What follows belongs to an exercise in optimizing a design on an open flow for small area, a short achievable clock period and few clock cycles; a production flow would make more cautious choices.
RTL that was checked went through simulation tests only; none was proved equivalent to the original.
Not every run is shown, and edits may drop behaviour that the tests do not exercise.
Function not checked in runs 2 to 6: the RTL went through the layout flow alone.
Power figures rest on the tool's default switching activity, not on a simulated workload.

`flow/run.sh`:
```
#!/bin/bash
# synth_recipe.tcl (not shown) runs the flow's synth.tcl, then flattens the netlist and writes it again
# the make line also repeats each setting of config.mk as NAME=value (left out here)
make -C /OpenROAD-flow-scripts/flow DESIGN_CONFIG=/design/flow/config.mk WORK_HOME=/design/flow/orfs CLKGATE_MAP_FILE= SYNTH_SCRIPT=/design/flow/synth_recipe.tcl finish
```
`flow/constraint.sdc`:
```
create_clock -name core_clock -period 10.0 [get_ports {clk}]
set_input_delay 2.0000 -clock core_clock [delete_from_list [all_inputs] [get_ports {clk}]]
set_output_delay 2.0000 -clock core_clock [all_outputs]
set_load 0.01 [all_outputs]
```
`flow/design.v`:
```
module register #(
    parameter NUM_OF_BITS
) (
    input wire clk_i,
    input wire rst_ni,
    input wire clear_i,
    input wire ld_i,
    input wire [NUM_OF_BITS - 1 : 0] reg_di, 
    output reg [NUM_OF_BITS - 1 : 0] reg_qo
);
    always @(posedge clk_i , negedge rst_ni) begin
        if (!rst_ni)
            reg_qo <= 0;
        else if (clear_i)
            reg_qo <= 0;
        else if (ld_i)
            reg_qo <= reg_di;
    end
endmodule
module mux3_to_1 #(parameter num_bit)(input [num_bit-1:0]data1,data2,data3, input [1:0]sel,output [num_bit-1:0]out);
	assign out=~sel[1] ? (sel[0] ? data2 : data1 ) : data3;	
endmodule
module mux2_to_1 #(parameter num_bit)(input [num_bit-1:0]data1,data2, input sel,output [num_bit-1:0]out);
	assign out=~sel?data1:data2;
endmodule
module sign_extension(input [15:0]primary,input signed_imm, output [31:0] extended);
	assign extended=(signed_imm)?{{16{primary[15]}},primary}:{16'b0,primary};
endmodule
module shl2 #(parameter num_bit)(input [num_bit-1:0]adr, output [num_bit-1:0]sh_adr);
	assign sh_adr=adr<<2;
endmodule
module alu(input [31:0]data1,data2, input [3:0]alu_op,input [4:0]shamt,input signed_imm, output reg[31:0]alu_result, output zero_flag);
	always@(*) begin
		alu_result=32'b0;
		case (alu_op)
			4'b0000: 	alu_result=data1 & data2;
			4'b0001:	alu_result=data1 | data2;
			4'b0010:	alu_result=data1 + data2;
			4'b0011:	alu_result=data1 - data2;
			4'b0110: 	alu_result=data1 ^ data2;
			4'b0111: 	alu_result={data2[15:0],16'b0};
			4'b0101:    alu_result=~(data1 | data2);
			4'b1000:	alu_result=data2 << shamt;
			4'b1001:	alu_result=data2 >> shamt;
			4'b1010:	alu_result=$signed(data2) >>> shamt;
			4'b1011:	alu_result=data2 << data1[4:0];
			4'b1100:	alu_result=data2 >> data1[4:0];
			4'b1101:	alu_result=$signed(data2) >>> data1[4:0];
			4'b0100: begin
				alu_result= (data1 - data2);
				alu_result= alu_result[31] ? 32'b1:32'b0;
			end
		endcase
	end
	assign zero_flag=(alu_result==32'b0) ? 1'b1:1'b0;
endmodule
module adder(input clk,input [31:0] data1,data2, output [31:0]sum);
	wire co;
	assign {co,sum}=data1+data2;
endmodule
module reg_file(input clk,rst,RegWrite,input [4:0] read_reg1,read_reg2,write_reg,input [31:0]write_data,
		output [31:0]read_data1,read_data2);
	reg [31:0] register[0:31];
	integer i;
	always@(negedge clk, posedge rst) begin
		if(rst) begin
			for(i=0;i<32;i=i+1) register[i]<=32'b0;
		end
		else begin
			if(RegWrite && write_reg != 5'd0) register[write_reg]<=write_data;
		end
	end
	assign read_data1=register[read_reg1];
	assign read_data2=register[read_reg2];
endmodule
module pc(input clk, input rst, input ld_en_i, input [31:0]in,output reg[31:0]out);
	always @(posedge clk, posedge rst) begin
		if(rst) 
			out <= 32'b0;
		else if (ld_en_i)
			out <= in;
	end
endmodule
module controller(
	input      [5:0] opcode,
	input      [5:0] func,
	output reg RegDst,
	output reg DataC,
	output reg RegWrite,
	output reg Branch,
	output reg MemRead,
	output reg MemWrite,
	output reg [1:0] PCSrc_o,
	output reg [3:0] AluOperation,
	output reg imm_en_o,
	output reg signed_imm
	);
	always@(opcode,func) begin
		    {signed_imm, imm_en_o, RegDst,PCSrc_o,DataC,RegWrite,Branch,MemRead,MemWrite,AluOperation}=0;
			case(opcode) 
			6'b001011: begin
                RegDst = 1;	 
				RegWrite=1;
				AluOperation=4'b0100;
				imm_en_o = 1;
            end
            6'b001100: begin
				RegDst = 1;  
                RegWrite = 1;
                imm_en_o = 1;
                AluOperation = 4'b0000; 
            end
            6'b001101: begin
				RegDst = 1;  
                RegWrite = 1;
                imm_en_o = 1;
                AluOperation = 4'b0001; 
            end
            6'b001110: begin
				RegDst = 1;  
                RegWrite = 1;
                imm_en_o = 1;
                AluOperation = 4'b0110; 
            end
            6'b001111: begin
				RegDst = 1;  
                RegWrite = 1;
                imm_en_o = 1;
                AluOperation = 4'b0111;  
            end
            6'b000101: begin
                AluOperation=4'b0011;
				Branch=1;
				signed_imm=1;
            end
			6'b000000: begin
				RegDst=1'b0;  
				RegWrite=1;
				case (func)
				6'b100010: AluOperation = 4'b0011;  
				6'b101010: AluOperation = 4'b0100;  
				6'b100000: AluOperation = 4'b0010;  
				6'b100001: AluOperation = 4'b0010;  
				6'b100011: AluOperation = 4'b0011;  
				6'b101011: AluOperation = 4'b0100;  
				6'b100100: AluOperation = 4'b0000;  
				6'b100101: AluOperation = 4'b0001;  
				6'b100110: AluOperation = 4'b0110;  
				6'b100111: AluOperation = 4'b0101;  
				6'b000000: AluOperation = 4'b1000;  
				6'b000010: AluOperation = 4'b1001;  
				6'b000011: AluOperation = 4'b1010;  
				6'b000100: AluOperation = 4'b1011;  
				6'b000110: AluOperation = 4'b1100;  
				6'b000111: AluOperation = 4'b1101;  
				6'b001000: PCSrc_o = 2'b10;		    
				6'b001001: begin				    
					PCSrc_o = 2'b10;
					DataC=1;
					RegWrite=1;
				end	
				endcase
			 end
			6'b001000: begin
				signed_imm=1;
				RegWrite=1;
				RegDst = 1;  
				AluOperation=4'b0010;
				imm_en_o = 1;
			 end
			6'b001001: begin
				RegDst = 1;	 
				RegWrite=1;
				AluOperation=4'b0010;
				imm_en_o = 1;
			 end
			6'b001010: begin
				signed_imm=1;
				RegDst = 1;	 
				RegWrite=1;
				AluOperation=4'b0100;
				imm_en_o = 1;
			 end
			6'b100011: begin
				signed_imm=1;
				RegWrite=1;
				RegDst = 1;	 
				AluOperation=4'b0010;
				MemRead=1;
				imm_en_o = 1;
			 end
			6'b101011: begin
				AluOperation=4'b0010;
				MemWrite=1;
				imm_en_o=1;
				signed_imm=1;
			 end
			6'b000100: begin
				AluOperation=4'b0011;
				Branch=1;
				signed_imm=1;
			 end
			6'b000010: begin
				PCSrc_o = 2'b01;
			 end
			6'b000011: begin
				RegDst=2'b10;
				DataC=1;
				RegWrite=1;
				PCSrc_o = 2'b01;
			 end
			endcase
	end
endmodule
module mips_stall_controller (
    input wire [4:0] rs_i,
    input wire [4:0] rt_i,
    input wire MemRead_EX_i,
    input wire MemRead_MEM_i,
    input wire [4:0] write_reg_EX_i,
    input wire [4:0] write_reg_MEM_i,
    input wire RegWrite_EX_i,
    input wire RegWrite_MEM_i,
    output reg stall_o,
    output reg [1:0] Asrc_o,
    output reg [1:0] Bsrc_o
);
    always @(*) begin
        stall_o = 0;
        if (write_reg_EX_i != 0)
            if (MemRead_EX_i & 
                ((write_reg_EX_i == rs_i) | (write_reg_EX_i == rt_i)))  
                stall_o = 1'b1;
    end
    always @(*) begin
        Asrc_o = 0;
        Bsrc_o = 0;
        if ( (write_reg_EX_i != 0) & (write_reg_EX_i == rs_i) & RegWrite_EX_i)
            Asrc_o = 01;
        else if ( (write_reg_MEM_i != 0) & (write_reg_MEM_i == rs_i) & RegWrite_MEM_i)
            Asrc_o = 10;
        if ((write_reg_EX_i != 0) & (write_reg_EX_i == rt_i) & RegWrite_EX_i)
            Bsrc_o = 01;
        else if ((write_reg_MEM_i != 0) & (write_reg_MEM_i == rt_i) & RegWrite_MEM_i)
            Bsrc_o = 10;
    end
endmodule
`timescale 1ns/1ns
module mips(
	input wire clk,
	input wire rst,
	output wire [31:0] INST_ADDR,
	input wire [31:0] INST_DATA,
	output wire [31:0] DMEM_ADDR,
	output wire DMEM_WE,
	output wire [31:0] DMEM_WDATA,
	input wire [31:0] DMEM_RDATA
	);
	wire MemRead_ID_ctrl, MemRead_ID, MemRead_EX , MemRead_MEM; 
	wire MemWrite_ID_ctrl, MemWrite_ID, MemWrite_EX , MemWrite_MEM;
	wire RegWrite_ID_ctrl, RegWrite_ID, RegWrite_EX, RegWrite_MEM, RegWrite_WB;
	wire [31:0] write_data_reg_MEM, write_data_reg_WB;
	wire [31:0] alu_result_EX, alu_result_MEM;
	wire [31:0] instruction_instmem, instruction_IF, instruction_ID,instruction_EX;
	wire [4:0] 	write_reg_EX, write_reg_MEM, write_reg_WB;
	wire [31:0] read_data1_reg_ID, read_data1_EX, read_data1_ID;
	wire [31:0] read_data_rt_ID, read_data2_ID, read_data2_EX;  
	wire [31:0] read_data2_reg_ID, read_data2_reg_EX, read_data2_reg_MEM;
	wire [31:0] imm_extended_ID, imm_extended_EX;
	wire imm_en;
	wire [4:0] write_reg;
	wire [31:0] write_data;
	wire DataC_ID_ctrl, DataC_ID, DataC_EX, DataC_MEM, DataC_WB;
	wire signed_imm_ID,signed_imm_EX;
	wire write_reg_sel_ID, write_reg_sel_EX;
	wire [31:0] read_data_mem;
	wire [3:0] AluOperation_ID, AluOperation_EX;
	wire [31:0] in_pc, pc_IF, pc_ID;
	wire [31:0] pc4_IF, pc4_ID, pc4_EX, pc4_MEM, pc4_WB;
	wire [4:0] rd_ID, rd_EX, rt_ID, rt_EX, rs_ID;
	wire [1:0] PCSrc_ID_ctrl, PCSrc_ID;
	wire Branch_ID_ctrl, Branch_ID, Branch_EX;
	wire zero_EX;
	wire stall;
	wire [1:0] Asrc, Bsrc;
	wire flush_branch, flush_jmp;
	assign flush_branch = (instruction_EX[31:26]==6'b000100 && zero_EX && Branch_EX) | 
				(instruction_EX[31:26]== 6'b000101 && (~zero_EX) && Branch_EX) ;
	assign flush_jmp = (PCSrc_ID == 2'b01) | (PCSrc_ID == 2'b10);
	mips_stall_controller stall_controller(
		.rs_i(rs_ID),
		.rt_i(rt_ID),
		.MemRead_EX_i(MemRead_EX),
		.MemRead_MEM_i(MemRead_MEM),
		.write_reg_EX_i(write_reg_EX),
		.write_reg_MEM_i(write_reg_MEM),
		.RegWrite_EX_i(RegWrite_EX),
		.RegWrite_MEM_i(RegWrite_MEM),
		.stall_o(stall),
		.Asrc_o(Asrc),
		.Bsrc_o(Bsrc)
	);
	pc PC(.clk(clk),.rst(rst),.ld_en_i(~stall), .in(in_pc),.out(pc_IF));
	adder adder_of_pc(.clk(clk),.data1(pc_IF),.data2(32'd4),.sum(pc4_IF));
	assign INST_ADDR = pc_IF;
	assign instruction_IF = INST_DATA;
	assign in_pc = (instruction_EX[31:26]==6'b000100 && zero_EX && Branch_EX) ?  (pc_ID + (imm_extended_EX << 2)) :  
				(instruction_EX[31:26]== 6'b000101 && (~zero_EX) && Branch_EX) ?  (pc_ID + (imm_extended_EX << 2)) :  
				(PCSrc_ID == 2'b00) ?  pc4_IF:
				(PCSrc_ID == 2'b01) ?  {pc_IF[31:28], instruction_ID[25:0] ,2'b00} :
				(PCSrc_ID == 2'b10) ?  read_data1_ID : 32'd0; 
	assign rs_ID = instruction_ID[25:21];
	assign rt_ID = instruction_ID[20:16];
	assign rd_ID = instruction_ID[15:11];
	register #(96) IF_ID_preg(
		.clk_i (clk),
		.rst_ni(~rst),
		.clear_i(flush_branch | flush_jmp),
		.ld_i(~stall),
		.reg_di({pc_IF, pc4_IF, instruction_IF}),
		.reg_qo({pc_ID, pc4_ID, instruction_ID})
	);
	controller CU(
		.opcode(instruction_ID[31:26]),
		.func(instruction_ID[5:0]),
		.RegDst(write_reg_sel_ID),
		.PCSrc_o(PCSrc_ID_ctrl),
		.DataC(DataC_ID_ctrl),
		.RegWrite(RegWrite_ID_ctrl),
		.Branch(Branch_ID_ctrl),
		.MemRead(MemRead_ID_ctrl),
		.MemWrite(MemWrite_ID_ctrl),
		.AluOperation(AluOperation_ID),
		.imm_en_o(imm_en),
		.signed_imm(signed_imm_ID)
		);
	assign {RegWrite_ID, Branch_ID, MemRead_ID, MemWrite_ID, DataC_ID, PCSrc_ID} = stall | flush_branch ? 0 :
					 {RegWrite_ID_ctrl, Branch_ID_ctrl, MemRead_ID_ctrl, MemWrite_ID_ctrl, DataC_ID_ctrl, PCSrc_ID_ctrl};
	reg_file RegFile(.clk(clk), .rst(rst), .RegWrite(RegWrite_WB),.read_reg1(rs_ID),
					.read_reg2(rt_ID), .write_reg(write_reg),.write_data(write_data),
					.read_data1(read_data1_reg_ID),.read_data2(read_data2_reg_ID));
	sign_extension sign_ext(.primary(instruction_ID[15:0]),.signed_imm(signed_imm_ID),.extended(imm_extended_ID));
	wire [31:0] fwd_EX, fwd_MEM;
	assign fwd_EX = DataC_EX ? pc4_EX : alu_result_EX;
	assign fwd_MEM = DataC_MEM ? pc4_MEM : write_data_reg_MEM;
	assign read_data1_ID = Asrc == 2'b00 ? read_data1_reg_ID :
						Asrc == 2'b01 ? 	fwd_EX	:
						Asrc == 2'b10 ? 	fwd_MEM : 32'b0;
	assign read_data_rt_ID = Bsrc == 2'b00 ? read_data2_reg_ID :
						Bsrc == 2'b01 ? 	fwd_EX	:
						Bsrc == 2'b10 ? 	fwd_MEM : 32'b0;
	mux2_to_1 #(32) read_data2_mux (.data1(read_data_rt_ID),.data2(imm_extended_ID),.sel(imm_en),.out(read_data2_ID));
	mux2_to_1 #(5) writereg_mux (.data1(write_reg_WB),.data2(5'd31),.sel(DataC_WB),.out(write_reg));
	mux2_to_1 #(32) writedata_mux (.data1(write_data_reg_WB),.data2(pc4_WB),.sel(DataC_WB),.out(write_data));
	register #(213) ID_EX_preg(
		.clk_i (clk),
		.rst_ni(~rst),
		.clear_i(1'b0),
		.ld_i(1'b1),
		.reg_di({pc4_ID, instruction_ID, Branch_ID, imm_extended_ID, write_reg_sel_ID, MemWrite_ID, MemRead_ID, 
				AluOperation_ID, RegWrite_ID, rd_ID, rt_ID, read_data1_ID, read_data2_ID, read_data_rt_ID,signed_imm_ID
				,DataC_ID}),
		.reg_qo({pc4_EX,instruction_EX,Branch_EX, imm_extended_EX, write_reg_sel_EX, MemWrite_EX, MemRead_EX, 
				AluOperation_EX, RegWrite_EX, rd_EX, rt_EX, read_data1_EX, read_data2_EX, read_data2_reg_EX,signed_imm_EX
				,DataC_EX})
	);
	alu ALU(
		.data1(read_data1_EX),
		.data2(read_data2_EX),
		.alu_op(AluOperation_EX),
		.alu_result(alu_result_EX),
		.zero_flag(zero_EX),
		.shamt(instruction_EX[10:6]),
		.signed_imm(signed_imm_EX)
		);
	wire [4:0] write_reg_rd_rt_EX;
	mux2_to_1 #(5) write_reg_mux (.data1(rd_EX),.data2(rt_EX),.sel(write_reg_sel_EX),.out(write_reg_rd_rt_EX));
	assign write_reg_EX = DataC_EX ? 5'd31 : write_reg_rd_rt_EX;
	register #(105) EX_MEM_preg(
		.clk_i (clk),
		.rst_ni(~rst),
		.clear_i(1'b0),
		.ld_i(1'b1),
		.reg_di({pc4_EX, MemWrite_EX, MemRead_EX, RegWrite_EX, write_reg_EX,
				 read_data2_reg_EX, alu_result_EX, DataC_EX}),
		.reg_qo({pc4_MEM,MemWrite_MEM, MemRead_MEM, RegWrite_MEM, write_reg_MEM,
				 read_data2_reg_MEM, alu_result_MEM,DataC_MEM})
	);
	assign DMEM_ADDR = alu_result_MEM;
	assign DMEM_WE = MemWrite_MEM;
	assign DMEM_WDATA = read_data2_reg_MEM;
	assign read_data_mem = MemRead_MEM ? DMEM_RDATA : 32'b0;
	mux2_to_1 #(32) write_data_reg_mux (.data1(alu_result_MEM),.data2(read_data_mem),
			.sel(MemRead_MEM),.out(write_data_reg_MEM)
			);
	register #(71) MEM_WB_preg(
		.clk_i (clk),
		.rst_ni(~rst),
		.clear_i(1'b0),
		.ld_i(1'b1),
		.reg_di({pc4_MEM,RegWrite_MEM, write_reg_MEM, write_data_reg_MEM,DataC_MEM}),
		.reg_qo({pc4_WB,RegWrite_WB, write_reg_WB, write_data_reg_WB,DataC_WB})
	);
endmodule
```
`flow/config.mk`:
```
export PLATFORM = sky130hd
export DESIGN_NAME = mips
export DESIGN_NICKNAME = mips
export VERILOG_FILES = /design/flow/design.v
export SDC_FILE = /design/flow/constraint.sdc
export NUM_CORES = 8
export LEC_CHECK = 0
export CAP_MARGIN = 20
export CORE_MARGIN = 2
export CORE_UTILIZATION = 40
export SLEW_MARGIN = 20
```
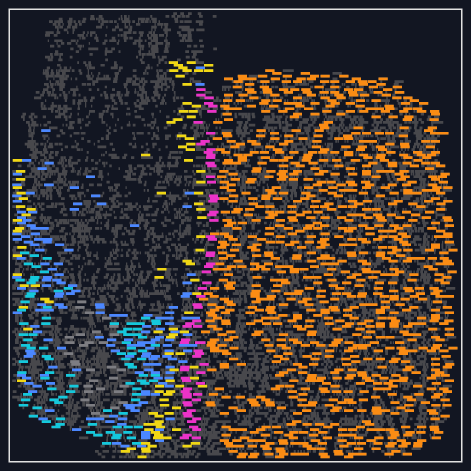
*Register map, names as in the netlist, run 1*
(1 px per µm) Other sequential cells in the stronger gray, the rest of the logic in the fainter gray.
EX_MEM_preg.reg_qo: drawn in yellow, placed flops 105. RegFile.register: drawn in orange, placed flops 1024. ID_EX_preg.reg_qo: drawn in blue, placed flops 166. IF_ID_preg.reg_qo: drawn in cyan, placed flops 94, where south-west. MEM_WB_preg.reg_qo: drawn in magenta, placed flops 71, where a column down the middle.
Flop+latch power: 0.00861 W
utilization of the core after routing: 0.455
storage element area: 37300 µm²
share of the final layout cell area in sequential cells: 0.412

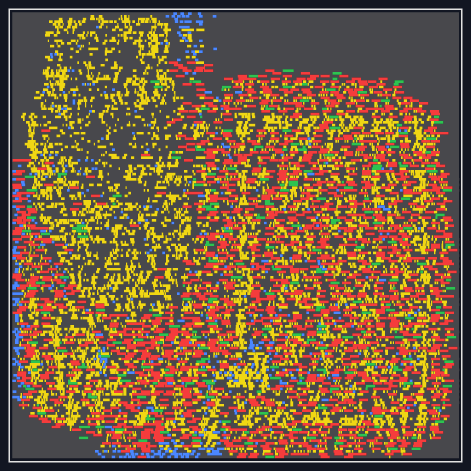
*Cells colored by class, run 1*
(1 px per µm) Fill, decap, tap and diode cells in gray.
remaining logic cells: drawn in yellow, cells 6387, share of their area 46%. remaining buffers and delay cells: drawn in blue, cells 508, share of their area 5.2%. clock drivers and dummy loads: drawn in green, cells 289, share of their area 6.2%. sequential cells: drawn in red, cells 1492, share of their area 43%.
Floorplan Core Area: 199000 µm²
Finished Cell Area: 90600 µm²

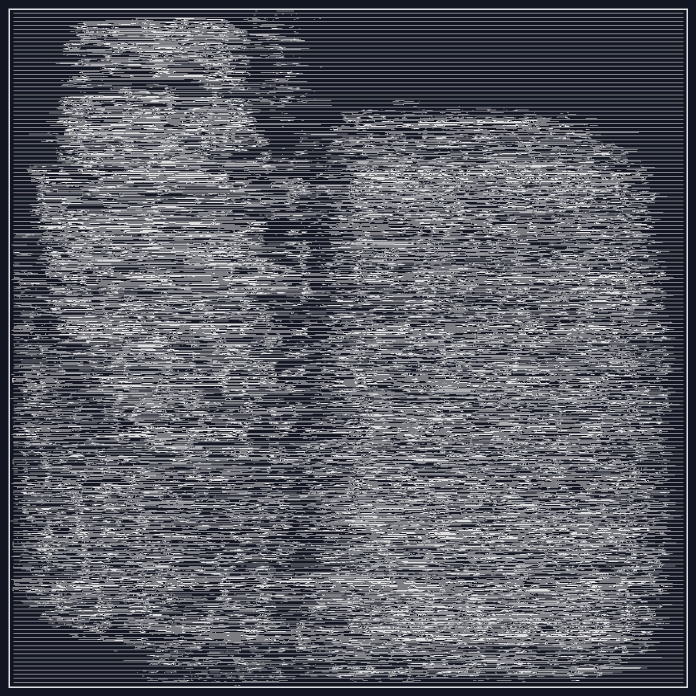
*Signal wires on met1, run 1*
(1.5 px per µm) Supply wires on this layer in gray.
8265 nets have wire on it. The layer carries 154 mm of wire. The wires run mostly horizontal.
total number of vias: 79900
total wire length: 441000 µm
met1 capacity usage during global routing: 0.509

==> out/summary.log, run 1 <==
INFO  clock_network  clk_latency=0.84ns
INFO  finish         layout.cells.most_common_list=sky130_fd_sc_hd__dfrtn_1, sky130_fd_sc_hd__nand2_1, sky130_fd_sc_hd__a21oi_1
INFO  power_and_ir_drop proportion_of_power_drawn_by_the_clock_network=0.302
INFO  finish         top_register=RegFile.register
INFO  finish         finish.net_count=8756
INFO  worst_setup_path critical_path.n_buffers_inverters=3
INFO  place          finalWeightedCongestion=1.10
INFO  grt            groute.usage.overall=0.421
INFO  sta            timing.clock.skew=0.114ns
INFO  place          port_buffers=162
INFO  clock_network  cts_sinks=1492
INFO  clock_network  numCtsBuffers=160
INFO  place          dp_hpwl=283000µm
INFO  worst_setup_path r2r_slack=0.64ns
INFO  grt            number_of_global_route_vias_before_repair=75400
INFO  finish         largest_registers=RegFile.register x1024, ID_EX_preg.reg_qo x166, EX_MEM_preg.reg_qo x105
INFO  worst_setup_path critical-path-max-stage-delay=0.85ns
INFO  routing        antenna_violating_nets_post_route=0
INFO  routing        detailroute.wirelength.met3=62000µm
INFO  power_and_ir_drop worst_ir_drop_on_vdd=0.217mV
INFO  place          dp.cells=11000
INFO  routing        met2_length=181000µm
INFO  finish         fillerInstances=19100
INFO  routing        drt-initial-drc-count=13800
INFO  min_path       worstHoldPathType=reg -> reg
INFO  sta            setup_tns=0ns
INFO  min_path       worstHoldEndpoint=EX_MEM_preg.reg_qo[49]
INFO  sta            tightestPinTransition=1.40ns
INFO  clock_network  clkTransAtPathRegs=0.06ns
INFO  synthesis      yosys.area_share.adder=0.0224
INFO  worst_setup_path worst-path-max-fanout=23
INFO  routing        avgViaCountPerCell=7.04
INFO  synthesis      synth_compound_area_frac=0.265
INFO  synthesis      ys_top_cells_by_count=sky130_fd_sc_hd__dfrtn_1, sky130_fd_sc_hd__nand2_1, sky130_fd_sc_hd__a21oi_1, sky130_fd_sc_hd__nor2_1, sky130_fd_sc_hd__clkbuf_1
INFO  grt            wire_length_of_the_first_global_routing_pass=605000µm
INFO  finish         area_growth_syn_to_layout=13.3%
INFO  power_and_ir_drop net_sw_frac=0.383
INFO  worst_setup_path setup.worst_path.start_class=flop
INFO  routing        routedWlPerCell=38.9µm
INFO  finish         layout.cells.most_common=sky130_fd_sc_hd__dfrtn_1
INFO  grt            number_of_antenna_violations_at_the_first_check_in_global_routing=28
INFO  power_and_ir_drop power.combinational.fraction=0.281
INFO  sta            finalMaxSlewViolations=0
INFO  power_and_ir_drop internal-power=0.0127W
INFO  routing        remaining_drc_errors=0
INFO  worst_setup_path critical_path.cell_chain=and4b_1 > mux2i_4 > buf_4 > nor3_1 > nand3_1 > and4_1 > o2111a_1 > nand4_1 > or4_1 > nor4_1 > buf_4 > nand4_1 > nor4_1 > nand4b_1 > mux2i_4 > nand2b_1 > or3_1 > ha_1 > nor2b_1 > and2_0 > buf_4 > a21oi_1 > mux2_1 > a21oi_1
INFO  sta            finalWorstPathRequiredPeriod=9.36ns
INFO  worst_setup_path critical_path_arrival=10.11ns
INFO  finish         final_cells=11400
INFO  die            ios=163
INFO  power_and_ir_drop largestPowerGroup=sequential cells
INFO  clock_network  cts_hold_repair.buffers=0
INFO  worst_setup_path rr_endpoint=PC.out[12]
INFO  synthesis      synth_top_flop_cell=sky130_fd_sc_hd__dfrtn_1
INFO  finish         flip_flop_count_of_the_largest_register_all_copies_and_words_added=1024
INFO  sta            hold_violations=0
INFO  power_and_ir_drop cellPowerDensity=228nW/µm²
INFO  finish         multi_input_gate_area=39500µm²
INFO  die            chipWidth=451µm
INFO  sta            timing.final.setup_violations=0
INFO  worst_setup_path cpMostUsedCell=sky130_fd_sc_hd__buf_4
INFO  die            die-area=203000µm²
INFO  worst_setup_path standard_cell_with_the_maximum_stage_delay_on_the_critical_path=sky130_fd_sc_hd__dfrtp_1
INFO  synthesis      synth-seq-area-share=0.467
INFO  power_and_ir_drop pwr.group.combinational=0.00581W
INFO  die            initial_utilization=0.401
INFO  worst_setup_path timing.reg2reg.worst_path_depth=24
INFO  synthesis      syn_avg_cell_area=9.11µm²
INFO  outcome        outcome=no timing/DRC/antenna violations
INFO  sta            unrepaired_setup_endpoints_after_global_routing=false
INFO  synthesis      synth.area.mux_share=0.0455
INFO  clock_network  clockBufferDepth=3
INFO  synthesis      syn-cell-area=79900µm²
INFO  die            vert_die_dim=451µm
INFO  synthesis      post_synth_inst_count=8769
INFO  sta            fmax=107MHz
INFO  grt            overflow_after_grt=0
INFO  min_path       hold_path_startpoint=ID_EX_preg.reg_qo[18]
INFO  routing        dr.max_layer_used=met5
INFO  clock_network  cts-resized-gates=0
INFO  power_and_ir_drop seqPwrFrac=0.417
INFO  worst_setup_path crit_path_end_kind=flop
INFO  grt            grt_util_met2=0.599
INFO  power_and_ir_drop clk-power=0.00623W
INFO  synthesis      synth_cell_types=92
INFO  clock_network  postCtsSetupBuffers=0
INFO  clock_network  tritoncts_clock_tree=yes
INFO  synthesis      synth_most_common_cell=sky130_fd_sc_hd__dfrtn_1
INFO  sta            timing.final.crit_share=0.936
INFO  clock_network  clk_root_buffer_cell=sky130_fd_sc_hd__clkbuf_16
INFO  routing        drt-met1-wl=154000µm
INFO  synthesis      synth_top_family_by_area=compound AO/OA/AOI/OAI gates
INFO  worst_setup_path path_depth=24
INFO  worst_setup_path worst_reg2reg_path_startpoint=ID_EX_preg.reg_qo[112]
INFO  synthesis      xor_and_xnor_area_share_after_synthesis=0.0133
INFO  grt            grt_util_met3=0.163
INFO  sta            hold_slack=0.339ns
INFO  synthesis      synthesis.yosys.warnings=10
INFO  synthesis      postSynthRegisterBits=1492
INFO  synthesis      syn_nets=8976
INFO  power_and_ir_drop power_leakage=38.4nW
INFO  die            rows=164
INFO  job            cap_viol_max_count=0
INFO  sta            slew_headroom=0.0654
INFO  worst_setup_path path_delay_family=simple AND/OR/NAND/NOR gates
INFO  routing        drt-pass1-iter-count=13
INFO  synthesis      synth-edff-count=0
INFO  grt            grt_busiest_layer=met2
INFO  min_path       holdPathStages=0
INFO  grt            grt_start_max_net_pins=162
INFO  synthesis      yosysTopAreaCellShare=0.321
Testbench counts for the RTL of run 1, summed over its fixed seeds: cycles 90,895.
==> run 1: per-stage QoR <==
step	total power (W)	setup WS [ns]	area (µm²)
after global routing	0.0213	0.477	90500
after CTS	0.0203	0.885	90500
after global placement	0.0141	0.982	85100
final	0.0206	0.635	90600
after detailed placement	0.0142	0.968	85100
after floorplan	0.0115	-17.14	79900
==> run 1: worst max-delay path by stage <==
stage / start / endpoint
after global placement: ID_EX_preg.reg_qo[112] / PC.out[12]
after detailed placement: ID_EX_preg.reg_qo[112] / PC.out[12]
after floorplan: rst / RegFile.register[0][0]
final: ID_EX_preg.reg_qo[112] / PC.out[12]
after global routing: ID_EX_preg.reg_qo[112] / PC.out[12]
after CTS: ID_EX_preg.reg_qo[112] / PC.out[12]
==> run 1: area by class of cell <==
class	instances	share of cell area
multi-input cells	6261	0.436
flip-flops and latches	1492	0.412
clock buffers	239	0.0532
repair buffers	508	0.0503
well taps	2656	0.0367
clock inverters	50	0.00620
inverters	126	0.00526
diodes	20	0.000553
### Routing congestion, run 1

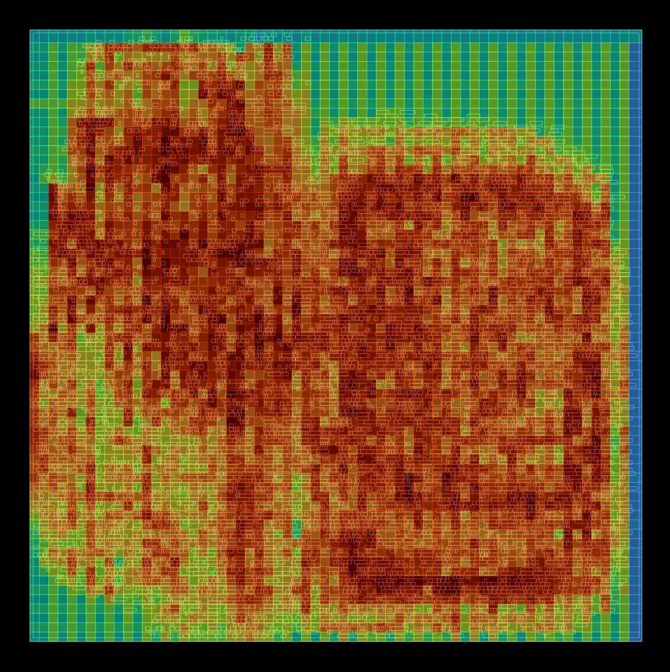

--- run 2 (changed files replaced; the others as in run 1) ---
==> flow/design.v <==
`timescale 1ns/1ns
module mips(
	input wire clk,
	input wire rst,
	output wire [31:0] INST_ADDR,
	input wire [31:0] INST_DATA,
	output wire [31:0] DMEM_ADDR,
	output wire DMEM_WE,
	output wire [31:0] DMEM_WDATA,
	input wire [31:0] DMEM_RDATA
	);
	reg  [31:0] pc;
	reg  [31:0] ras;
	reg         e_ld, e_st, e_br, e_bne, e_pred, e_jr;
	reg  [4:0]  e_rd;                    
	reg         e_sub;                   
	reg         r_add, r_slt, r_log, r_sh, r_b;    
	reg  [1:0]  e_lop;                   
	reg         e_shl, e_sra;
	reg  [4:0]  e_sa;
	reg  [31:0] e_a, e_b, e_s, e_alt;
	reg         m_we, m_ld;
	reg  [4:0]  m_rd;
	reg  [31:0] m_res, m_wd;
	reg  [31:0] rf [1:31];
	reg  [31:1] rf_v;
	wire [31:0] e_bx = e_sub ? ~e_b : e_b;
	wire [31:0] sum = e_a + e_bx + {31'b0, e_sub};
	reg  [31:0] lg;
	always @(*) begin
		case (e_lop)
			2'd0: lg = e_a & e_b;
			2'd1: lg = e_a | e_b;
			2'd2: lg = e_a ^ e_b;
			default: lg = ~(e_a | e_b);
		endcase
	end
	function automatic [31:0] rev32(input [31:0] x);
		integer k;
		for (k = 0; k < 32; k = k + 1) rev32[k] = x[31-k];
	endfunction
	wire [31:0] sh_in = e_shl ? rev32(e_b) : e_b;
	wire        sh_fill = e_sra & e_b[31];
	wire [32:0] sh_ext = $signed({sh_fill, sh_in}) >>> e_sa;
	wire [31:0] sh_out = e_shl ? rev32(sh_ext[31:0]) : sh_ext[31:0];
	wire [31:0] alu = ({32{r_add}} & sum)
	                | ({32{r_slt}} & {31'b0, sum[31]})
	                | ({32{r_log}} & lg)
	                | ({32{r_sh}}  & sh_out)
	                | ({32{r_b}}   & e_b);
	wire taken  = (e_a == e_b) ^ e_bne;
	wire mis_br = e_br & (taken ^ e_pred);
	wire mis_jr = e_jr & (e_a != pc);
	wire mis    = mis_br | mis_jr;
	wire [31:0] redirect = e_jr ? e_a : e_alt;
	wire [31:0] m_val = m_ld ? DMEM_RDATA : m_res;
	assign DMEM_ADDR  = m_res;
	assign DMEM_WE    = m_we;
	assign DMEM_WDATA = m_wd;
	wire [31:0] ins = INST_DATA;
	assign INST_ADDR = pc;
	wire [5:0]  op  = ins[31:26];
	wire [4:0]  rs  = ins[25:21];
	wire [4:0]  rt  = ins[20:16];
	wire [4:0]  rdf = ins[15:11];
	wire [4:0]  shamt = ins[10:6];
	wire [5:0]  fn  = ins[5:0];
	wire [15:0] imm = ins[15:0];
	wire is_r    = (op == 6'd0);
	wire is_jr   = is_r & (fn == 6'b001000);
	wire is_jalr = is_r & (fn == 6'b001001);
	wire is_j    = (op == 6'd2);
	wire is_jal  = (op == 6'd3);
	wire is_beq  = (op == 6'd4);
	wire is_bne  = (op == 6'd5);
	wire is_br   = is_beq | is_bne;
	wire is_lw   = (op == 6'b100011);
	wire is_sw   = (op == 6'b101011);
	wire is_ia   = (op[5:3] == 3'b001);           
	wire is_lui  = (op == 6'b001111);
	wire sh_const = is_r & (fn == 6'd0 || fn == 6'd2 || fn == 6'd3);
	wire sh_var   = is_r & (fn == 6'd4 || fn == 6'd6 || fn == 6'd7);
	wire uses_rs = (is_r & ~sh_const) | (is_ia & ~is_lui) | is_lw | is_sw | is_br;
	wire uses_rt = (is_r & ~is_jalr) | is_sw | is_br;
	reg  [4:0] dst;
	always @(*) begin
		if (is_r) dst = is_jalr ? 5'd31 : rdf;
		else if (is_ia | is_lw) dst = rt;
		else if (is_jal) dst = 5'd31;
		else dst = 5'd0;
	end
	reg f_sub, f_add, f_slt, f_log, f_sh, f_b, f_shl, f_sra;
	reg [1:0] f_lop;
	always @(*) begin
		{f_sub, f_add, f_slt, f_log, f_sh, f_b, f_shl, f_sra} = 8'b0;
		f_lop = 2'd0;
		if (is_r) begin
			case (fn)
				6'b100000, 6'b100001: f_add = 1'b1;
				6'b100010, 6'b100011: begin f_add = 1'b1; f_sub = 1'b1; end
				6'b101010, 6'b101011: begin f_slt = 1'b1; f_sub = 1'b1; end
				6'b100100: f_log = 1'b1;
				6'b100101: begin f_log = 1'b1; f_lop = 2'd1; end
				6'b100110: begin f_log = 1'b1; f_lop = 2'd2; end
				6'b100111: begin f_log = 1'b1; f_lop = 2'd3; end
				6'b000000, 6'b000100: begin f_sh = 1'b1; f_shl = 1'b1; end
				6'b000010, 6'b000110: f_sh = 1'b1;
				6'b000011, 6'b000111: begin f_sh = 1'b1; f_sra = 1'b1; end
				6'b001001: f_b = 1'b1;                  
				default: f_log = 1'b1;                  
			endcase
		end else begin
			case (op)
				6'b001000, 6'b001001, 6'b100011, 6'b101011: f_add = 1'b1;
				6'b001010, 6'b001011: begin f_slt = 1'b1; f_sub = 1'b1; end
				6'b001100: f_log = 1'b1;
				6'b001101: begin f_log = 1'b1; f_lop = 2'd1; end
				6'b001110: begin f_log = 1'b1; f_lop = 2'd2; end
				default: f_b = 1'b1;                    
			endcase
		end
	end
	wire sext = (op == 6'b001000) | (op == 6'b001010) | is_lw | is_sw | is_br;
	wire [31:0] pc4 = pc + 32'd4;
	wire [31:0] immv = is_lui ? {imm, 16'b0} :
	                   (is_jal | is_jalr) ? pc4 :
	                   {{16{sext & imm[15]}}, imm};
	wire b_imm = ~((is_r & ~is_jalr) | is_br);
	function automatic [31:0] rf_read(input [4:0] r);
		integer k;
		begin
			rf_read = 32'b0;
			for (k = 1; k < 32; k = k + 1)
				rf_read = rf_read | ({32{(r == k) & rf_v[k]}} & rf[k]);
		end
	endfunction
	wire e_w = (e_rd != 5'd0);
	wire m_w = (m_rd != 5'd0);
	wire rs_e = e_w & (rs == e_rd);
	wire rt_e = e_w & (rt == e_rd);
	wire rs_m = m_w & (rs == m_rd);
	wire rt_m = m_w & (rt == m_rd);
	wire [31:0] rs_val = rs_e ? alu : rs_m ? m_val : rf_read(rs);
	wire [31:0] rt_val = rt_e ? alu : rt_m ? m_val : rf_read(rt);
	wire stall = e_ld & ((uses_rs & rs_e) | (uses_rt & rt_e));
	wire adv = ~stall & ~mis;         
	wire pred_t = is_bne | (is_beq & imm[15]);
	wire [31:0] btgt = pc4 + {{14{imm[15]}}, imm, 2'b00};
	reg [31:0] npc;
	always @(*) begin
		if (is_j | is_jal) npc = {pc4[31:28], ins[25:0], 2'b00};
		else if (is_br & pred_t) npc = btgt;
		else if (is_jr) npc = ras;
		else npc = pc4;
	end
	always @(posedge clk or posedge rst) begin
		if (rst) begin
			pc <= 32'b0;
			ras <= 32'b0;
		end else begin
			if (mis) pc <= redirect;
			else if (~stall) pc <= npc;
			if (adv & (is_jal | is_jalr)) ras <= pc4;
		end
	end
	always @(posedge clk or posedge rst) begin
		if (rst) begin
			{e_ld, e_st, e_br, e_bne, e_pred, e_jr} <= 6'b0;
			e_rd <= 5'd0;
			m_we <= 1'b0;
			m_ld <= 1'b0;
			m_rd <= 5'd0;
		end else begin
			if (adv) begin
				e_ld <= is_lw;
				e_st <= is_sw;
				e_br <= is_br;
				e_bne <= is_bne;
				e_pred <= pred_t;
				e_jr <= is_jr | is_jalr;
				e_rd <= dst;
			end else begin
				{e_ld, e_st, e_br, e_bne, e_pred, e_jr} <= 6'b0;
				e_rd <= 5'd0;
			end
			m_we <= e_st;
			m_ld <= e_ld;
			m_rd <= e_rd;
		end
	end
	always @(posedge clk) begin
		e_sub <= f_sub;
		r_add <= f_add;
		r_slt <= f_slt;
		r_log <= f_log;
		r_sh  <= f_sh;
		r_b   <= f_b;
		e_lop <= f_lop;
		e_shl <= f_shl;
		e_sra <= f_sra;
		e_sa  <= sh_var ? rs_val[4:0] : shamt;
		e_a   <= rs_val;
		e_b   <= b_imm ? immv : rt_val;
		e_s   <= rt_val;
		e_alt <= pred_t ? pc4 : btgt;
		m_res <= alu;
		m_wd  <= e_s;
	end
	always @(posedge clk or posedge rst) begin
		if (rst) rf_v <= 31'b0;
		else if (m_w) rf_v[m_rd] <= 1'b1;
	end
	always @(posedge clk) begin
		if (m_w) rf[m_rd] <= m_val;
	end
endmodule
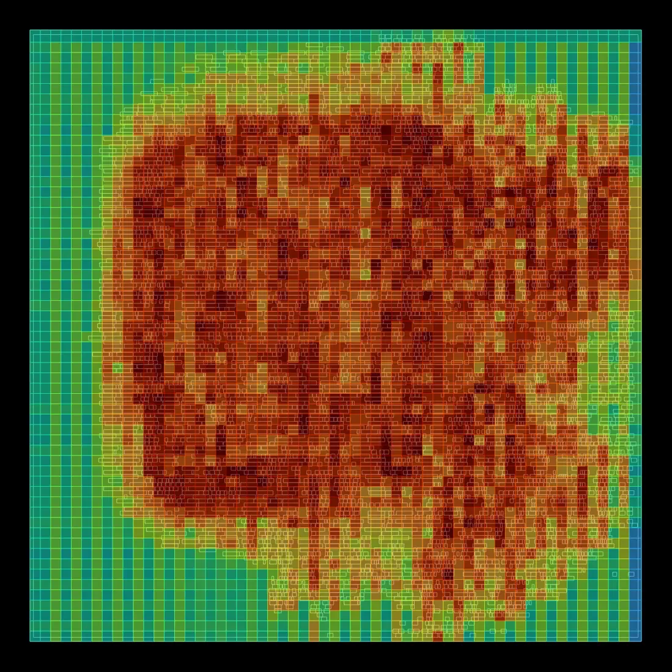
*Routing congestion, run 2*
most utilized layer in the global route result: met2
utilization of the core after routing: 0.455
met1 capacity usage during global routing: 0.439
Routed WL per cell: 41.8 µm
Total Routing Usage GR: 0.379

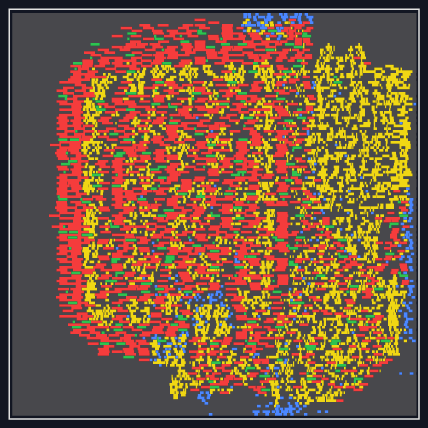
*Cells colored by class, run 2*
(1 px per µm) Fill, decap, tap and diode cells in gray.
remaining logic cells: drawn in yellow, cells 3750, share of their area 38%. sequential cells: drawn in red, cells 1312, share of their area 52%. remaining buffers and delay cells: drawn in blue, cells 339, share of their area 4.1%. clock drivers and dummy loads: drawn in green, cells 251, share of their area 6.2%.
share of the final layout cell area in sequential cells: 0.497
Finished Cell Area: 74100 µm²
row cnt: 148

==> run 2 against run 1 <==
Net effect: now fails the layout checks on max-capacitance violations; sequential power down 25%; total power down 33%; worst hold slack worse by 0.013 ns; critical endpoint is now e_sa[1].
==> out/summary.log, run 2 <==
INFO  outcome        outcome=complete, but fails checks
INFO  outcome        failed_layout_checks=max-capacitance violations
INFO  sta            setup_tns=0ns [unchanged]
INFO  finish         flip_flop_count_of_the_largest_register_all_copies_and_words_added=992 [-3.1%]
INFO  grt            grt_util_met3=0.166 [+0.00317]
INFO  grt            number_of_antenna_violations_at_the_first_check_in_global_routing=11 [-61%]
INFO  worst_setup_path path_delay_family=buffers and inverters
INFO  clock_network  numCtsBuffers=136 [-15%]
INFO  synthesis      largest_cells_by_area_after_synthesis=sky130_fd_sc_hd__edfxtp_1, sky130_fd_sc_hd__dfxtp_1, sky130_fd_sc_hd__a22oi_1, sky130_fd_sc_hd__dfrtp_1, sky130_fd_sc_hd__a221oi_1
INFO  finish         clock_cell_share_of_area=0.0602 [+0.000770]
INFO  die            initial_utilization=0.402 [+0.00116]
INFO  sta            hold_violations=0 [unchanged]
INFO  job            cap_viol_max_count=1 [+1]
INFO  die            chipWidth=408µm [-9.5%]
INFO  routing        met2_length=135000µm [-25%]
INFO  routing        drt-pass1-iter-count=13 [unchanged]
INFO  worst_setup_path setup.worst_path.start_class=input pin
INFO  finish         numSequentialCells=1312 [-12%]
INFO  synthesis      synth_async_sr_flop_share=0.0861
INFO  routing        remaining_drc_errors=0 [unchanged]
INFO  clock_network  cts_sinks=1312 [-12%]
INFO  die            die-area=167000µm² [-18%]
INFO  finish         area_growth_syn_to_layout=13.2%
INFO  finish         layout.non_clock_buffers=339 [-33%]
INFO  worst_setup_path worst_reg2reg_path_startpoint=m_rd[0]
INFO  synthesis      post_synth_inst_count=5550 [-37%]
INFO  place          dp_slack=3.15ns [+2.18 ns]
INFO  finish         final_cells=7835 [-31%]
INFO  routing        dr.max_layer_used=met5
INFO  sta            timing.clock.skew=0.0238ns [-0.0899 ns]
INFO  synthesis      synth_top_family_by_area=compound AO/OA/AOI/OAI gates
INFO  die            tap_cells=2175 [-18%]
INFO  power_and_ir_drop cellPowerDensity=188nW/µm² [-18%]
INFO  clock_network  clk_root_buffer_cell=sky130_fd_sc_hd__clkbuf_16
INFO  synthesis      syn-cell-area=65400µm² [-18%]
INFO  grt            grt_start_max_net_pins=75 [-54%]
INFO  clock_network  clockBufferDepth=3 [unchanged]
INFO  finish         clockBufferCount=180 [-25%]
INFO  finish         post_route_cells_drive_above_1_share=0.116
INFO  sta            tightestPinTransition=1.48ns [+0.0778 ns]
INFO  die            ios=163 [unchanged]
INFO  worst_setup_path cp.required=10.69ns
INFO  finish         multi_input_gates=3588 [-43%]
INFO  finish         layout.cells.most_common_list=sky130_fd_sc_hd__edfxtp_1, sky130_fd_sc_hd__a22oi_1, sky130_fd_sc_hd__a221oi_1
INFO  place          port_buffers=162 [unchanged]
INFO  grt            number_of_global_route_vias_before_repair=54600 [-28%]
INFO  clock_network  tritoncts_clock_tree=yes
INFO  synthesis      synth-seq-area-share=0.562 [+0.0949]
INFO  clock_network  cts_hold_repair.buffers=0 [unchanged]
INFO  finish         layout.cells.most_common=sky130_fd_sc_hd__edfxtp_1
INFO  worst_setup_path criticalPathCategory=in -> reg
INFO  place          placement.cell_area=69500µm² [-18%]
INFO  sta            finalWorstPathRequiredPeriod=6.36ns [-3.01 ns]
INFO  finish         finish.net_count=5743 [-34%]
INFO  die            vert_die_dim=408µm [-9.5%]
INFO  routing        drt-initial-drc-count=13300 [-3.9%]
INFO  sta            finalMaxSlewViolations=0 [unchanged]
INFO  place          dp_hpwl=195000µm [-31%]
INFO  synthesis      postSynthRegisterBits=1312 [-12%]
INFO  sta            slew_headroom=0.00597 [-0.0595]
INFO  grt            grt_util_met2=0.548 [-0.0513]
INFO  routing        antenna_violating_nets_post_route=0 [unchanged]
INFO  synthesis      synth.area.mux_share=0.0475 [+0.00199]
INFO  synthesis      synth-edff-count=992 [+992]
INFO  worst_setup_path standard_cell_with_the_maximum_stage_delay_on_the_critical_path=sky130_fd_sc_hd__o31ai_1
INFO  sta            fmax=157MHz [+47%]
INFO  finish         multi_input_area_share=0.358 [-0.0774]
INFO  worst_setup_path critical_path.n_buffers_inverters=3 [unchanged]
INFO  finish         bufAreaShareNonClock=0.0398 [-0.0104]
INFO  worst_setup_path worst_setup_path_startpoint=INST_DATA[23]
INFO  clock_network  clkTransAtPathRegs=0.06ns [about the same]
INFO  synthesis      syn_nets=5754 [-36%]
INFO  finish         antenna-diode-count=8 [-60%]
INFO  finish         n_all_inverters=162 [+29%]
INFO  sta            timing.final.setup_violations=0 [unchanged]
INFO  clock_network  cts-resized-gates=0 [unchanged]
INFO  grt            wire_length_of_the_first_global_routing_pass=443000µm [-27%]
INFO  grt            overflow_after_grt=0 [unchanged]
INFO  synthesis      synthesis.yosys.warnings=1 [-9]
INFO  sta            unrepaired_setup_endpoints_after_global_routing=false
INFO  synthesis      ys_top_cells_by_count=sky130_fd_sc_hd__edfxtp_1, sky130_fd_sc_hd__a22oi_1, sky130_fd_sc_hd__clkbuf_1, sky130_fd_sc_hd__nor2_1, sky130_fd_sc_hd__a221oi_1
INFO  synthesis      syn_avg_cell_area=11.8µm² [+29%]
INFO  worst_setup_path worst-path-max-fanout=34 [+48%]
INFO  finish         multi_input_gate_area=26500µm² [-33%]
INFO  clock_network  postCtsSetupBuffers=0 [unchanged]
INFO  clock_network  cts_max_level=4
INFO  synthesis      yosysTopAreaCellShare=0.455 [+0.135]
INFO  finish         fillerInstances=14800 [-22%]
INFO  power_and_ir_drop worst_ir_drop_on_vdd=0.191mV [-12%]
INFO  finish         biggestCellCategory=flip-flops and latches
INFO  worst_setup_path crit_path_end_kind=flop
INFO  place          dp.cells=7575 [-31%]
INFO  sta            timing.final.ws_setup=3.64ns [+3.01 ns]
INFO  synthesis      synth_cell_types=96 [+4.3%]
INFO  synthesis      yosys.area_share.adder=0.0266 [+0.00427]
INFO  synthesis      synthSimpleGateAreaFrac=0.0914
INFO  synthesis      synth_top_cell_by_area=sky130_fd_sc_hd__edfxtp_1
INFO  power_and_ir_drop totalPowerFinal=0.0139W [-33%]
INFO  sta            timing.final.crit_share=0.636 [-0.301]
INFO  routing        avgViaCountPerCell=7.46 [+5.9%]
INFO  sta            hold_slack=0.326ns [-0.0127 ns]
INFO  routing        drt-met1-wl=107000µm [-31%]
INFO  worst_setup_path critical_path_arrival=7.05ns [-3.06 ns]
INFO  worst_setup_path critical_path.cell_chain=clkdlybuf4s50_1 > xor2_1 > or4_2 > buf_4 > inv_2 > o31ai_1 > mux2i_1 > mux2_2
INFO  die            design.core.area=163000µm² [-18%]
INFO  place          finalWeightedCongestion=1.05 [-4.3%]
INFO  min_path       worstHoldPathType=reg -> reg
INFO  synthesis      synth_top_flop_cell=sky130_fd_sc_hd__edfxtp_1
INFO  min_path       hold_path_startpoint=e_s[2]
INFO  routing        detailroute.wirelength.met3=51700µm [-16%]
INFO  synthesis      xor_and_xnor_area_share_after_synthesis=0.0222 [+0.00897]
INFO  synthesis      synth_most_common_cell=sky130_fd_sc_hd__edfxtp_1
INFO  worst_setup_path critical-path-max-stage-delay=1.20ns [+0.35 ns]
INFO  clock_network  clk_latency=0.82ns [-0.02 ns]
INFO  synthesis      synth_compound_area_frac=0.211 [-0.0538]
INFO  finish         top_register=rf
INFO  power_and_ir_drop power_leakage=25.7nW [-33%]
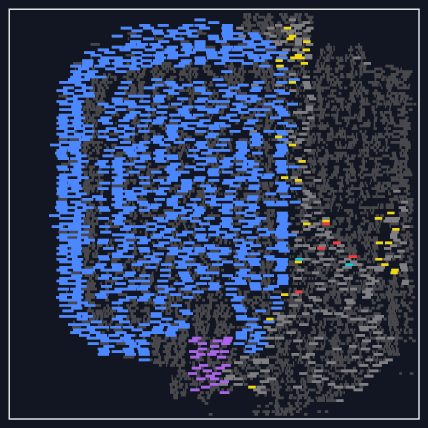
*Register map, names as in the netlist, run 2*
(1 px per µm) Other sequential cells in the stronger gray, the rest of the logic in the fainter gray.
e_sa: drawn in red, placed flops 5, where east. rf_v: drawn in purple, placed flops 31, where south. e_s: drawn in yellow, placed flops 32. rf: drawn in blue, placed flops 992. e_lop: drawn in cyan, placed flops 2.
Flop+latch power: 0.00648 W
storage element area: 36800 µm²

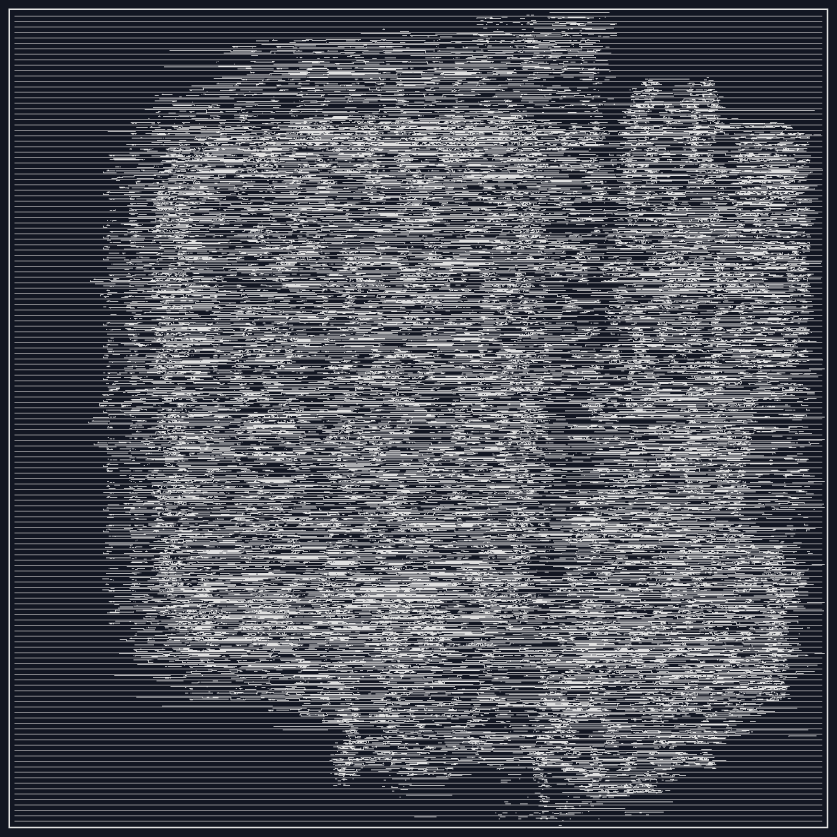
*Signal wires on met1, run 2*
(2 px per µm) Supply wires on this layer in gray.
5408 nets have wire on it. The layer holds 33% of the routed length. The layer carries 107 mm of wire. The longest straight run is 108 µm. The wires run mostly horizontal.
total wire length: 328000 µm
total number of vias: 58400

## run 2: cell types whose count changed after synthesis, moves of 146 or more
cell	change
sky130_fd_sc_hd__dfrtp_1	-355
sky130_fd_sc_hd__dfrtn_1	-1024
sky130_fd_sc_hd__clkbuf_1	-335
sky130_fd_sc_hd__o21ai_0	-433
sky130_fd_sc_hd__nand2_1	-720
sky130_fd_sc_hd__dfxtp_1	+207
sky130_fd_sc_hd__nor2_1	-587
sky130_fd_sc_hd__mux2i_1	-146
sky130_fd_sc_hd__edfxtp_1	+992
sky130_fd_sc_hd__a21oi_1	-688
## run 2: path summary, 6_finish.rpt
kind / end / slack, ns / cells after the start
worst max-delay path: e_sa[1] / 3.64 / 8
worst min-delay path: m_wd[2] / 0.33 / 0
worst max register to register: e_sa[1] / 4.04 / 10
worst min register to register: m_wd[2] / 0.33 / 0
max in group asynchronous: m_ld / 6.95 / 3
min in group asynchronous: m_we / 1.62 / 2
## run 2: power breakdown
| part | switching [W] | internal [W] |
|---|---|---|
| registers | 0.000333 | 0.00614 |
| clock network | 0.00227 | 0.00289 |
| logic | 0.00143 | 0.000829 |
### Logic cells by family, run 2

(1.5 px per µm)
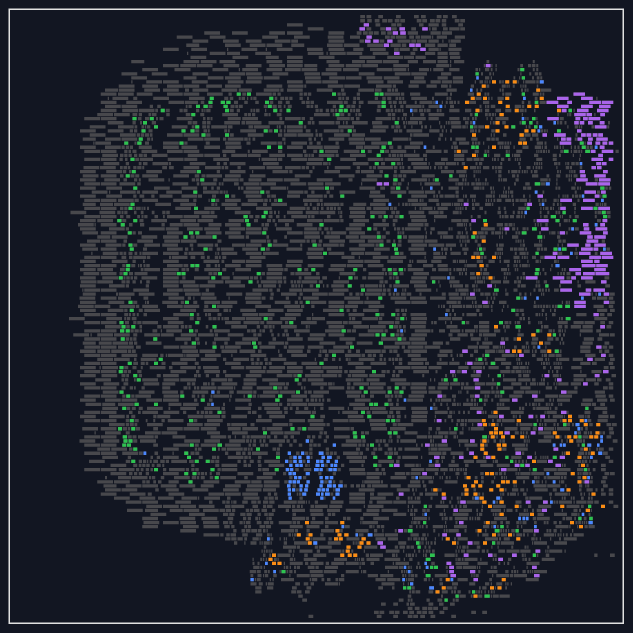

--- run 3 (diff from run 2) ---
--- a/flow/config.mk
+++ b/flow/config.mk
@@ -5,7 +5,9 @@
 export SDC_FILE = /design/flow/constraint.sdc
 export NUM_CORES = 8
 export LEC_CHECK = 0
+export ABC_CLOCK_PERIOD_IN_PS = 3500
 export CAP_MARGIN = 20
 export CORE_MARGIN = 2
 export CORE_UTILIZATION = 40
+export SETUP_SLACK_MARGIN = 5
 export SLEW_MARGIN = 20
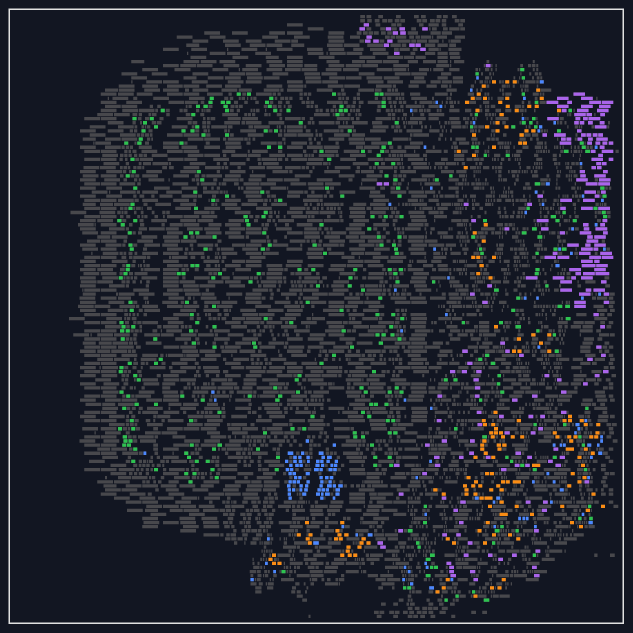
*Logic cells by family, run 3*
(1.5 px per µm)
non-inverting ao/oa cells: drawn in green, cells 352, most used a22o_1. xor and xnor cells: drawn in orange, cells 166, most used xnor2_1. and/or cells: drawn in blue, cells 161, most used and3_2. mux cells: drawn in purple, cells 226, most used mux2i_1.
non-filler cells, final: 7845
most common cell after layout, fill and taps aside: sky130_fd_sc_hd__edfxtp_1
multi-input gate share of the layout cell area: 0.360

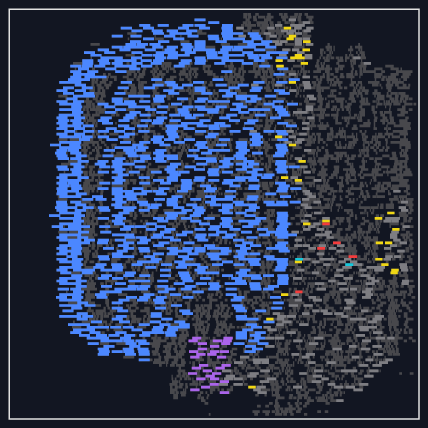
*Register map, names as in the netlist, run 3*
(1 px per µm) Other sequential cells in the stronger gray, the rest of the logic in the fainter gray.
rf_v: drawn in purple, placed flops 31, where south. e_lop: drawn in cyan, placed flops 2. rf: drawn in blue, placed flops 992. e_sa: drawn in red, placed flops 5, where east. e_s: drawn in yellow, placed flops 32.
Another 250 sequential cells are not colored.
utilization of the core after routing: 0.457
share of the final layout cell area in sequential cells: 0.495

==> run 3 against run 2 <==
Net effect: the run now finishes clean; final area grew 0.37%; setup slack improved by 1.1 ns; highest routed layer unchanged; combinational power about the same; first-iteration DRC count up 1.3%; register-to-register slack better by 1.1 ns; core utilization rose by 0.17 points; global-route usage hardly changed; total power increased by 0.12%.
==> out/summary.log, run 3 <==
INFO  outcome        outcome=no timing/DRC/antenna violations
INFO  place          dp_hpwl=195000µm [unchanged]
INFO  sta            tightestPinTransition=1.23ns [-0.254 ns]
INFO  finish         finish.net_count=5751 [+0.14%]
INFO  power_and_ir_drop clk-power=0.00516W [about the same]
INFO  grt            number_of_global_route_vias_before_repair=54600 [+0.12%]
INFO  synthesis      synth-seq-area-share=0.562 [unchanged]
INFO  sta            hold_slack=0.325ns [-0.00113 ns]
INFO  grt            number_of_antenna_violations_at_the_first_check_in_global_routing=13 [+2]
INFO  worst_setup_path worst_reg2reg_path_startpoint=e_sa[0]
INFO  routing        remaining_drc_errors=0 [unchanged]
INFO  finish         area.sequential=36800µm² [unchanged]
INFO  finish         layout.cells.most_common_list=sky130_fd_sc_hd__edfxtp_1, sky130_fd_sc_hd__a22oi_1, sky130_fd_sc_hd__a221oi_1
INFO  synthesis      syn-cell-area=65400µm² [unchanged]
INFO  sta            timing.final.setup_violations=0 [unchanged]
INFO  routing        drt-initial-drc-count=13400 [+1.3%]
INFO  finish         multi_input_gates=3588 [unchanged]
INFO  synthesis      ys_top_cells_by_count=sky130_fd_sc_hd__edfxtp_1, sky130_fd_sc_hd__a22oi_1, sky130_fd_sc_hd__clkbuf_1, sky130_fd_sc_hd__nor2_1, sky130_fd_sc_hd__a221oi_1
INFO  place          placement.cell_area=69500µm² [unchanged]
INFO  finish         clockBufferCount=180 [unchanged]
INFO  worst_setup_path rr_endpoint=e_b[8]
INFO  finish         area_growth_syn_to_layout=13.6%
INFO  place          dp.cells=7575 [unchanged]
INFO  sta            timing.clock.skew=0.0214ns [-0.00236 ns]
INFO  min_path       holdPathStages=0 [unchanged]
INFO  grt            wire_length_of_the_first_global_routing_pass=443000µm [about the same]
INFO  power_and_ir_drop pwr.group.combinational=0.00227W [about the same]
INFO  finish         post_route_cells_drive_above_1_share=0.123 [+0.00743]
INFO  synthesis      synth_top_flop_cell=sky130_fd_sc_hd__edfxtp_1
INFO  power_and_ir_drop proportion_of_power_drawn_by_the_clock_network=0.371 [about the same]
INFO  sta            setup_tns=0ns [unchanged]
INFO  power_and_ir_drop net_sw_frac=0.290 [+0.000311]
INFO  worst_setup_path worst-path-max-fanout=19 [-44%]
INFO  job            cap_viol_max_count=0 [-1]
INFO  synthesis      synthesis.yosys.warnings=1 [unchanged]
INFO  power_and_ir_drop power.combinational.fraction=0.163 [about the same]
INFO  sta            timing.final.crit_share=0.523 [-0.112]
INFO  finish         multi_input_gate_area=26700µm² [+0.74%]
INFO  synthesis      synth_most_common_cell=sky130_fd_sc_hd__edfxtp_1
INFO  grt            overflow_after_grt=0 [unchanged]
INFO  die            initial_utilization=0.402 [unchanged]
INFO  sta            fmax=191MHz [+21%]
INFO  synthesis      synth_top_cell_by_area=sky130_fd_sc_hd__edfxtp_1
INFO  synthesis      syn_nets=5754 [unchanged]
INFO  finish         fillerInstances=14800 [-0.094%]
INFO  power_and_ir_drop totalPowerFinal=0.0139W [+0.12%]
INFO  power_and_ir_drop cellPowerDensity=187nW/µm² [-0.24%]
INFO  die            chipWidth=408µm [unchanged]
INFO  finish         clock_cell_share_of_area=0.0599 [-0.000220]
INFO  worst_setup_path cp-endpoint=e_b[0]
INFO  worst_setup_path critical_path_arrival=5.92ns [-1.13 ns]
INFO  place          port_buffers=162 [unchanged]
INFO  routing        drt-pass1-iter-count=22 [+9]
INFO  clock_network  clockBufferDepth=3 [unchanged]
INFO  sta            finalMaxSlewViolations=0 [unchanged]
INFO  routing        num_vias=58800 [+0.71%]
INFO  clock_network  cts-resized-gates=30 [+30]
INFO  clock_network  cts_max_level=4 [unchanged]
INFO  grt            grt_start_max_net_pins=75 [unchanged]
INFO  sta            unrepaired_setup_endpoints_after_global_routing=true
INFO  finish         bufAreaShareNonClock=0.0406 [+0.000747]
INFO  clock_network  clkTransAtPathRegs=0.06ns [about the same]
INFO  clock_network  postCtsSetupBuffers=4 [+4]
INFO  die            ios=163 [unchanged]
INFO  die            rows=148 [unchanged]
INFO  sta            hold_violations=0 [unchanged]
INFO  power_and_ir_drop flop_latch_power=0.00648W [about the same]
INFO  power_and_ir_drop worst_ir_drop_on_vdd=0.192mV [+0.13%]
INFO  power_and_ir_drop netSwitchingPower=0.00404W [+0.23%]
INFO  sta            timing.final.ws_setup=4.77ns [+1.12 ns]
INFO  min_path       worstHoldPathType=reg -> reg
INFO  finish         numSequentialCells=1312 [unchanged]
INFO  place          dp_slack=3.15ns [unchanged]
INFO  worst_setup_path crit_path_end_kind=flop
INFO  worst_setup_path setup.worst_path.start_class=input pin
INFO  power_and_ir_drop seqPwrFrac=0.466 [about the same]
INFO  clock_network  clk_latency=0.82ns [about the same]
INFO  synthesis      synth_async_sr_flop_share=0.0861 [unchanged]
INFO  routing        antenna_violating_nets_post_route=0 [unchanged]
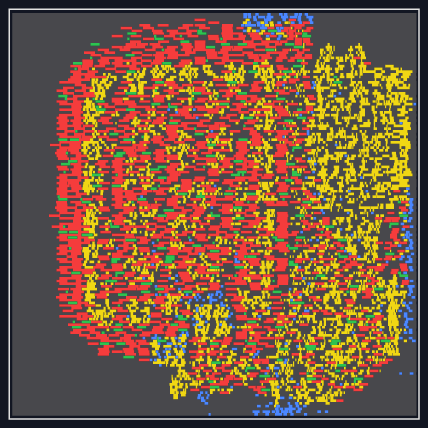
*Cells colored by class, run 3*
(1 px per µm) Fill, decap, tap and diode cells in gray.
remaining logic cells: drawn in yellow, cells 3750, share of their area 38%. sequential cells: drawn in red, cells 1312, share of their area 51%. clock drivers and dummy loads: drawn in green, cells 251, share of their area 6.2%. remaining buffers and delay cells: drawn in blue, cells 347, share of their area 4.2%.
Floorplan Core Area: 163000 µm²
Finished Cell Area: 74300 µm²

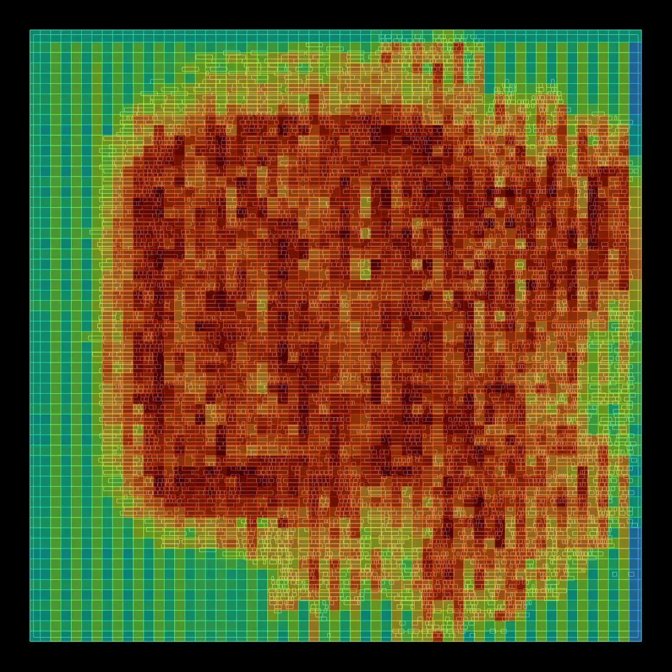
*Routing congestion, run 3*
Routed WL per cell: 41.8 µm
GR Util met2: 0.549
met3 demand-to-capacity share in global routing: 0.163
Total Routing Usage GR: 0.379

==> run 3: cell counts after synthesis <==
Identical to the previous run, type by type.
==> run 3: logic make-up after synthesis <==
group           after synthesis  synth area share
compound gates             1855             0.211
flops                      1312             0.562
simple gates               1203            0.0914
buf+inv                     650            0.0388
mux                         226            0.0475
xor+xnor                    166            0.0222
fa+ha+maj                   138            0.0266
==> run 3: routing by layer <==
layer  GRT usage  vias up  part of all wire
li1            -    22200                 -
met1       0.441    28200              0.33
met2       0.549     6285              0.41
met3       0.163     2126              0.16
met4       0.293       22              0.10
met5     0.00517        -            0.0010
==> run 3: worst max-delay path, stage by stage <==
cell and delay [ns]:
sky130_fd_sc_hd__clkdlybuf4s15_1 0.51, sky130_fd_sc_hd__nor2b_1 0.34, sky130_fd_sc_hd__and3_2 0.53, sky130_fd_sc_hd__buf_4 0.44, sky130_fd_sc_hd__a22o_1 0.25, sky130_fd_sc_hd__a221oi_1 0.23, sky130_fd_sc_hd__nand4_1 0.16, sky130_fd_sc_hd__nor3_1 0.99
sky130_fd_sc_hd__o2bb2ai_1 0.25, sky130_fd_sc_hd__nand2_1 0.12, sky130_fd_sc_hd__o21ai_1 0.07
### Signal wires on met1, run 3

(2 px per µm) Supply wires on this layer in gray.
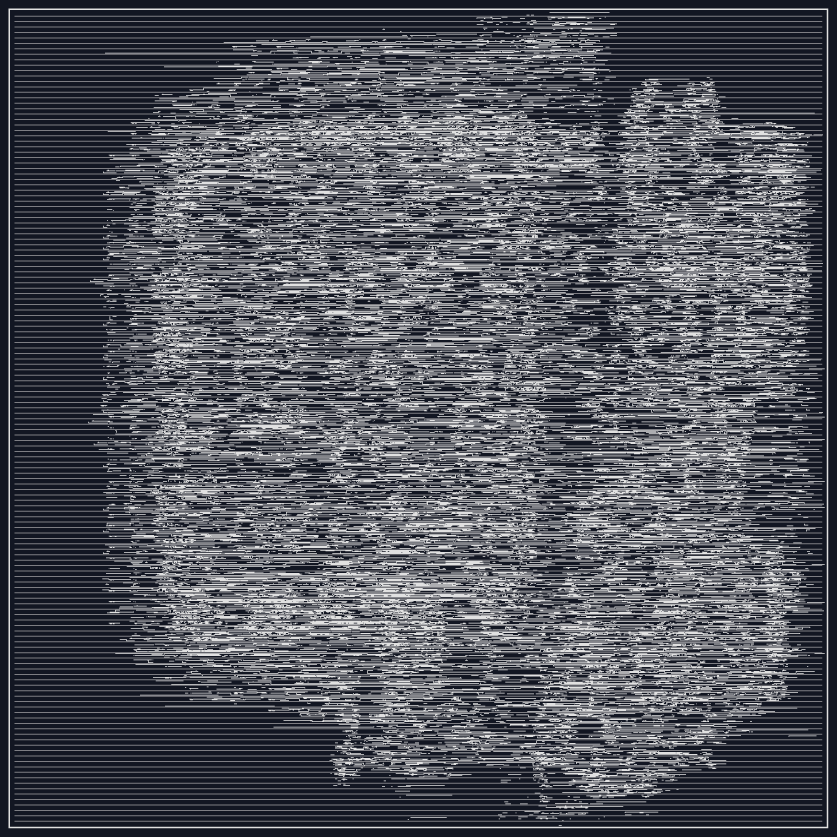

## Run 4: files that changed since run 3, shown whole
==> flow/design.v <==
module g_a222oi(input a1, a2, b1, b2, c1, c2, output y);
	assign y = ~((a1 & a2) | (b1 & b2) | (c1 & c2));
endmodule
module g_a22oi(input a1, a2, b1, b2, output y);
	assign y = ~((a1 & a2) | (b1 & b2));
endmodule
module g_nand4(input a, b, c, d, output y);
	assign y = ~(a & b & c & d);
endmodule
module g_nand3(input a, b, c, output y);
	assign y = ~(a & b & c);
endmodule
module g_or3(input a, b, c, output y);
	assign y = a | b | c;
endmodule
module g_a22o(input a1, a2, b1, b2, output y);
	assign y = (a1 & a2) | (b1 & b2);
endmodule
module g_rd32(input [31:0] s, input [31:0] d, output q);
	wire [10:0] y;
	wire z0, z1, z2;
	genvar i;
	generate for (i = 0; i < 10; i = i + 1) begin : g
		g_a222oi u(.a1(s[3*i]), .a2(d[3*i]), .b1(s[3*i+1]), .b2(d[3*i+1]),
		           .c1(s[3*i+2]), .c2(d[3*i+2]), .y(y[i]));
	end endgenerate
	g_a22oi u10(.a1(s[30]), .a2(d[30]), .b1(s[31]), .b2(d[31]), .y(y[10]));
	g_nand4 n0(.a(y[0]), .b(y[1]), .c(y[2]), .d(y[3]), .y(z0));
	g_nand4 n1(.a(y[4]), .b(y[5]), .c(y[6]), .d(y[7]), .y(z1));
	g_nand3 n2(.a(y[8]), .b(y[9]), .c(y[10]), .y(z2));
	g_or3 o(.a(z0), .b(z1), .c(z2), .y(q));
endmodule
`timescale 1ns/1ns
module mips(
	input wire clk,
	input wire rst,
	output wire [31:0] INST_ADDR,
	input wire [31:0] INST_DATA,
	output wire [31:0] DMEM_ADDR,
	output wire DMEM_WE,
	output wire [31:0] DMEM_WDATA,
	input wire [31:0] DMEM_RDATA
	);
	reg  [31:0] pc;
	reg  [31:0] ras;
	reg         e_ld, e_st, e_br, e_bne, e_pred, e_jr;
	reg  [4:0]  e_rd;                    
	reg         e_fa, e_fb;              
	reg         e_ui;                    
	reg         e_sv;                    
	reg         e_sub;                   
	reg         r_add, r_slt, r_log, r_sh, r_b;    
	reg  [1:0]  e_lop;                   
	reg         e_shl, e_sra;
	reg  [4:0]  e_sa;
	reg  [31:0] e_a, e_b, e_imm, e_alt;
	reg         m_we, m_ld;
	reg  [4:0]  m_rd;
	reg  [31:0] m_res, m_wd;
	reg  [31:0] rf [1:31];
	reg  [31:1] rf_v;
	wire [31:0] a = e_fa ? m_res : e_a;
	wire [31:0] bf = e_fb ? m_res : e_b;
	wire [31:0] b = e_ui ? e_imm : bf;
	wire [4:0]  sa = e_sv ? a[4:0] : e_sa;
	wire [31:0] bx = e_sub ? ~b : b;
	wire [31:0] sum = a + bx + {31'b0, e_sub};
	reg  [31:0] lg;
	always @(*) begin
		case (e_lop)
			2'd0: lg = a & b;
			2'd1: lg = a | b;
			2'd2: lg = a ^ b;
			default: lg = ~(a | b);
		endcase
	end
	function automatic [31:0] rev32(input [31:0] x);
		integer k;
		for (k = 0; k < 32; k = k + 1) rev32[k] = x[31-k];
	endfunction
	wire [31:0] sh_in = e_shl ? rev32(b) : b;
	wire        sh_fill = e_sra & b[31];
	wire [32:0] sh_ext = $signed({sh_fill, sh_in}) >>> sa;
	wire [31:0] sh_out = e_shl ? rev32(sh_ext[31:0]) : sh_ext[31:0];
	wire [31:0] alu = ({32{r_add}} & sum)
	                | ({32{r_slt}} & {31'b0, sum[31]})
	                | ({32{r_log}} & lg)
	                | ({32{r_sh}}  & sh_out)
	                | ({32{r_b}}   & b);
	wire taken  = (a == bf) ^ e_bne;
	wire mis_br = e_br & (taken ^ e_pred);
	wire mis_jr = e_jr & (a != pc);
	wire mis    = mis_br | mis_jr;
	wire [31:0] redirect = e_jr ? a : e_alt;
	wire [31:0] m_val = m_ld ? DMEM_RDATA : m_res;
	wire m_w = (m_rd != 5'd0);
	assign DMEM_ADDR  = m_res;
	assign DMEM_WE    = m_we;
	assign DMEM_WDATA = m_wd;
	wire [31:0] ins = INST_DATA;
	assign INST_ADDR = pc;
	wire [5:0]  op  = ins[31:26];
	wire [4:0]  rs  = ins[25:21];
	wire [4:0]  rt  = ins[20:16];
	wire [4:0]  rdf = ins[15:11];
	wire [4:0]  shamt = ins[10:6];
	wire [5:0]  fn  = ins[5:0];
	wire [15:0] imm = ins[15:0];
	wire is_r    = (op == 6'd0);
	wire is_jr   = is_r & (fn == 6'b001000);
	wire is_jalr = is_r & (fn == 6'b001001);
	wire is_j    = (op == 6'd2);
	wire is_jal  = (op == 6'd3);
	wire is_beq  = (op == 6'd4);
	wire is_bne  = (op == 6'd5);
	wire is_br   = is_beq | is_bne;
	wire is_lw   = (op == 6'b100011);
	wire is_sw   = (op == 6'b101011);
	wire is_ia   = (op[5:3] == 3'b001);           
	wire is_lui  = (op == 6'b001111);
	wire sh_const = is_r & (fn == 6'd0 || fn == 6'd2 || fn == 6'd3);
	wire sh_var   = is_r & (fn == 6'd4 || fn == 6'd6 || fn == 6'd7);
	wire uses_rs = (is_r & ~sh_const) | (is_ia & ~is_lui) | is_lw | is_sw | is_br;
	wire uses_rt = (is_r & ~is_jalr) | is_sw | is_br;
	reg  [4:0] dst;
	always @(*) begin
		if (is_r) dst = is_jalr ? 5'd31 : rdf;
		else if (is_ia | is_lw) dst = rt;
		else if (is_jal) dst = 5'd31;
		else dst = 5'd0;
	end
	reg f_sub, f_add, f_slt, f_log, f_sh, f_b, f_shl, f_sra;
	reg [1:0] f_lop;
	always @(*) begin
		{f_sub, f_add, f_slt, f_log, f_sh, f_b, f_shl, f_sra} = 8'b0;
		f_lop = 2'd0;
		if (is_r) begin
			case (fn)
				6'b100000, 6'b100001: f_add = 1'b1;
				6'b100010, 6'b100011: begin f_add = 1'b1; f_sub = 1'b1; end
				6'b101010, 6'b101011: begin f_slt = 1'b1; f_sub = 1'b1; end
				6'b100100: f_log = 1'b1;
				6'b100101: begin f_log = 1'b1; f_lop = 2'd1; end
				6'b100110: begin f_log = 1'b1; f_lop = 2'd2; end
				6'b100111: begin f_log = 1'b1; f_lop = 2'd3; end
				6'b000000, 6'b000100: begin f_sh = 1'b1; f_shl = 1'b1; end
				6'b000010, 6'b000110: f_sh = 1'b1;
				6'b000011, 6'b000111: begin f_sh = 1'b1; f_sra = 1'b1; end
				6'b001001: f_b = 1'b1;                  
				default: f_log = 1'b1;                  
			endcase
		end else begin
			case (op)
				6'b001000, 6'b001001, 6'b100011, 6'b101011: f_add = 1'b1;
				6'b001010, 6'b001011: begin f_slt = 1'b1; f_sub = 1'b1; end
				6'b001100: f_log = 1'b1;
				6'b001101: begin f_log = 1'b1; f_lop = 2'd1; end
				6'b001110: begin f_log = 1'b1; f_lop = 2'd2; end
				default: f_b = 1'b1;                    
			endcase
		end
	end
	wire sext = (op == 6'b001000) | (op == 6'b001010) | is_lw | is_sw | is_br;
	wire [31:0] pc4 = pc + 32'd4;
	wire [31:0] immv = is_lui ? {imm, 16'b0} :
	                   (is_jal | is_jalr) ? pc4 :
	                   {{16{sext & imm[15]}}, imm};
	wire ui = ~((is_r & ~is_jalr) | is_br);
	wire rs_m = m_w & (rs == m_rd);
	wire rt_m = m_w & (rt == m_rd);
	wire [31:1] rf_en;
	genvar gk, gb;
	generate for (gk = 1; gk < 32; gk = gk + 1) begin : en
		assign rf_en[gk] = rf_v[gk] & (m_rd != gk);
	end endgenerate
	wire [31:0] sel_a, sel_b;
	generate for (gk = 1; gk < 32; gk = gk + 1) begin : sel
		assign sel_a[gk-1] = (rs == gk) & rf_en[gk];
		assign sel_b[gk-1] = (rt == gk) & rf_en[gk];
	end endgenerate
	assign sel_a[31] = rs_m;
	assign sel_b[31] = rt_m;
	wire [31:0] rs_val, rt_val;
	generate for (gb = 0; gb < 32; gb = gb + 1) begin : rdp
		wire [31:0] d;
		for (gk = 1; gk < 32; gk = gk + 1) begin : c
			assign d[gk-1] = rf[gk][gb];
		end
		assign d[31] = m_val[gb];
		g_rd32 ua(.s(sel_a), .d(d), .q(rs_val[gb]));
		g_rd32 ub(.s(sel_b), .d(d), .q(rt_val[gb]));
	end endgenerate
	wire e_w = (e_rd != 5'd0);
	wire rs_e = e_w & (rs == e_rd);
	wire rt_e = e_w & (rt == e_rd);
	wire stall = e_ld & ((uses_rs & rs_e) | (uses_rt & rt_e));
	wire adv = ~stall & ~mis;         
	wire pred_t = is_bne | (is_beq & imm[15]);
	wire [31:0] btgt = pc4 + {{14{imm[15]}}, imm, 2'b00};
	reg [31:0] npc;
	always @(*) begin
		if (is_j | is_jal) npc = {pc4[31:28], ins[25:0], 2'b00};
		else if (is_br & pred_t) npc = btgt;
		else if (is_jr) npc = ras;
		else npc = pc4;
	end
	always @(posedge clk or posedge rst) begin
		if (rst) begin
			pc <= 32'b0;
			ras <= 32'b0;
		end else begin
			if (mis) pc <= redirect;
			else if (~stall) pc <= npc;
			if (adv & (is_jal | is_jalr)) ras <= pc4;
		end
	end
	always @(posedge clk or posedge rst) begin
		if (rst) begin
			{e_ld, e_st, e_br, e_bne, e_pred, e_jr} <= 6'b0;
			e_rd <= 5'd0;
			m_we <= 1'b0;
			m_ld <= 1'b0;
			m_rd <= 5'd0;
		end else begin
			if (adv) begin
				e_ld <= is_lw;
				e_st <= is_sw;
				e_br <= is_br;
				e_bne <= is_bne;
				e_pred <= pred_t;
				e_jr <= is_jr | is_jalr;
				e_rd <= dst;
			end else begin
				{e_ld, e_st, e_br, e_bne, e_pred, e_jr} <= 6'b0;
				e_rd <= 5'd0;
			end
			m_we <= e_st;
			m_ld <= e_ld;
			m_rd <= e_rd;
		end
	end
	always @(posedge clk) begin
		e_fa  <= rs_e;
		e_fb  <= rt_e;
		e_ui  <= ui;
		e_sv  <= sh_var;
		e_sub <= f_sub;
		r_add <= f_add;
		r_slt <= f_slt;
		r_log <= f_log;
		r_sh  <= f_sh;
		r_b   <= f_b;
		e_lop <= f_lop;
		e_shl <= f_shl;
		e_sra <= f_sra;
		e_sa  <= shamt;
		e_a   <= rs_val;
		e_b   <= rt_val;
		e_imm <= immv;
		e_alt <= pred_t ? pc4 : btgt;
		m_res <= alu;
		m_wd  <= bf;
	end
	always @(posedge clk or posedge rst) begin
		if (rst) rf_v <= 31'b0;
		else if (m_w) rf_v[m_rd] <= 1'b1;
	end
	generate for (gk = 1; gk < 32; gk = gk + 1) begin : wr
		wire we = (m_rd == gk);
		wire wen = ~we;
		for (gb = 0; gb < 32; gb = gb + 1) begin : b
			wire nx;
			g_a22o m(.a1(we), .a2(m_val[gb]), .b1(wen), .b2(rf[gk][gb]), .y(nx));
			always @(posedge clk) rf[gk][gb] <= nx;
		end
	end endgenerate
endmodule
==> flow/config.mk <==
export PLATFORM = sky130hd
export DESIGN_NAME = mips
export DESIGN_NICKNAME = mips
export VERILOG_FILES = /design/flow/design.v
export SDC_FILE = /design/flow/constraint.sdc
export NUM_CORES = 8
export LEC_CHECK = 0
export CAP_MARGIN = 20
export CORE_MARGIN = 2
export CORE_UTILIZATION = 40
export SETUP_SLACK_MARGIN = 5
export SLEW_MARGIN = 20
export SYNTH_HIERARCHICAL = 1
export SYNTH_MINIMUM_KEEP_SIZE = 0
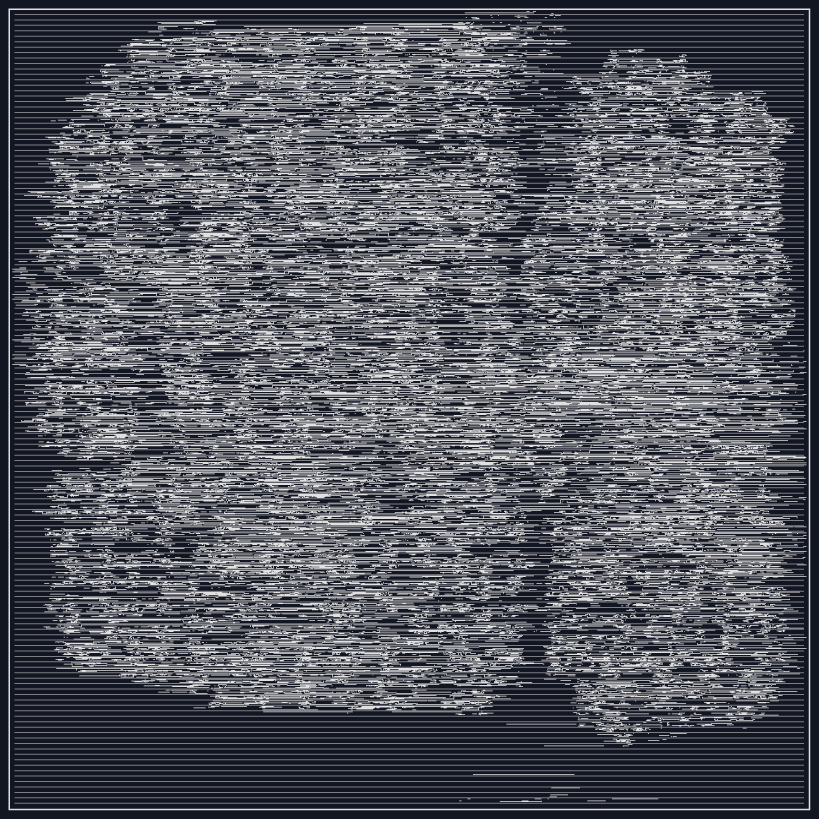
*Signal wires on met1, run 4*
(2 px per µm) Supply wires on this layer in gray.
The layer holds 37% of the routed length. The wires run mostly horizontal. The longest straight run is 114 µm. 6146 nets have wire on it.
total number of vias: 61500
total wire length: 297000 µm
met1 capacity usage during global routing: 0.452

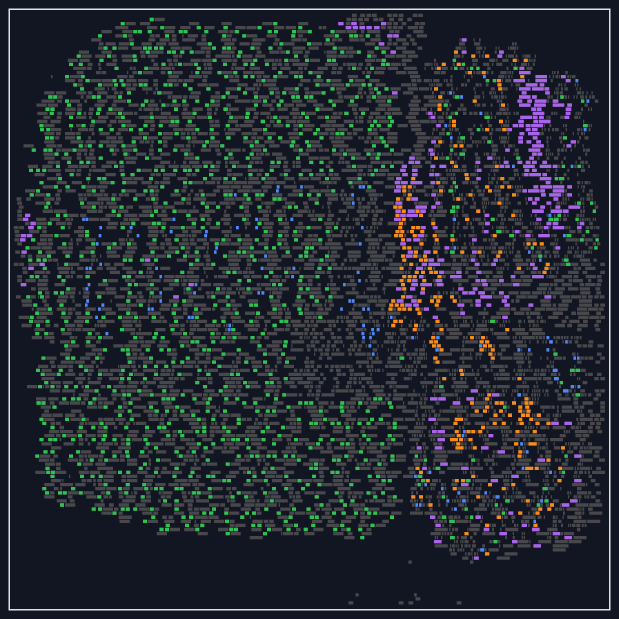
*Logic cells by family, run 4*
(1.5 px per µm)
multi-input gate share of the layout cell area: 0.477
non-filler cells, final: 8442
most common cell after layout, fill and taps aside: sky130_fd_sc_hd__dfxtp_1

==> run 4 against run 3 <==
Net effect: flip-flop and latch count grew 4; non-clock buffer count up 12; critical path type is now reg -> reg; sequential power barely moved; final area is 1.3% lower; global-route usage shrank 2.3 points; synthesized cell count grew 7.4%; largest cell class is now multi-input combinational cells; sequential share of layout area fell by 13 points; setup slack improved by 0.28 ns.
==> out/summary.log, run 4 <==
INFO  outcome        outcome=no timing/DRC/antenna violations
INFO  die            ios=163 [unchanged]
INFO  grt            grt_util_met3=0.117 [-0.0467]
INFO  worst_setup_path cpMostUsedCell=sky130_fd_sc_hd__mux2_2
INFO  place          dp_hpwl=189000µm [-3.2%]
INFO  grt            grt_util_met2=0.514 [-0.0353]
INFO  grt            grt_busiest_layer=met2
INFO  finish         numSequentialCells=1316 [+0.30%]
INFO  power_and_ir_drop netSwitchingPower=0.00456W [+13%]
INFO  place          port_buffers=162 [unchanged]
INFO  finish         clockBufferCount=213 [+18%]
INFO  synthesis      yosys.area_share.adder=0.0281 [+0.00143]
INFO  finish         finish.net_count=6465 [+12%]
INFO  worst_setup_path worst_reg2reg_path_startpoint=e_fb
INFO  routing        drt-pass1-iter-count=14 [-36%]
INFO  worst_setup_path critical_path.cell_chain=buf_6 > mux2_2 > mux2_2 > xor2_1 > ha_1 > a2111oi_2 > inv_1 > a21oi_1 > o41ai_1 > o31ai_2 > o211ai_1 > o21ai_1 > xnor2_1 > a221o_1
INFO  grt            number_of_global_route_vias_before_repair=57600 [+5.4%]
INFO  synthesis      synthSimpleGateAreaFrac=0.0912 [-0.000193]
INFO  synthesis      synth_compound_area_frac=0.331 [+0.120]
INFO  sta            unrepaired_setup_endpoints_after_global_routing=false
INFO  finish         layout.cells.most_common_list=sky130_fd_sc_hd__dfxtp_1, sky130_fd_sc_hd__a22o_1, sky130_fd_sc_hd__a222oi_1
INFO  grt            grt_start_max_net_pins=84 [+12%]
INFO  finish         clock_cell_share_of_area=0.0691 [+0.00920]
INFO  routing        drt-met1-wl=111000µm [+4.4%]
INFO  sta            fmax=202MHz [+5.5%]
INFO  synthesis      ys_top_cells_by_count=sky130_fd_sc_hd__dfxtp_1, sky130_fd_sc_hd__a22o_1, sky130_fd_sc_hd__a222oi_1, sky130_fd_sc_hd__nand2_1, sky130_fd_sc_hd__nor2_1
INFO  synthesis      synth-seq-area-share=0.430 [-0.132]
INFO  clock_network  clockBufferDepth=3 [unchanged]
INFO  die            initial_utilization=0.402 [-0.000609]
INFO  grt            wire_length_of_the_first_global_routing_pass=417000µm [-5.7%]
INFO  clock_network  clkTransAtPathRegs=0.07ns [about the same]
INFO  routing        drt-initial-drc-count=13100 [-2.1%]
INFO  grt            groute.usage.overall=0.356 [-0.0228]
INFO  worst_setup_path critical-path-max-stage-delay=0.54ns [-0.45 ns]
INFO  job            cap_viol_max_count=0 [unchanged]
INFO  clock_network  clk_latency=0.81ns [about the same]
INFO  sta            timing.final.ws_setup=5.04ns [+0.275 ns]
INFO  synthesis      synthesis.yosys.warnings=9 [+8]
INFO  synthesis      synth_most_common_cell=sky130_fd_sc_hd__dfxtp_1
INFO  sta            tightestPinTransition=1.20ns [-0.0309 ns]
INFO  finish         bufAreaShareNonClock=0.0430 [+0.00242]
INFO  worst_setup_path critical_path.n_buffers_inverters=2 [unchanged]
INFO  power_and_ir_drop totalPowerFinal=0.0149W [+7.3%]
INFO  worst_setup_path worst-path-max-fanout=41 [+22]
INFO  worst_setup_path rr_endpoint=m_res[0]
INFO  synthesis      synth_top_flop_cell=sky130_fd_sc_hd__dfxtp_1
INFO  worst_setup_path cp-endpoint=m_res[0]
INFO  synthesis      synth_top_family_by_area=compound AO/OA/AOI/OAI gates
INFO  sta            setup_tns=0ns [unchanged]
INFO  sta            hold_violations=0 [unchanged]
INFO  power_and_ir_drop worst_ir_drop_on_vdd=0.194mV [+1.0%]
INFO  min_path       holdPathStages=0 [unchanged]
INFO  worst_setup_path critical_path_arrival=5.62ns [-0.30 ns]
INFO  finish         post_route_cells_drive_above_1_share=0.130 [+0.00689]
INFO  synthesis      syn_nets=6164 [+7.1%]
INFO  finish         multi_input_gate_area=35000µm² [+31%]
INFO  grt            number_of_antenna_violations_at_the_first_check_in_global_routing=12 [-1]
INFO  synthesis      synth_async_sr_flop_share=0.0859 [-0.000262]
INFO  power_and_ir_drop pwr.group.combinational=0.00276W [+22%]
INFO  place          dp.cells=8170 [+7.9%]
INFO  finish         area_growth_syn_to_layout=17.3%
INFO  routing        dr.max_layer_used=met5
INFO  synthesis      xor_and_xnor_area_share_after_synthesis=0.0346 [+0.0124]
INFO  place          placement.cell_area=68100µm² [-2.1%]
INFO  sta            timing.clock.skew=0.0534ns [+0.0320 ns]
INFO  place          dp_slack=3.98ns [+0.827 ns]
INFO  worst_setup_path setup.worst_path.start_class=flop
INFO  min_path       worstHoldPathType=reg -> reg
INFO  power_and_ir_drop cellPowerDensity=203nW/µm² [+8.7%]
INFO  power_and_ir_drop power.combinational.fraction=0.185 [+0.022]
INFO  grt            overflow_after_grt=0 [unchanged]
INFO  synthesis      synth.area.mux_share=0.0602 [+0.0127]
INFO  synthesis      syn-cell-area=62500µm² [-4.4%]
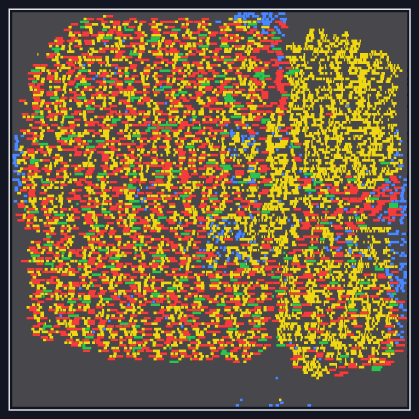
*Cells colored by class, run 4*
(1 px per µm) Fill, decap, tap and diode cells in gray.
remaining logic cells: drawn in yellow, cells 4441, share of their area 50%. remaining buffers and delay cells: drawn in blue, cells 359, share of their area 4.5%. clock drivers and dummy loads: drawn in green, cells 260, share of their area 7.2%. sequential cells: drawn in red, cells 1316, share of their area 38%.
Floorplan Core Area: 156000 µm²
utilization of the core after routing: 0.471
Finished Cell Area: 73300 µm²
row cnt: 145
share of the final layout cell area in sequential cells: 0.367

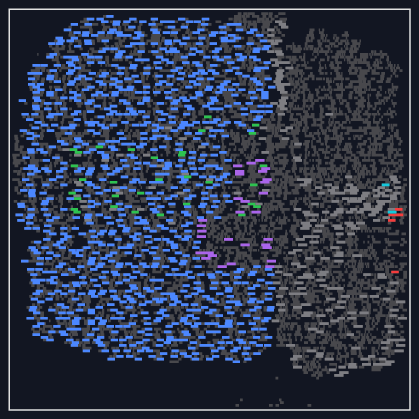
*Register map, names as in the netlist, run 4*
(1 px per µm) Other sequential cells in the stronger gray, the rest of the logic in the fainter gray.
rf_v: drawn in purple, placed flops 31, where center. e_sa: drawn in red, placed flops 5, where east. e_b: drawn in green, placed flops 32. e_lop: drawn in cyan, placed flops 2. rf: drawn in blue, placed flops 992.
Another 254 sequential cells are not colored.
storage element area: 26900 µm²
Flop+latch power: 0.00646 W

[run 4: cell types whose count changed in the layout (fill, tap and decap cells not counted), moves of 50 or more]
cell | previous run | this run
sky130_fd_sc_hd__a222oi_1 | 74 | 661
sky130_fd_sc_hd__a22o_1 | 256 | 995
sky130_fd_sc_hd__a22oi_2 | 0 | 64
sky130_fd_sc_hd__a221oi_1 | 270 | 18
sky130_fd_sc_hd__xnor2_1 | 84 | 175
sky130_fd_sc_hd__or3_1 | 11 | 74
sky130_fd_sc_hd__dfxtp_1 | 200 | 1196
sky130_fd_sc_hd__a22oi_1 | 426 | 29
sky130_fd_sc_hd__edfxtp_1 | 992 | 0
sky130_fd_sc_hd__and3_2 | 50 | 0
[run 4: per-module statistics from Yosys, one instance, submodules excluded, excerpt]
module | area [µm²] | flip-flops and latches
mips | 45100 | 1316
g_a22oi | 12.5 | 0
g_a22o | 8.76 | 0
g_a222oi | 10.0 | 0
g_nand4 | 6.26 | 0
g_or3 | 6.26 | 0
g_nand3 | 5.00 | 0
[run 4: timing repair]
action | in CTS | in global routing
setup endpoints to repair | 50 | 65
buffers inserted | 3 | 1
gates resized for setup | 15 | 21
cloned | 0 | 0
pin swaps | 2 | 0
hold endpoints to repair | 0 | 0
### Routing congestion, run 4

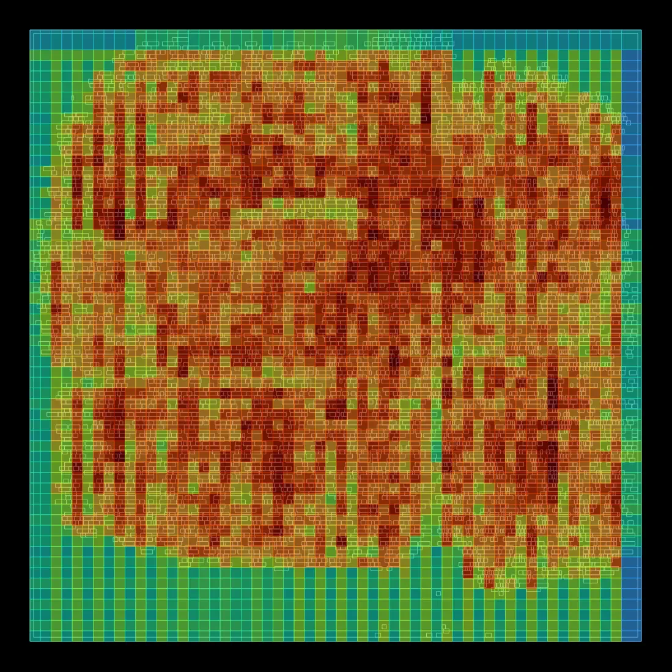

--- run 5 (diff from run 4) ---
==> flow/flow/run.sh (new file) <==
#!/bin/bash
set -euo pipefail
MARGIN=7
bash standard.sh synth > synth.log 2>&1
bash standard.sh SETUP_SLACK_MARGIN=$MARGIN finish > layout.log 2>&1
==> flow/standard.sh (new file) <==
#!/bin/bash
# synth_recipe.tcl (not shown) runs the flow's synth.tcl, then flattens the netlist and writes it again
# the make line also repeats each setting of config.mk as NAME=value (left out here)
make -C /OpenROAD-flow-scripts/flow DESIGN_CONFIG=/design/flow/config.mk WORK_HOME=/design/flow/orfs CLKGATE_MAP_FILE= SYNTH_SCRIPT=/design/flow/synth_recipe.tcl "${@:-finish}"
--- a/flow/config.mk
+++ b/flow/config.mk
@@ -8,7 +8,6 @@
 export CAP_MARGIN = 20
 export CORE_MARGIN = 2
 export CORE_UTILIZATION = 40
-export SETUP_SLACK_MARGIN = 5
 export SLEW_MARGIN = 20
 export SYNTH_HIERARCHICAL = 1
 export SYNTH_MINIMUM_KEEP_SIZE = 0
removed: flow/run.sh
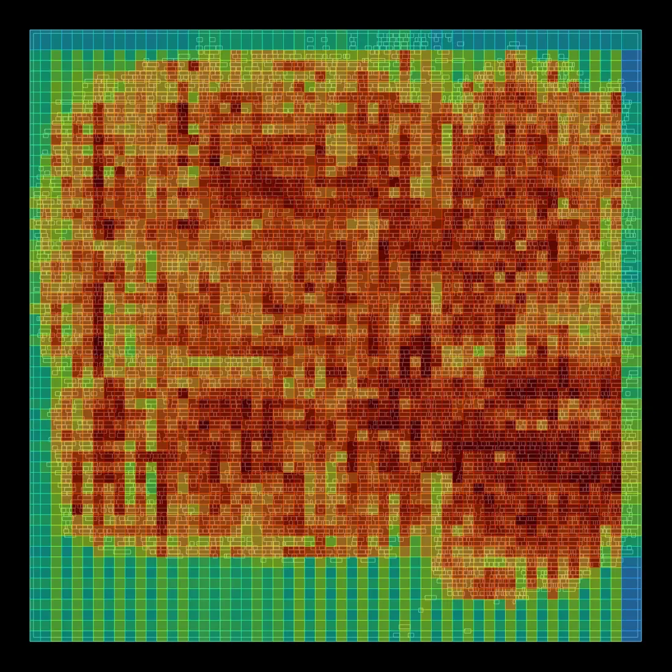
*Routing congestion, run 5*
Total Routing Usage GR: 0.400
utilization of the core after routing: 0.555
met1 capacity usage during global routing: 0.486
GR Util met2: 0.559
met3 demand-to-capacity share in global routing: 0.170

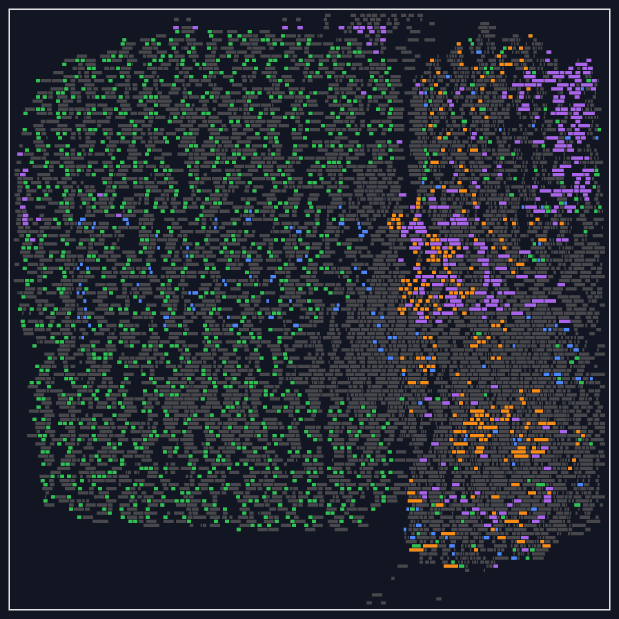
*Logic cells by family, run 5*
(1.5 px per µm)
non-inverting ao/oa cells: drawn in green, cells 1080, most used a22o_1. xor and xnor cells: drawn in orange, cells 247, most used xnor2_1. mux cells: drawn in purple, cells 293, most used mux2i_1. and/or cells: drawn in blue, cells 131, most used or3_1.
non-filler cells, final: 9102
multi-input gate share of the layout cell area: 0.456

==> run 5 against run 4 <==
Net effect: flip-flop and latch count stayed put; sequential power shrank 2%; combinational power increased by 71%; critical path depth is 4 higher; total power increased by 12%; routed wire length rose by 15%; maximum frequency rose by 17%; setup slack better by 0.71 ns.
==> out/summary.log, run 5 <==
INFO  outcome        outcome=no timing/DRC/antenna violations
INFO  worst_setup_path cp.required=10.57ns
INFO  power_and_ir_drop largestPowerGroup=sequential cells
INFO  job            cap_viol_max_count=0 [unchanged]
INFO  routing        drt-initial-drc-count=15100 [+15%]
INFO  die            initial_utilization=0.402 [unchanged]
INFO  clock_network  cts_hold_repair.buffers=0
INFO  sta            finalWorstPathRequiredPeriod=4.24ns
INFO  synthesis      syn_avg_cell_area=10.5µm²
INFO  worst_setup_path critical_path_arrival=4.82ns [-0.80 ns]
INFO  power_and_ir_drop totalPowerFinal=0.0167W [+12%]
INFO  finish         top_register=rf
INFO  synthesis      synthesis.yosys.warnings=9 [unchanged]
INFO  routing        avgViaCountPerCell=7.42
INFO  finish         n_all_inverters=170
INFO  synthesis      ys_top_cells_by_count=sky130_fd_sc_hd__dfxtp_1, sky130_fd_sc_hd__a22o_1, sky130_fd_sc_hd__a222oi_1, sky130_fd_sc_hd__nand2_1, sky130_fd_sc_hd__nor2_1
INFO  sta            setup_tns=0ns [unchanged]
INFO  die            chipWidth=399µm
INFO  worst_setup_path critical-path-max-stage-delay=0.59ns [+0.05 ns]
INFO  place          finalWeightedCongestion=0.962
INFO  clock_network  clk_root_buffer_cell=sky130_fd_sc_hd__clkbuf_16
INFO  sta            timing.final.setup_violations=0
INFO  worst_setup_path r2r_slack=5.76ns
INFO  worst_setup_path criticalPathCategory=reg -> reg
INFO  clock_network  tritoncts_clock_tree=yes
INFO  die            rows=145 [unchanged]
INFO  synthesis      synth_top_cell_by_area=sky130_fd_sc_hd__dfxtp_1
INFO  sta            hold_violations=0 [unchanged]
INFO  worst_setup_path critical_path.n_buffers_inverters=6 [+4]
INFO  sta            timing.final.crit_share=0.424
INFO  routing        routedWlPerCell=37.7µm
INFO  clock_network  cts_sinks=1316
INFO  clock_network  clockBufferDepth=3 [unchanged]
INFO  grt            number_of_antenna_violations_at_the_first_check_in_global_routing=14 [+2]
INFO  synthesis      post_synth_inst_count=5959
INFO  place          dp.cells=8175 [+0.061%]
INFO  clock_network  cts_max_level=4
INFO  synthesis      synth_most_common_cell=sky130_fd_sc_hd__dfxtp_1
INFO  worst_setup_path crit_path_end_kind=flop
INFO  grt            number_of_global_route_vias_before_repair=62400 [+8.3%]
INFO  finish         area_growth_syn_to_layout=38.2%
INFO  routing        remaining_drc_errors=0
INFO  die            vert_die_dim=399µm
INFO  synthesis      yosysTopAreaCellShare=0.385
INFO  grt            wire_length_of_the_first_global_routing_pass=464000µm [+11%]
INFO  sta            timing.clock.skew=0.0541ns [+0.000746 ns]
INFO  synthesis      synth_cell_types=94
INFO  synthesis      largest_cells_by_area_after_synthesis=sky130_fd_sc_hd__dfxtp_1, sky130_fd_sc_hd__a22o_1, sky130_fd_sc_hd__a222oi_1, sky130_fd_sc_hd__dfrtp_1, sky130_fd_sc_hd__ha_1
INFO  power_and_ir_drop net_sw_frac=0.323
INFO  routing        num_vias=67500 [+9.8%]
INFO  power_and_ir_drop seqPwrFrac=0.380
INFO  sta            timing.final.ws_setup=5.76ns [+0.715 ns]
INFO  finish         finish.net_count=7124 [+10%]
INFO  die            design.core.area=156000µm² [unchanged]
INFO  routing        drt-pass1-iter-count=13 [-1]
INFO  min_path       worstHoldPathType=reg -> reg
INFO  worst_setup_path critical_path.cell_chain=buf_12 > mux2_4 > mux2_4 > xor2_1 > ha_2 > buf_6 > buf_6 > buf_6 > buf_6 > o21ai_4 > o21ai_4 > buf_6 > a21oi_4 > o221ai_2 > a21oi_2 > xnor2_1 > a222oi_1 > o221ai_1
INFO  finish         clock_cell_share_of_area=0.0568 [-0.0123]
INFO  power_and_ir_drop cellPowerDensity=193nW/µm² [-5.0%]
INFO  sta            finalMaxSlewViolations=0
INFO  finish         numSequentialCells=1316 [unchanged]
INFO  grt            grt_start_max_net_pins=73 [-13%]
INFO  worst_setup_path standard_cell_with_the_maximum_stage_delay_on_the_critical_path=sky130_fd_sc_hd__a222oi_1
INFO  finish         flip_flop_count_of_the_largest_register_all_copies_and_words_added=992
INFO  synthesis      syn-cell-area=62500µm² [unchanged]
INFO  place          port_buffers=162 [unchanged]
INFO  synthesis      synth-seq-area-share=0.430 [unchanged]
INFO  finish         multi_input_gates=4276
INFO  worst_setup_path path_delay_family=compound AO/OA/AOI/OAI gates
INFO  finish         antenna-diode-count=14
INFO  sta            fmax=236MHz [+17%]
INFO  routing        route.final.wire_length=343000µm [+15%]
INFO  finish         post_route_cells_drive_above_1_share=0.316 [+0.186]
INFO  power_and_ir_drop worst_ir_drop_on_vdd=0.180mV [-7.1%]
INFO  clock_network  clkTransAtPathRegs=0.07ns [about the same]
INFO  finish         bufAreaShareNonClock=0.135 [+0.0921]
INFO  finish         layout.cells.most_common_list=sky130_fd_sc_hd__dfxtp_1, sky130_fd_sc_hd__a22o_1, sky130_fd_sc_hd__a222oi_1
INFO  synthesis      synth_async_sr_flop_share=0.0859 [unchanged]
INFO  power_and_ir_drop power.combinational.fraction=0.282 [+0.097]
INFO  grt            overflow_after_grt=0 [unchanged]
INFO  worst_setup_path worst-path-max-fanout=6 [-85%]
INFO  power_and_ir_drop proportion_of_power_drawn_by_the_clock_network=0.337
INFO  place          dp_hpwl=187000µm [-0.97%]
INFO  power_and_ir_drop pwr.group.combinational=0.00472W [+71%]
INFO  power_and_ir_drop netSwitchingPower=0.00540W [+18%]
INFO  sta            slew_headroom=0.305
INFO  finish         multi_input_gate_area=39400µm² [+13%]
INFO  synthesis      syn_nets=6164 [unchanged]
INFO  finish         clockBufferCount=202 [-5.2%]
INFO  power_and_ir_drop internal-power=0.0113W
INFO  clock_network  clk_latency=0.82ns [about the same]
INFO  sta            unrepaired_setup_endpoints_after_global_routing=true
INFO  die            die-area=159000µm²
INFO  place          placement.cell_area=68800µm² [+1.1%]
INFO  finish         biggestCellCategory=multi-input combinational cells
INFO  sta            tightestPinTransition=1.03ns [-0.160 ns]
INFO  sta            hold_slack=0.350ns
INFO  finish         layout.non_clock_buffers=1015
INFO  worst_setup_path cpMostUsedCell=sky130_fd_sc_hd__buf_6
INFO  die            tap_cells=2058
INFO  power_and_ir_drop power_leakage=34.3nW
INFO  synthesis      synth_top_flop_cell=sky130_fd_sc_hd__dfxtp_1
INFO  clock_network  numCtsBuffers=140
INFO  worst_setup_path setup.worst_path.start_class=flop
INFO  die            ios=163 [unchanged]
INFO  power_and_ir_drop clk-power=0.00563W
INFO  finish         fillerInstances=12900
INFO  finish         layout.cells.most_common=sky130_fd_sc_hd__dfxtp_1
INFO  synthesis      synth-edff-count=0
INFO  place          dp_slack=3.78ns [-0.195 ns]
INFO  synthesis      postSynthRegisterBits=1316
INFO  routing        antenna_violating_nets_post_route=0
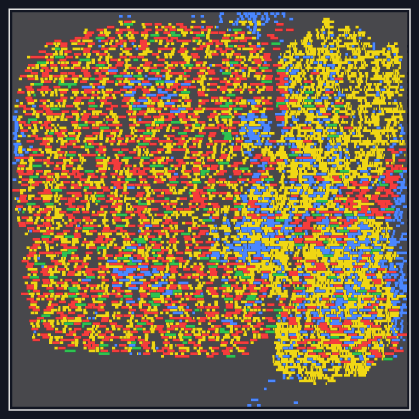
*Cells colored by class, run 5*
(1 px per µm) Fill, decap, tap and diode cells in gray.
remaining buffers and delay cells: drawn in blue, cells 1015, share of their area 14%. sequential cells: drawn in red, cells 1316, share of their area 32%. remaining logic cells: drawn in yellow, cells 4446, share of their area 48%. clock drivers and dummy loads: drawn in green, cells 253, share of their area 5.9%.
Finished Cell Area: 86400 µm²
share of the final layout cell area in sequential cells: 0.314

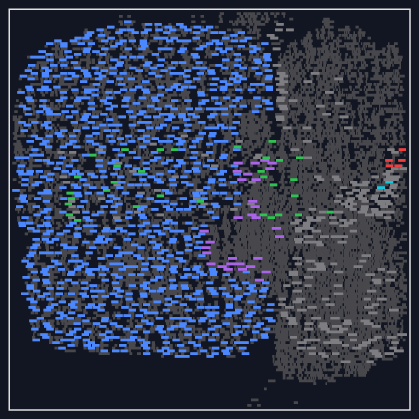
*Register map, names as in the netlist, run 5*
(1 px per µm) Other sequential cells in the stronger gray, the rest of the logic in the fainter gray.
Flop+latch power: 0.00635 W
storage element area: 27100 µm²

==> run 5: cell counts after synthesis <==
Identical to the previous run, type by type.
==> run 5: worst paths after layout <==
kind | end | start | depth (start not counted)
setup / recovery | m_res[12] | e_fb | 18
hold / removal | m_we | e_st | 0
setup reg to reg | m_res[12] | e_fb | 18
hold reg to reg | m_we | e_st | 0
max in group asynchronous | pc[18] | rst | 4
min in group asynchronous | rf_v[20] | rst | 3
==> run 5: repair_timing <==
action | in CTS | in global routing
setup endpoints to repair | 880 | 356
pin swaps | 550 | 352
gates resized for setup | 1698 | 307
buffers inserted | 459 | 134
gates cloned | 60 | 7
==> run 5: per-layer routing <==
layer	track usage	vias to the layer above	wire, µm
met4	0.300	8	31900
li1	-	26900	-
met1	0.486	32900	120000
met2	0.559	6137	137000
met3	0.170	1614	54500
met5	0.000303	-	119
==> run 5: logic make-up after synthesis <==
kind of cell	after synthesis	synth area share
multiplexers	293	0.0602
AO/OA/AOI/OAI	2430	0.331
buffers and inverters	372	0.0243
flip-flops	1316	0.430
adder cells (fa/ha/maj)	139	0.0281
XOR/XNOR	247	0.0346
AND/OR/NAND/NOR	1162	0.0912
### Signal wires on met1, run 5

(2 px per µm) Supply wires on this layer in gray.
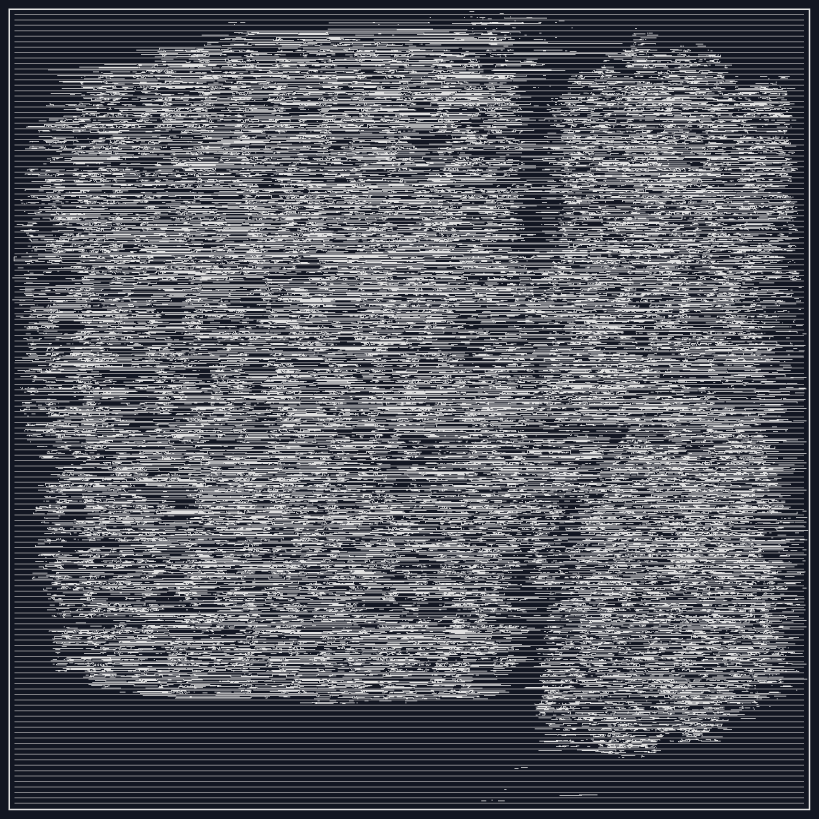

--- run 6: outline of the changes from run 5 ---
flow/design.v: 277 -> 808 lines; modules unchanged: 7
  ks_add32: new, 502 lines
  g_a21o: new, 3 lines
  g_aoi21: new, 3 lines
  g_oai21: new, 3 lines
  g_nand2: new, 3 lines
  g_nor2: new, 3 lines
  g_inv: new, 3 lines
  g_xor2: new, 3 lines
  g_xnor2: new, 3 lines
  g_ha: new, 4 lines
  mips: edited, 244 -> 245 lines
==> module g_nand2 as of run 6 <==
module g_nand2(input a, b, output y);
	assign y = ~(a & b);
endmodule
==> module g_nor2 as of run 6 <==
module g_nor2(input a, b, output y);
	assign y = ~(a | b);
endmodule
==> module g_oai21 as of run 6 <==
module g_oai21(input a1, a2, b1, output y);
	assign y = ~((a1 | a2) & b1);
endmodule
==> module g_ha as of run 6 <==
module g_ha(input a, b, output s, c);
	assign s = a ^ b;
	assign c = a & b;
endmodule
==> module g_aoi21 as of run 6 <==
module g_aoi21(input a1, a2, b1, output y);
	assign y = ~((a1 & a2) | b1);
endmodule
==> module g_inv as of run 6 <==
module g_inv(input a, output y);
	assign y = ~a;
endmodule
==> module g_xnor2 as of run 6 <==
module g_xnor2(input a, b, output y);
	assign y = ~(a ^ b);
endmodule
==> module g_a21o as of run 6 <==
module g_a21o(input a1, a2, b1, output y);
	assign y = (a1 & a2) | b1;
endmodule
==> module g_xor2 as of run 6 <==
module g_xor2(input a, b, output y);
	assign y = a ^ b;
endmodule
==> flow/flow/run.sh (replaced) <==
#!/bin/bash
set -euo pipefail
MARGIN=6.5
bash standard.sh synth > synth.log 2>&1
bash standard.sh SETUP_SLACK_MARGIN=$MARGIN finish > layout.log 2>&1
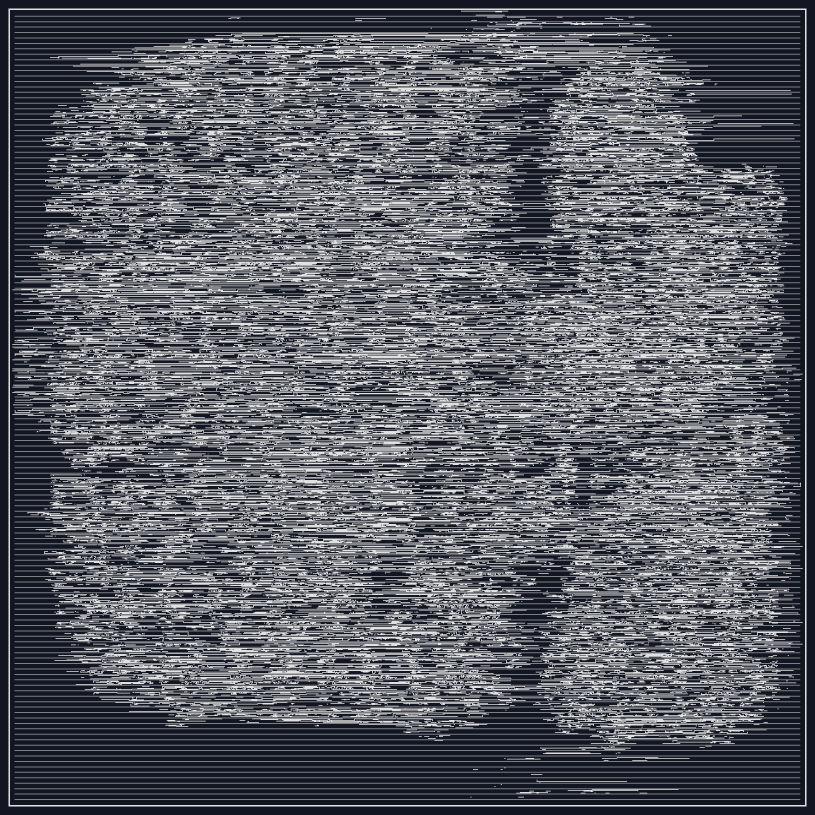
*Signal wires on met1, run 6*
(2 px per µm) Supply wires on this layer in gray.
The wires run mostly horizontal. The longest straight run is 193 µm.
met1 capacity usage during global routing: 0.500
total wire length: 338000 µm
total number of vias: 67300

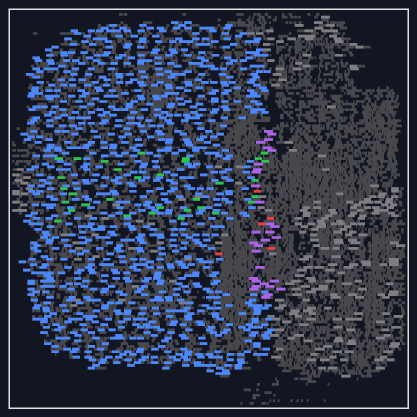
*Register map, names as in the netlist, run 6*
(1 px per µm) Other sequential cells in the stronger gray, the rest of the logic in the fainter gray.
e_sa: drawn in red, placed flops 5. e_b: drawn in green, placed flops 32. rf_v: drawn in purple, placed flops 31. rf: drawn in blue, placed flops 992.
Another 261 sequential cells are not colored.
storage element area: 27200 µm²
share of the final layout cell area in sequential cells: 0.329
utilization of the core after routing: 0.537
Flop+latch power: 0.00630 W

==> run 6 against run 5 <==
Net effect: global-route usage down 0.83 points; non-clock buffer count decreased by 167; critical path depth decreased by 4; critical endpoint is now pc[22]; first-iteration DRC count increased by 6.8%; total power shrank 7.0%; clock power is essentially flat; final area fell by 4.4%; flip-flop and latch count up 5.
==> out/summary.log, run 6 <==
INFO  grt            number_of_global_route_vias_before_repair=59900 [-4.0%]
INFO  finish         antenna-diode-count=14 [unchanged]
INFO  finish         finish.net_count=6933 [-2.7%]
INFO  sta            timing.final.ws_setup=6.05ns [+0.293 ns]
INFO  worst_setup_path critical_path.cell_chain=buf_12 > clkinv_8 > ha_4 > inv_2 > fa_2 > a211oi_2 > o211ai_1 > a32oi_2 > buf_4 > o211ai_1 > xnor2_2 > o211ai_1 > a22oi_1 > o21ai_1
INFO  worst_setup_path worst-path-max-fanout=3 [-3]
INFO  grt            number_of_antenna_violations_at_the_first_check_in_global_routing=15 [+1]
INFO  finish         layout.non_clock_buffers=848 [-16%]
INFO  die            ios=163 [unchanged]
INFO  job            cap_viol_max_count=0 [unchanged]
INFO  synthesis      synth_most_common_cell=sky130_fd_sc_hd__dfxtp_1
INFO  clock_network  clockBufferDepth=3 [unchanged]
INFO  finish         multi_input_gate_area=38100µm² [-3.2%]
INFO  routing        drt-initial-drc-count=16100 [+6.8%]
INFO  clock_network  postCtsSetupBuffers=252 [-45%]
INFO  die            initial_utilization=0.403 [+0.000846]
INFO  synthesis      synthSimpleGateAreaFrac=0.102 [+0.0105]
INFO  worst_setup_path critical_path_arrival=4.64ns [-0.18 ns]
INFO  synthesis      synth_top_family_by_area=compound AO/OA/AOI/OAI gates
INFO  power_and_ir_drop cellPowerDensity=188nW/µm² [-2.7%]
INFO  clock_network  clk_root_buffer_cell=sky130_fd_sc_hd__clkbuf_16
INFO  clock_network  numCtsBuffers=142 [+1.4%]
INFO  worst_setup_path setup.worst_path.start_class=input pin
INFO  finish         n_all_inverters=125 [-26%]
INFO  min_path       worstHoldEndpoint=m_we
INFO  sta            fmax=253MHz [+7.4%]
INFO  power_and_ir_drop largestPowerGroup=sequential cells
INFO  place          dp_slack=4.16ns [+0.381 ns]
INFO  sta            finalMaxSlewViolations=0 [unchanged]
INFO  finish         clockBufferCount=206 [+2.0%]
INFO  worst_setup_path path_depth=14 [-4]
INFO  synthesis      syn_nets=6156 [-0.13%]
INFO  power_and_ir_drop totalPowerFinal=0.0155W [-7.0%]
INFO  die            rows=144 [-0.69%]
INFO  grt            wire_length_of_the_first_global_routing_pass=452000µm [-2.6%]
INFO  finish         layout.cells.most_common_list=sky130_fd_sc_hd__dfxtp_1, sky130_fd_sc_hd__a22o_1, sky130_fd_sc_hd__a222oi_1
INFO  worst_setup_path criticalPathCategory=in -> reg
INFO  routing        remaining_drc_errors=0 [unchanged]
INFO  power_and_ir_drop internal-power=0.0106W [-6.0%]
INFO  worst_setup_path critical_path.n_buffers_inverters=4 [-2]
INFO  finish         flip_flop_count_of_the_largest_register_all_copies_and_words_added=992 [unchanged]
INFO  sta            finalWorstPathRequiredPeriod=3.95ns [-0.293 ns]
INFO  min_path       hold_path_startpoint=e_st
INFO  power_and_ir_drop netSwitchingPower=0.00491W [-9.0%]
INFO  finish         layout.cell_area.non_filler=82600µm² [-4.4%]
INFO  power_and_ir_drop seqPwrFrac=0.406 [+0.026]
INFO  sta            slew_headroom=0.224 [-0.0807]
INFO  place          placement.cell_area=68100µm² [-1.1%]
INFO  synthesis      yosys.area_share.adder=0.0153 [-0.0128]
INFO  sta            unrepaired_setup_endpoints_after_global_routing=true
INFO  clock_network  cts_max_level=4 [unchanged]
INFO  place          dp_hpwl=194000µm [+3.7%]
INFO  finish         area_growth_syn_to_layout=33.4%
INFO  finish         numSequentialCells=1321 [+0.38%]
INFO  die            chipWidth=397µm [-0.47%]
INFO  synthesis      postSynthRegisterBits=1321 [+0.38%]
INFO  finish         post_route_cells_drive_above_1_share=0.281 [-0.0354]
INFO  synthesis      synth_compound_area_frac=0.346 [+0.0148]
INFO  worst_setup_path rr_endpoint=pc[5]
INFO  synthesis      synth-seq-area-share=0.436 [+0.00572]
INFO  outcome        outcome=no timing/DRC/antenna violations
INFO  power_and_ir_drop net_sw_frac=0.316 [-0.00717]
INFO  power_and_ir_drop pwr.group.combinational=0.00358W [-24%]
INFO  sta            timing.final.crit_share=0.395 [-0.0293]
INFO  power_and_ir_drop clk-power=0.00565W [about the same]
INFO  sta            setup_tns=0ns [unchanged]
INFO  worst_setup_path cp-endpoint=pc[22]
INFO  synthesis      xor_and_xnor_area_share_after_synthesis=0.0321 [-0.00250]
INFO  worst_setup_path worst_reg2reg_path_startpoint=e_fa
INFO  die            vert_die_dim=397µm [-0.47%]
INFO  die            die-area=158000µm² [-0.93%]
INFO  routing        antenna_violating_nets_post_route=0 [unchanged]
INFO  power_and_ir_drop power_leakage=32.0nW [-6.7%]
INFO  synthesis      synth_async_sr_flop_share=0.0855 [-0.000325]
INFO  finish         layout.cells.most_common=sky130_fd_sc_hd__dfxtp_1
INFO  sta            hold_slack=0.349ns [-0.00116 ns]
INFO  synthesis      largest_cells_by_area_after_synthesis=sky130_fd_sc_hd__dfxtp_1, sky130_fd_sc_hd__a22o_1, sky130_fd_sc_hd__a222oi_1, sky130_fd_sc_hd__dfrtp_1, sky130_fd_sc_hd__nand2_1
INFO  place          finalWeightedCongestion=0.996 [+3.5%]
INFO  worst_setup_path cpMostUsedCell=sky130_fd_sc_hd__o211ai_1
INFO  worst_setup_path timing.reg2reg.worst_path_depth=14 [-4]
INFO  synthesis      synth_top_flop_cell=sky130_fd_sc_hd__dfxtp_1
INFO  sta            timing.final.setup_violations=0 [unchanged]
INFO  routing        avgViaCountPerCell=7.51 [+1.1%]
INFO  sta            tightestPinTransition=1.16ns [+0.127 ns]
INFO  worst_setup_path crit_path_end_kind=flop
INFO  synthesis      synth_top_cell_by_area=sky130_fd_sc_hd__dfxtp_1
INFO  worst_setup_path standard_cell_with_the_maximum_stage_delay_on_the_critical_path=sky130_fd_sc_hd__a32oi_2
INFO  clock_network  cts-resized-gates=1063 [-37%]
INFO  worst_setup_path path_delay_family=compound AO/OA/AOI/OAI gates
INFO  worst_setup_path cp.required=10.69ns [+0.12 ns]
INFO  clock_network  clk_latency=0.82ns [about the same]
INFO  worst_setup_path critical-path-max-stage-delay=0.39ns [-0.20 ns]
INFO  synthesis      ys_top_cells_by_count=sky130_fd_sc_hd__dfxtp_1, sky130_fd_sc_hd__a22o_1, sky130_fd_sc_hd__a222oi_1, sky130_fd_sc_hd__nand2_1, sky130_fd_sc_hd__nor2_1
INFO  die            tap_cells=2044 [-0.68%]
INFO  synthesis      syn_avg_cell_area=10.3µm² [-1.9%]
INFO  clock_network  clkTransAtPathRegs=0.07ns [about the same]
INFO  sta            hold_violations=0 [unchanged]
INFO  min_path       worstHoldPathType=reg -> reg
INFO  min_path       holdPathStages=0 [unchanged]
INFO  finish         top_register=rf
INFO  power_and_ir_drop power.combinational.fraction=0.231 [-0.051]
INFO  clock_network  tritoncts_clock_tree=yes
INFO  place          dp.cells=8218 [+0.53%]
INFO  finish         fillerInstances=13200 [+2.1%]
INFO  clock_network  cts_hold_repair.buffers=0 [unchanged]
INFO  grt            groute.usage.overall=0.392 [-0.00828]
INFO  routing        drt-pass1-iter-count=14 [+1]
INFO  sta            timing.clock.skew=0.0464ns [-0.00773 ns]
INFO  synthesis      synth-edff-count=0 [unchanged]
INFO  finish         clock_cell_share_of_area=0.0596 [+0.00277]
INFO  synthesis      synth.area.mux_share=0.0463 [-0.0139]
INFO  power_and_ir_drop worst_ir_drop_on_vdd=0.166mV [-7.6%]
INFO  finish         biggestCellCategory=multi-input combinational cells
INFO  synthesis      post_synth_inst_count=6015 [+0.94%]
INFO  synthesis      synth_cell_types=84 [-11%]
INFO  die            design.core.area=154000µm² [-1.2%]
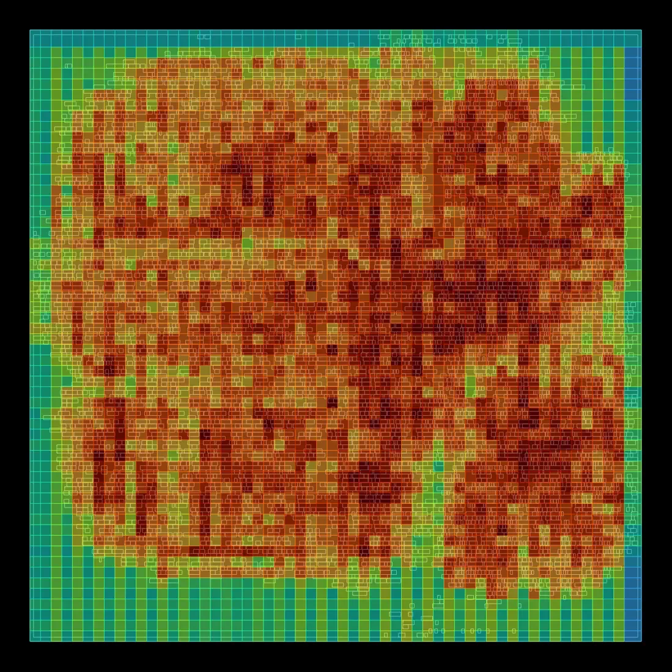
*Routing congestion, run 6*
met3 demand-to-capacity share in global routing: 0.132
Routed WL per cell: 37.7 µm
GR Util met2: 0.546

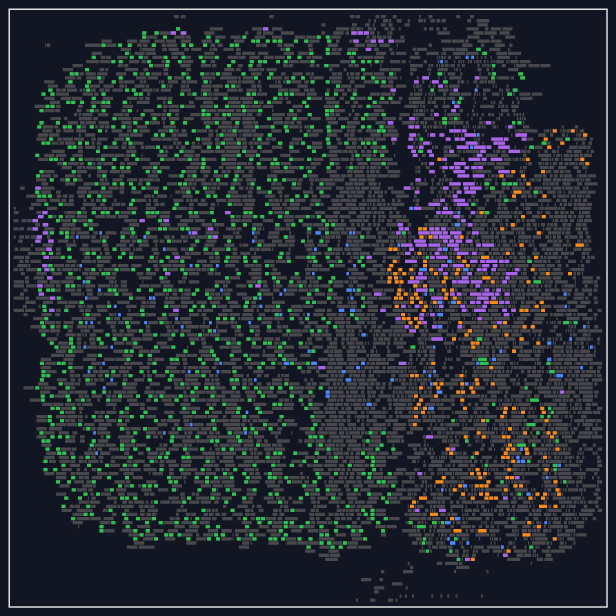
*Logic cells by family, run 6*
(1.5 px per µm)
non-inverting ao/oa cells: drawn in green, cells 1073, most used a22o_1. and/or cells: drawn in blue, cells 129, most used or3_1. xor and xnor cells: drawn in orange, cells 227, most used xnor2_1. mux cells: drawn in purple, cells 245, most used mux2i_1.
multi-input gate share of the layout cell area: 0.462
non-filler cells, final: 8964

-- run 6: cell count changes after synthesis, moves of 25 or more --
cell and delta:
sky130_fd_sc_hd__o21ai_0 -53, sky130_fd_sc_hd__a21oi_1 -30, sky130_fd_sc_hd__nor2_1 +61, sky130_fd_sc_hd__o21ai_1 +47, sky130_fd_sc_hd__mux2_4 -30, sky130_fd_sc_hd__inv_1 -46, sky130_fd_sc_hd__a21oi_2 +70, sky130_fd_sc_hd__ha_1 -63
sky130_fd_sc_hd__nand2_1 +60, sky130_fd_sc_hd__a221oi_1 +25
-- run 6: per-module statistics from Yosys (local to each module, per instance), a selection --
module    times used  flops+latches  cells inside
g_ha              32              0             1
g_oai21           52              0             1
g_a222oi         640              0             1
g_nand2           52              0             1
g_a22oi           64              0             1
g_xor2            12              0             1
g_a21o             1              0             1
g_nand4          128              0             1
g_or3             64              0             1
mips               1           1321          3772
-- run 6: layer usage --
metal | global-route usage | share of wire | vias up
met5 | 0 | 0.00015 | -
met4 | 0.289 | 0.094 | 6
met3 | 0.132 | 0.15 | 1463
met2 | 0.546 | 0.40 | 6398
met1 | 0.500 | 0.36 | 32700
li1 | - | - | 26700

what the ideal ports hide:
No port has a modelled driver above. Below, the same layouts with a new extraction and two added sets of constraints. Step 1 assumes that a clkbuf_16 drives the clock port and a buf_2 every other input. Step 2 times the ports against the registers' clock, not the clock port: input delays grow and output delays shrink by t, the midpoint of the rising clock arrivals with the driver on. Three values: no drivers, after step 1, after step 2; two values: the first two.
run	t (ns)	setup WS [ns]	worst setup path after step 2	slew at the worst register clock pin (ns)	worst slew at a driven data input, ns
run 2	0.889	3.642 / 3.692 / 2.802	input to register	0.07 / 0.07	0.04
run 3	0.891	4.765 / 4.820 / 3.929	input to register	0.07 / 0.07	0.04
run 4	0.873	5.040 / 5.040 / 4.213	input to register	0.07 / 0.07	0.11
run 5	0.873	5.755 / 5.755 / 5.146	input to register	0.07 / 0.07	0.17
run 6	0.883	6.048 / 6.072 / 5.190	input to register	0.07 / 0.07	0.08
The setup slack of run 6, which loses most, moves by +0.024 ns with the drivers and by -0.858 ns with both steps.
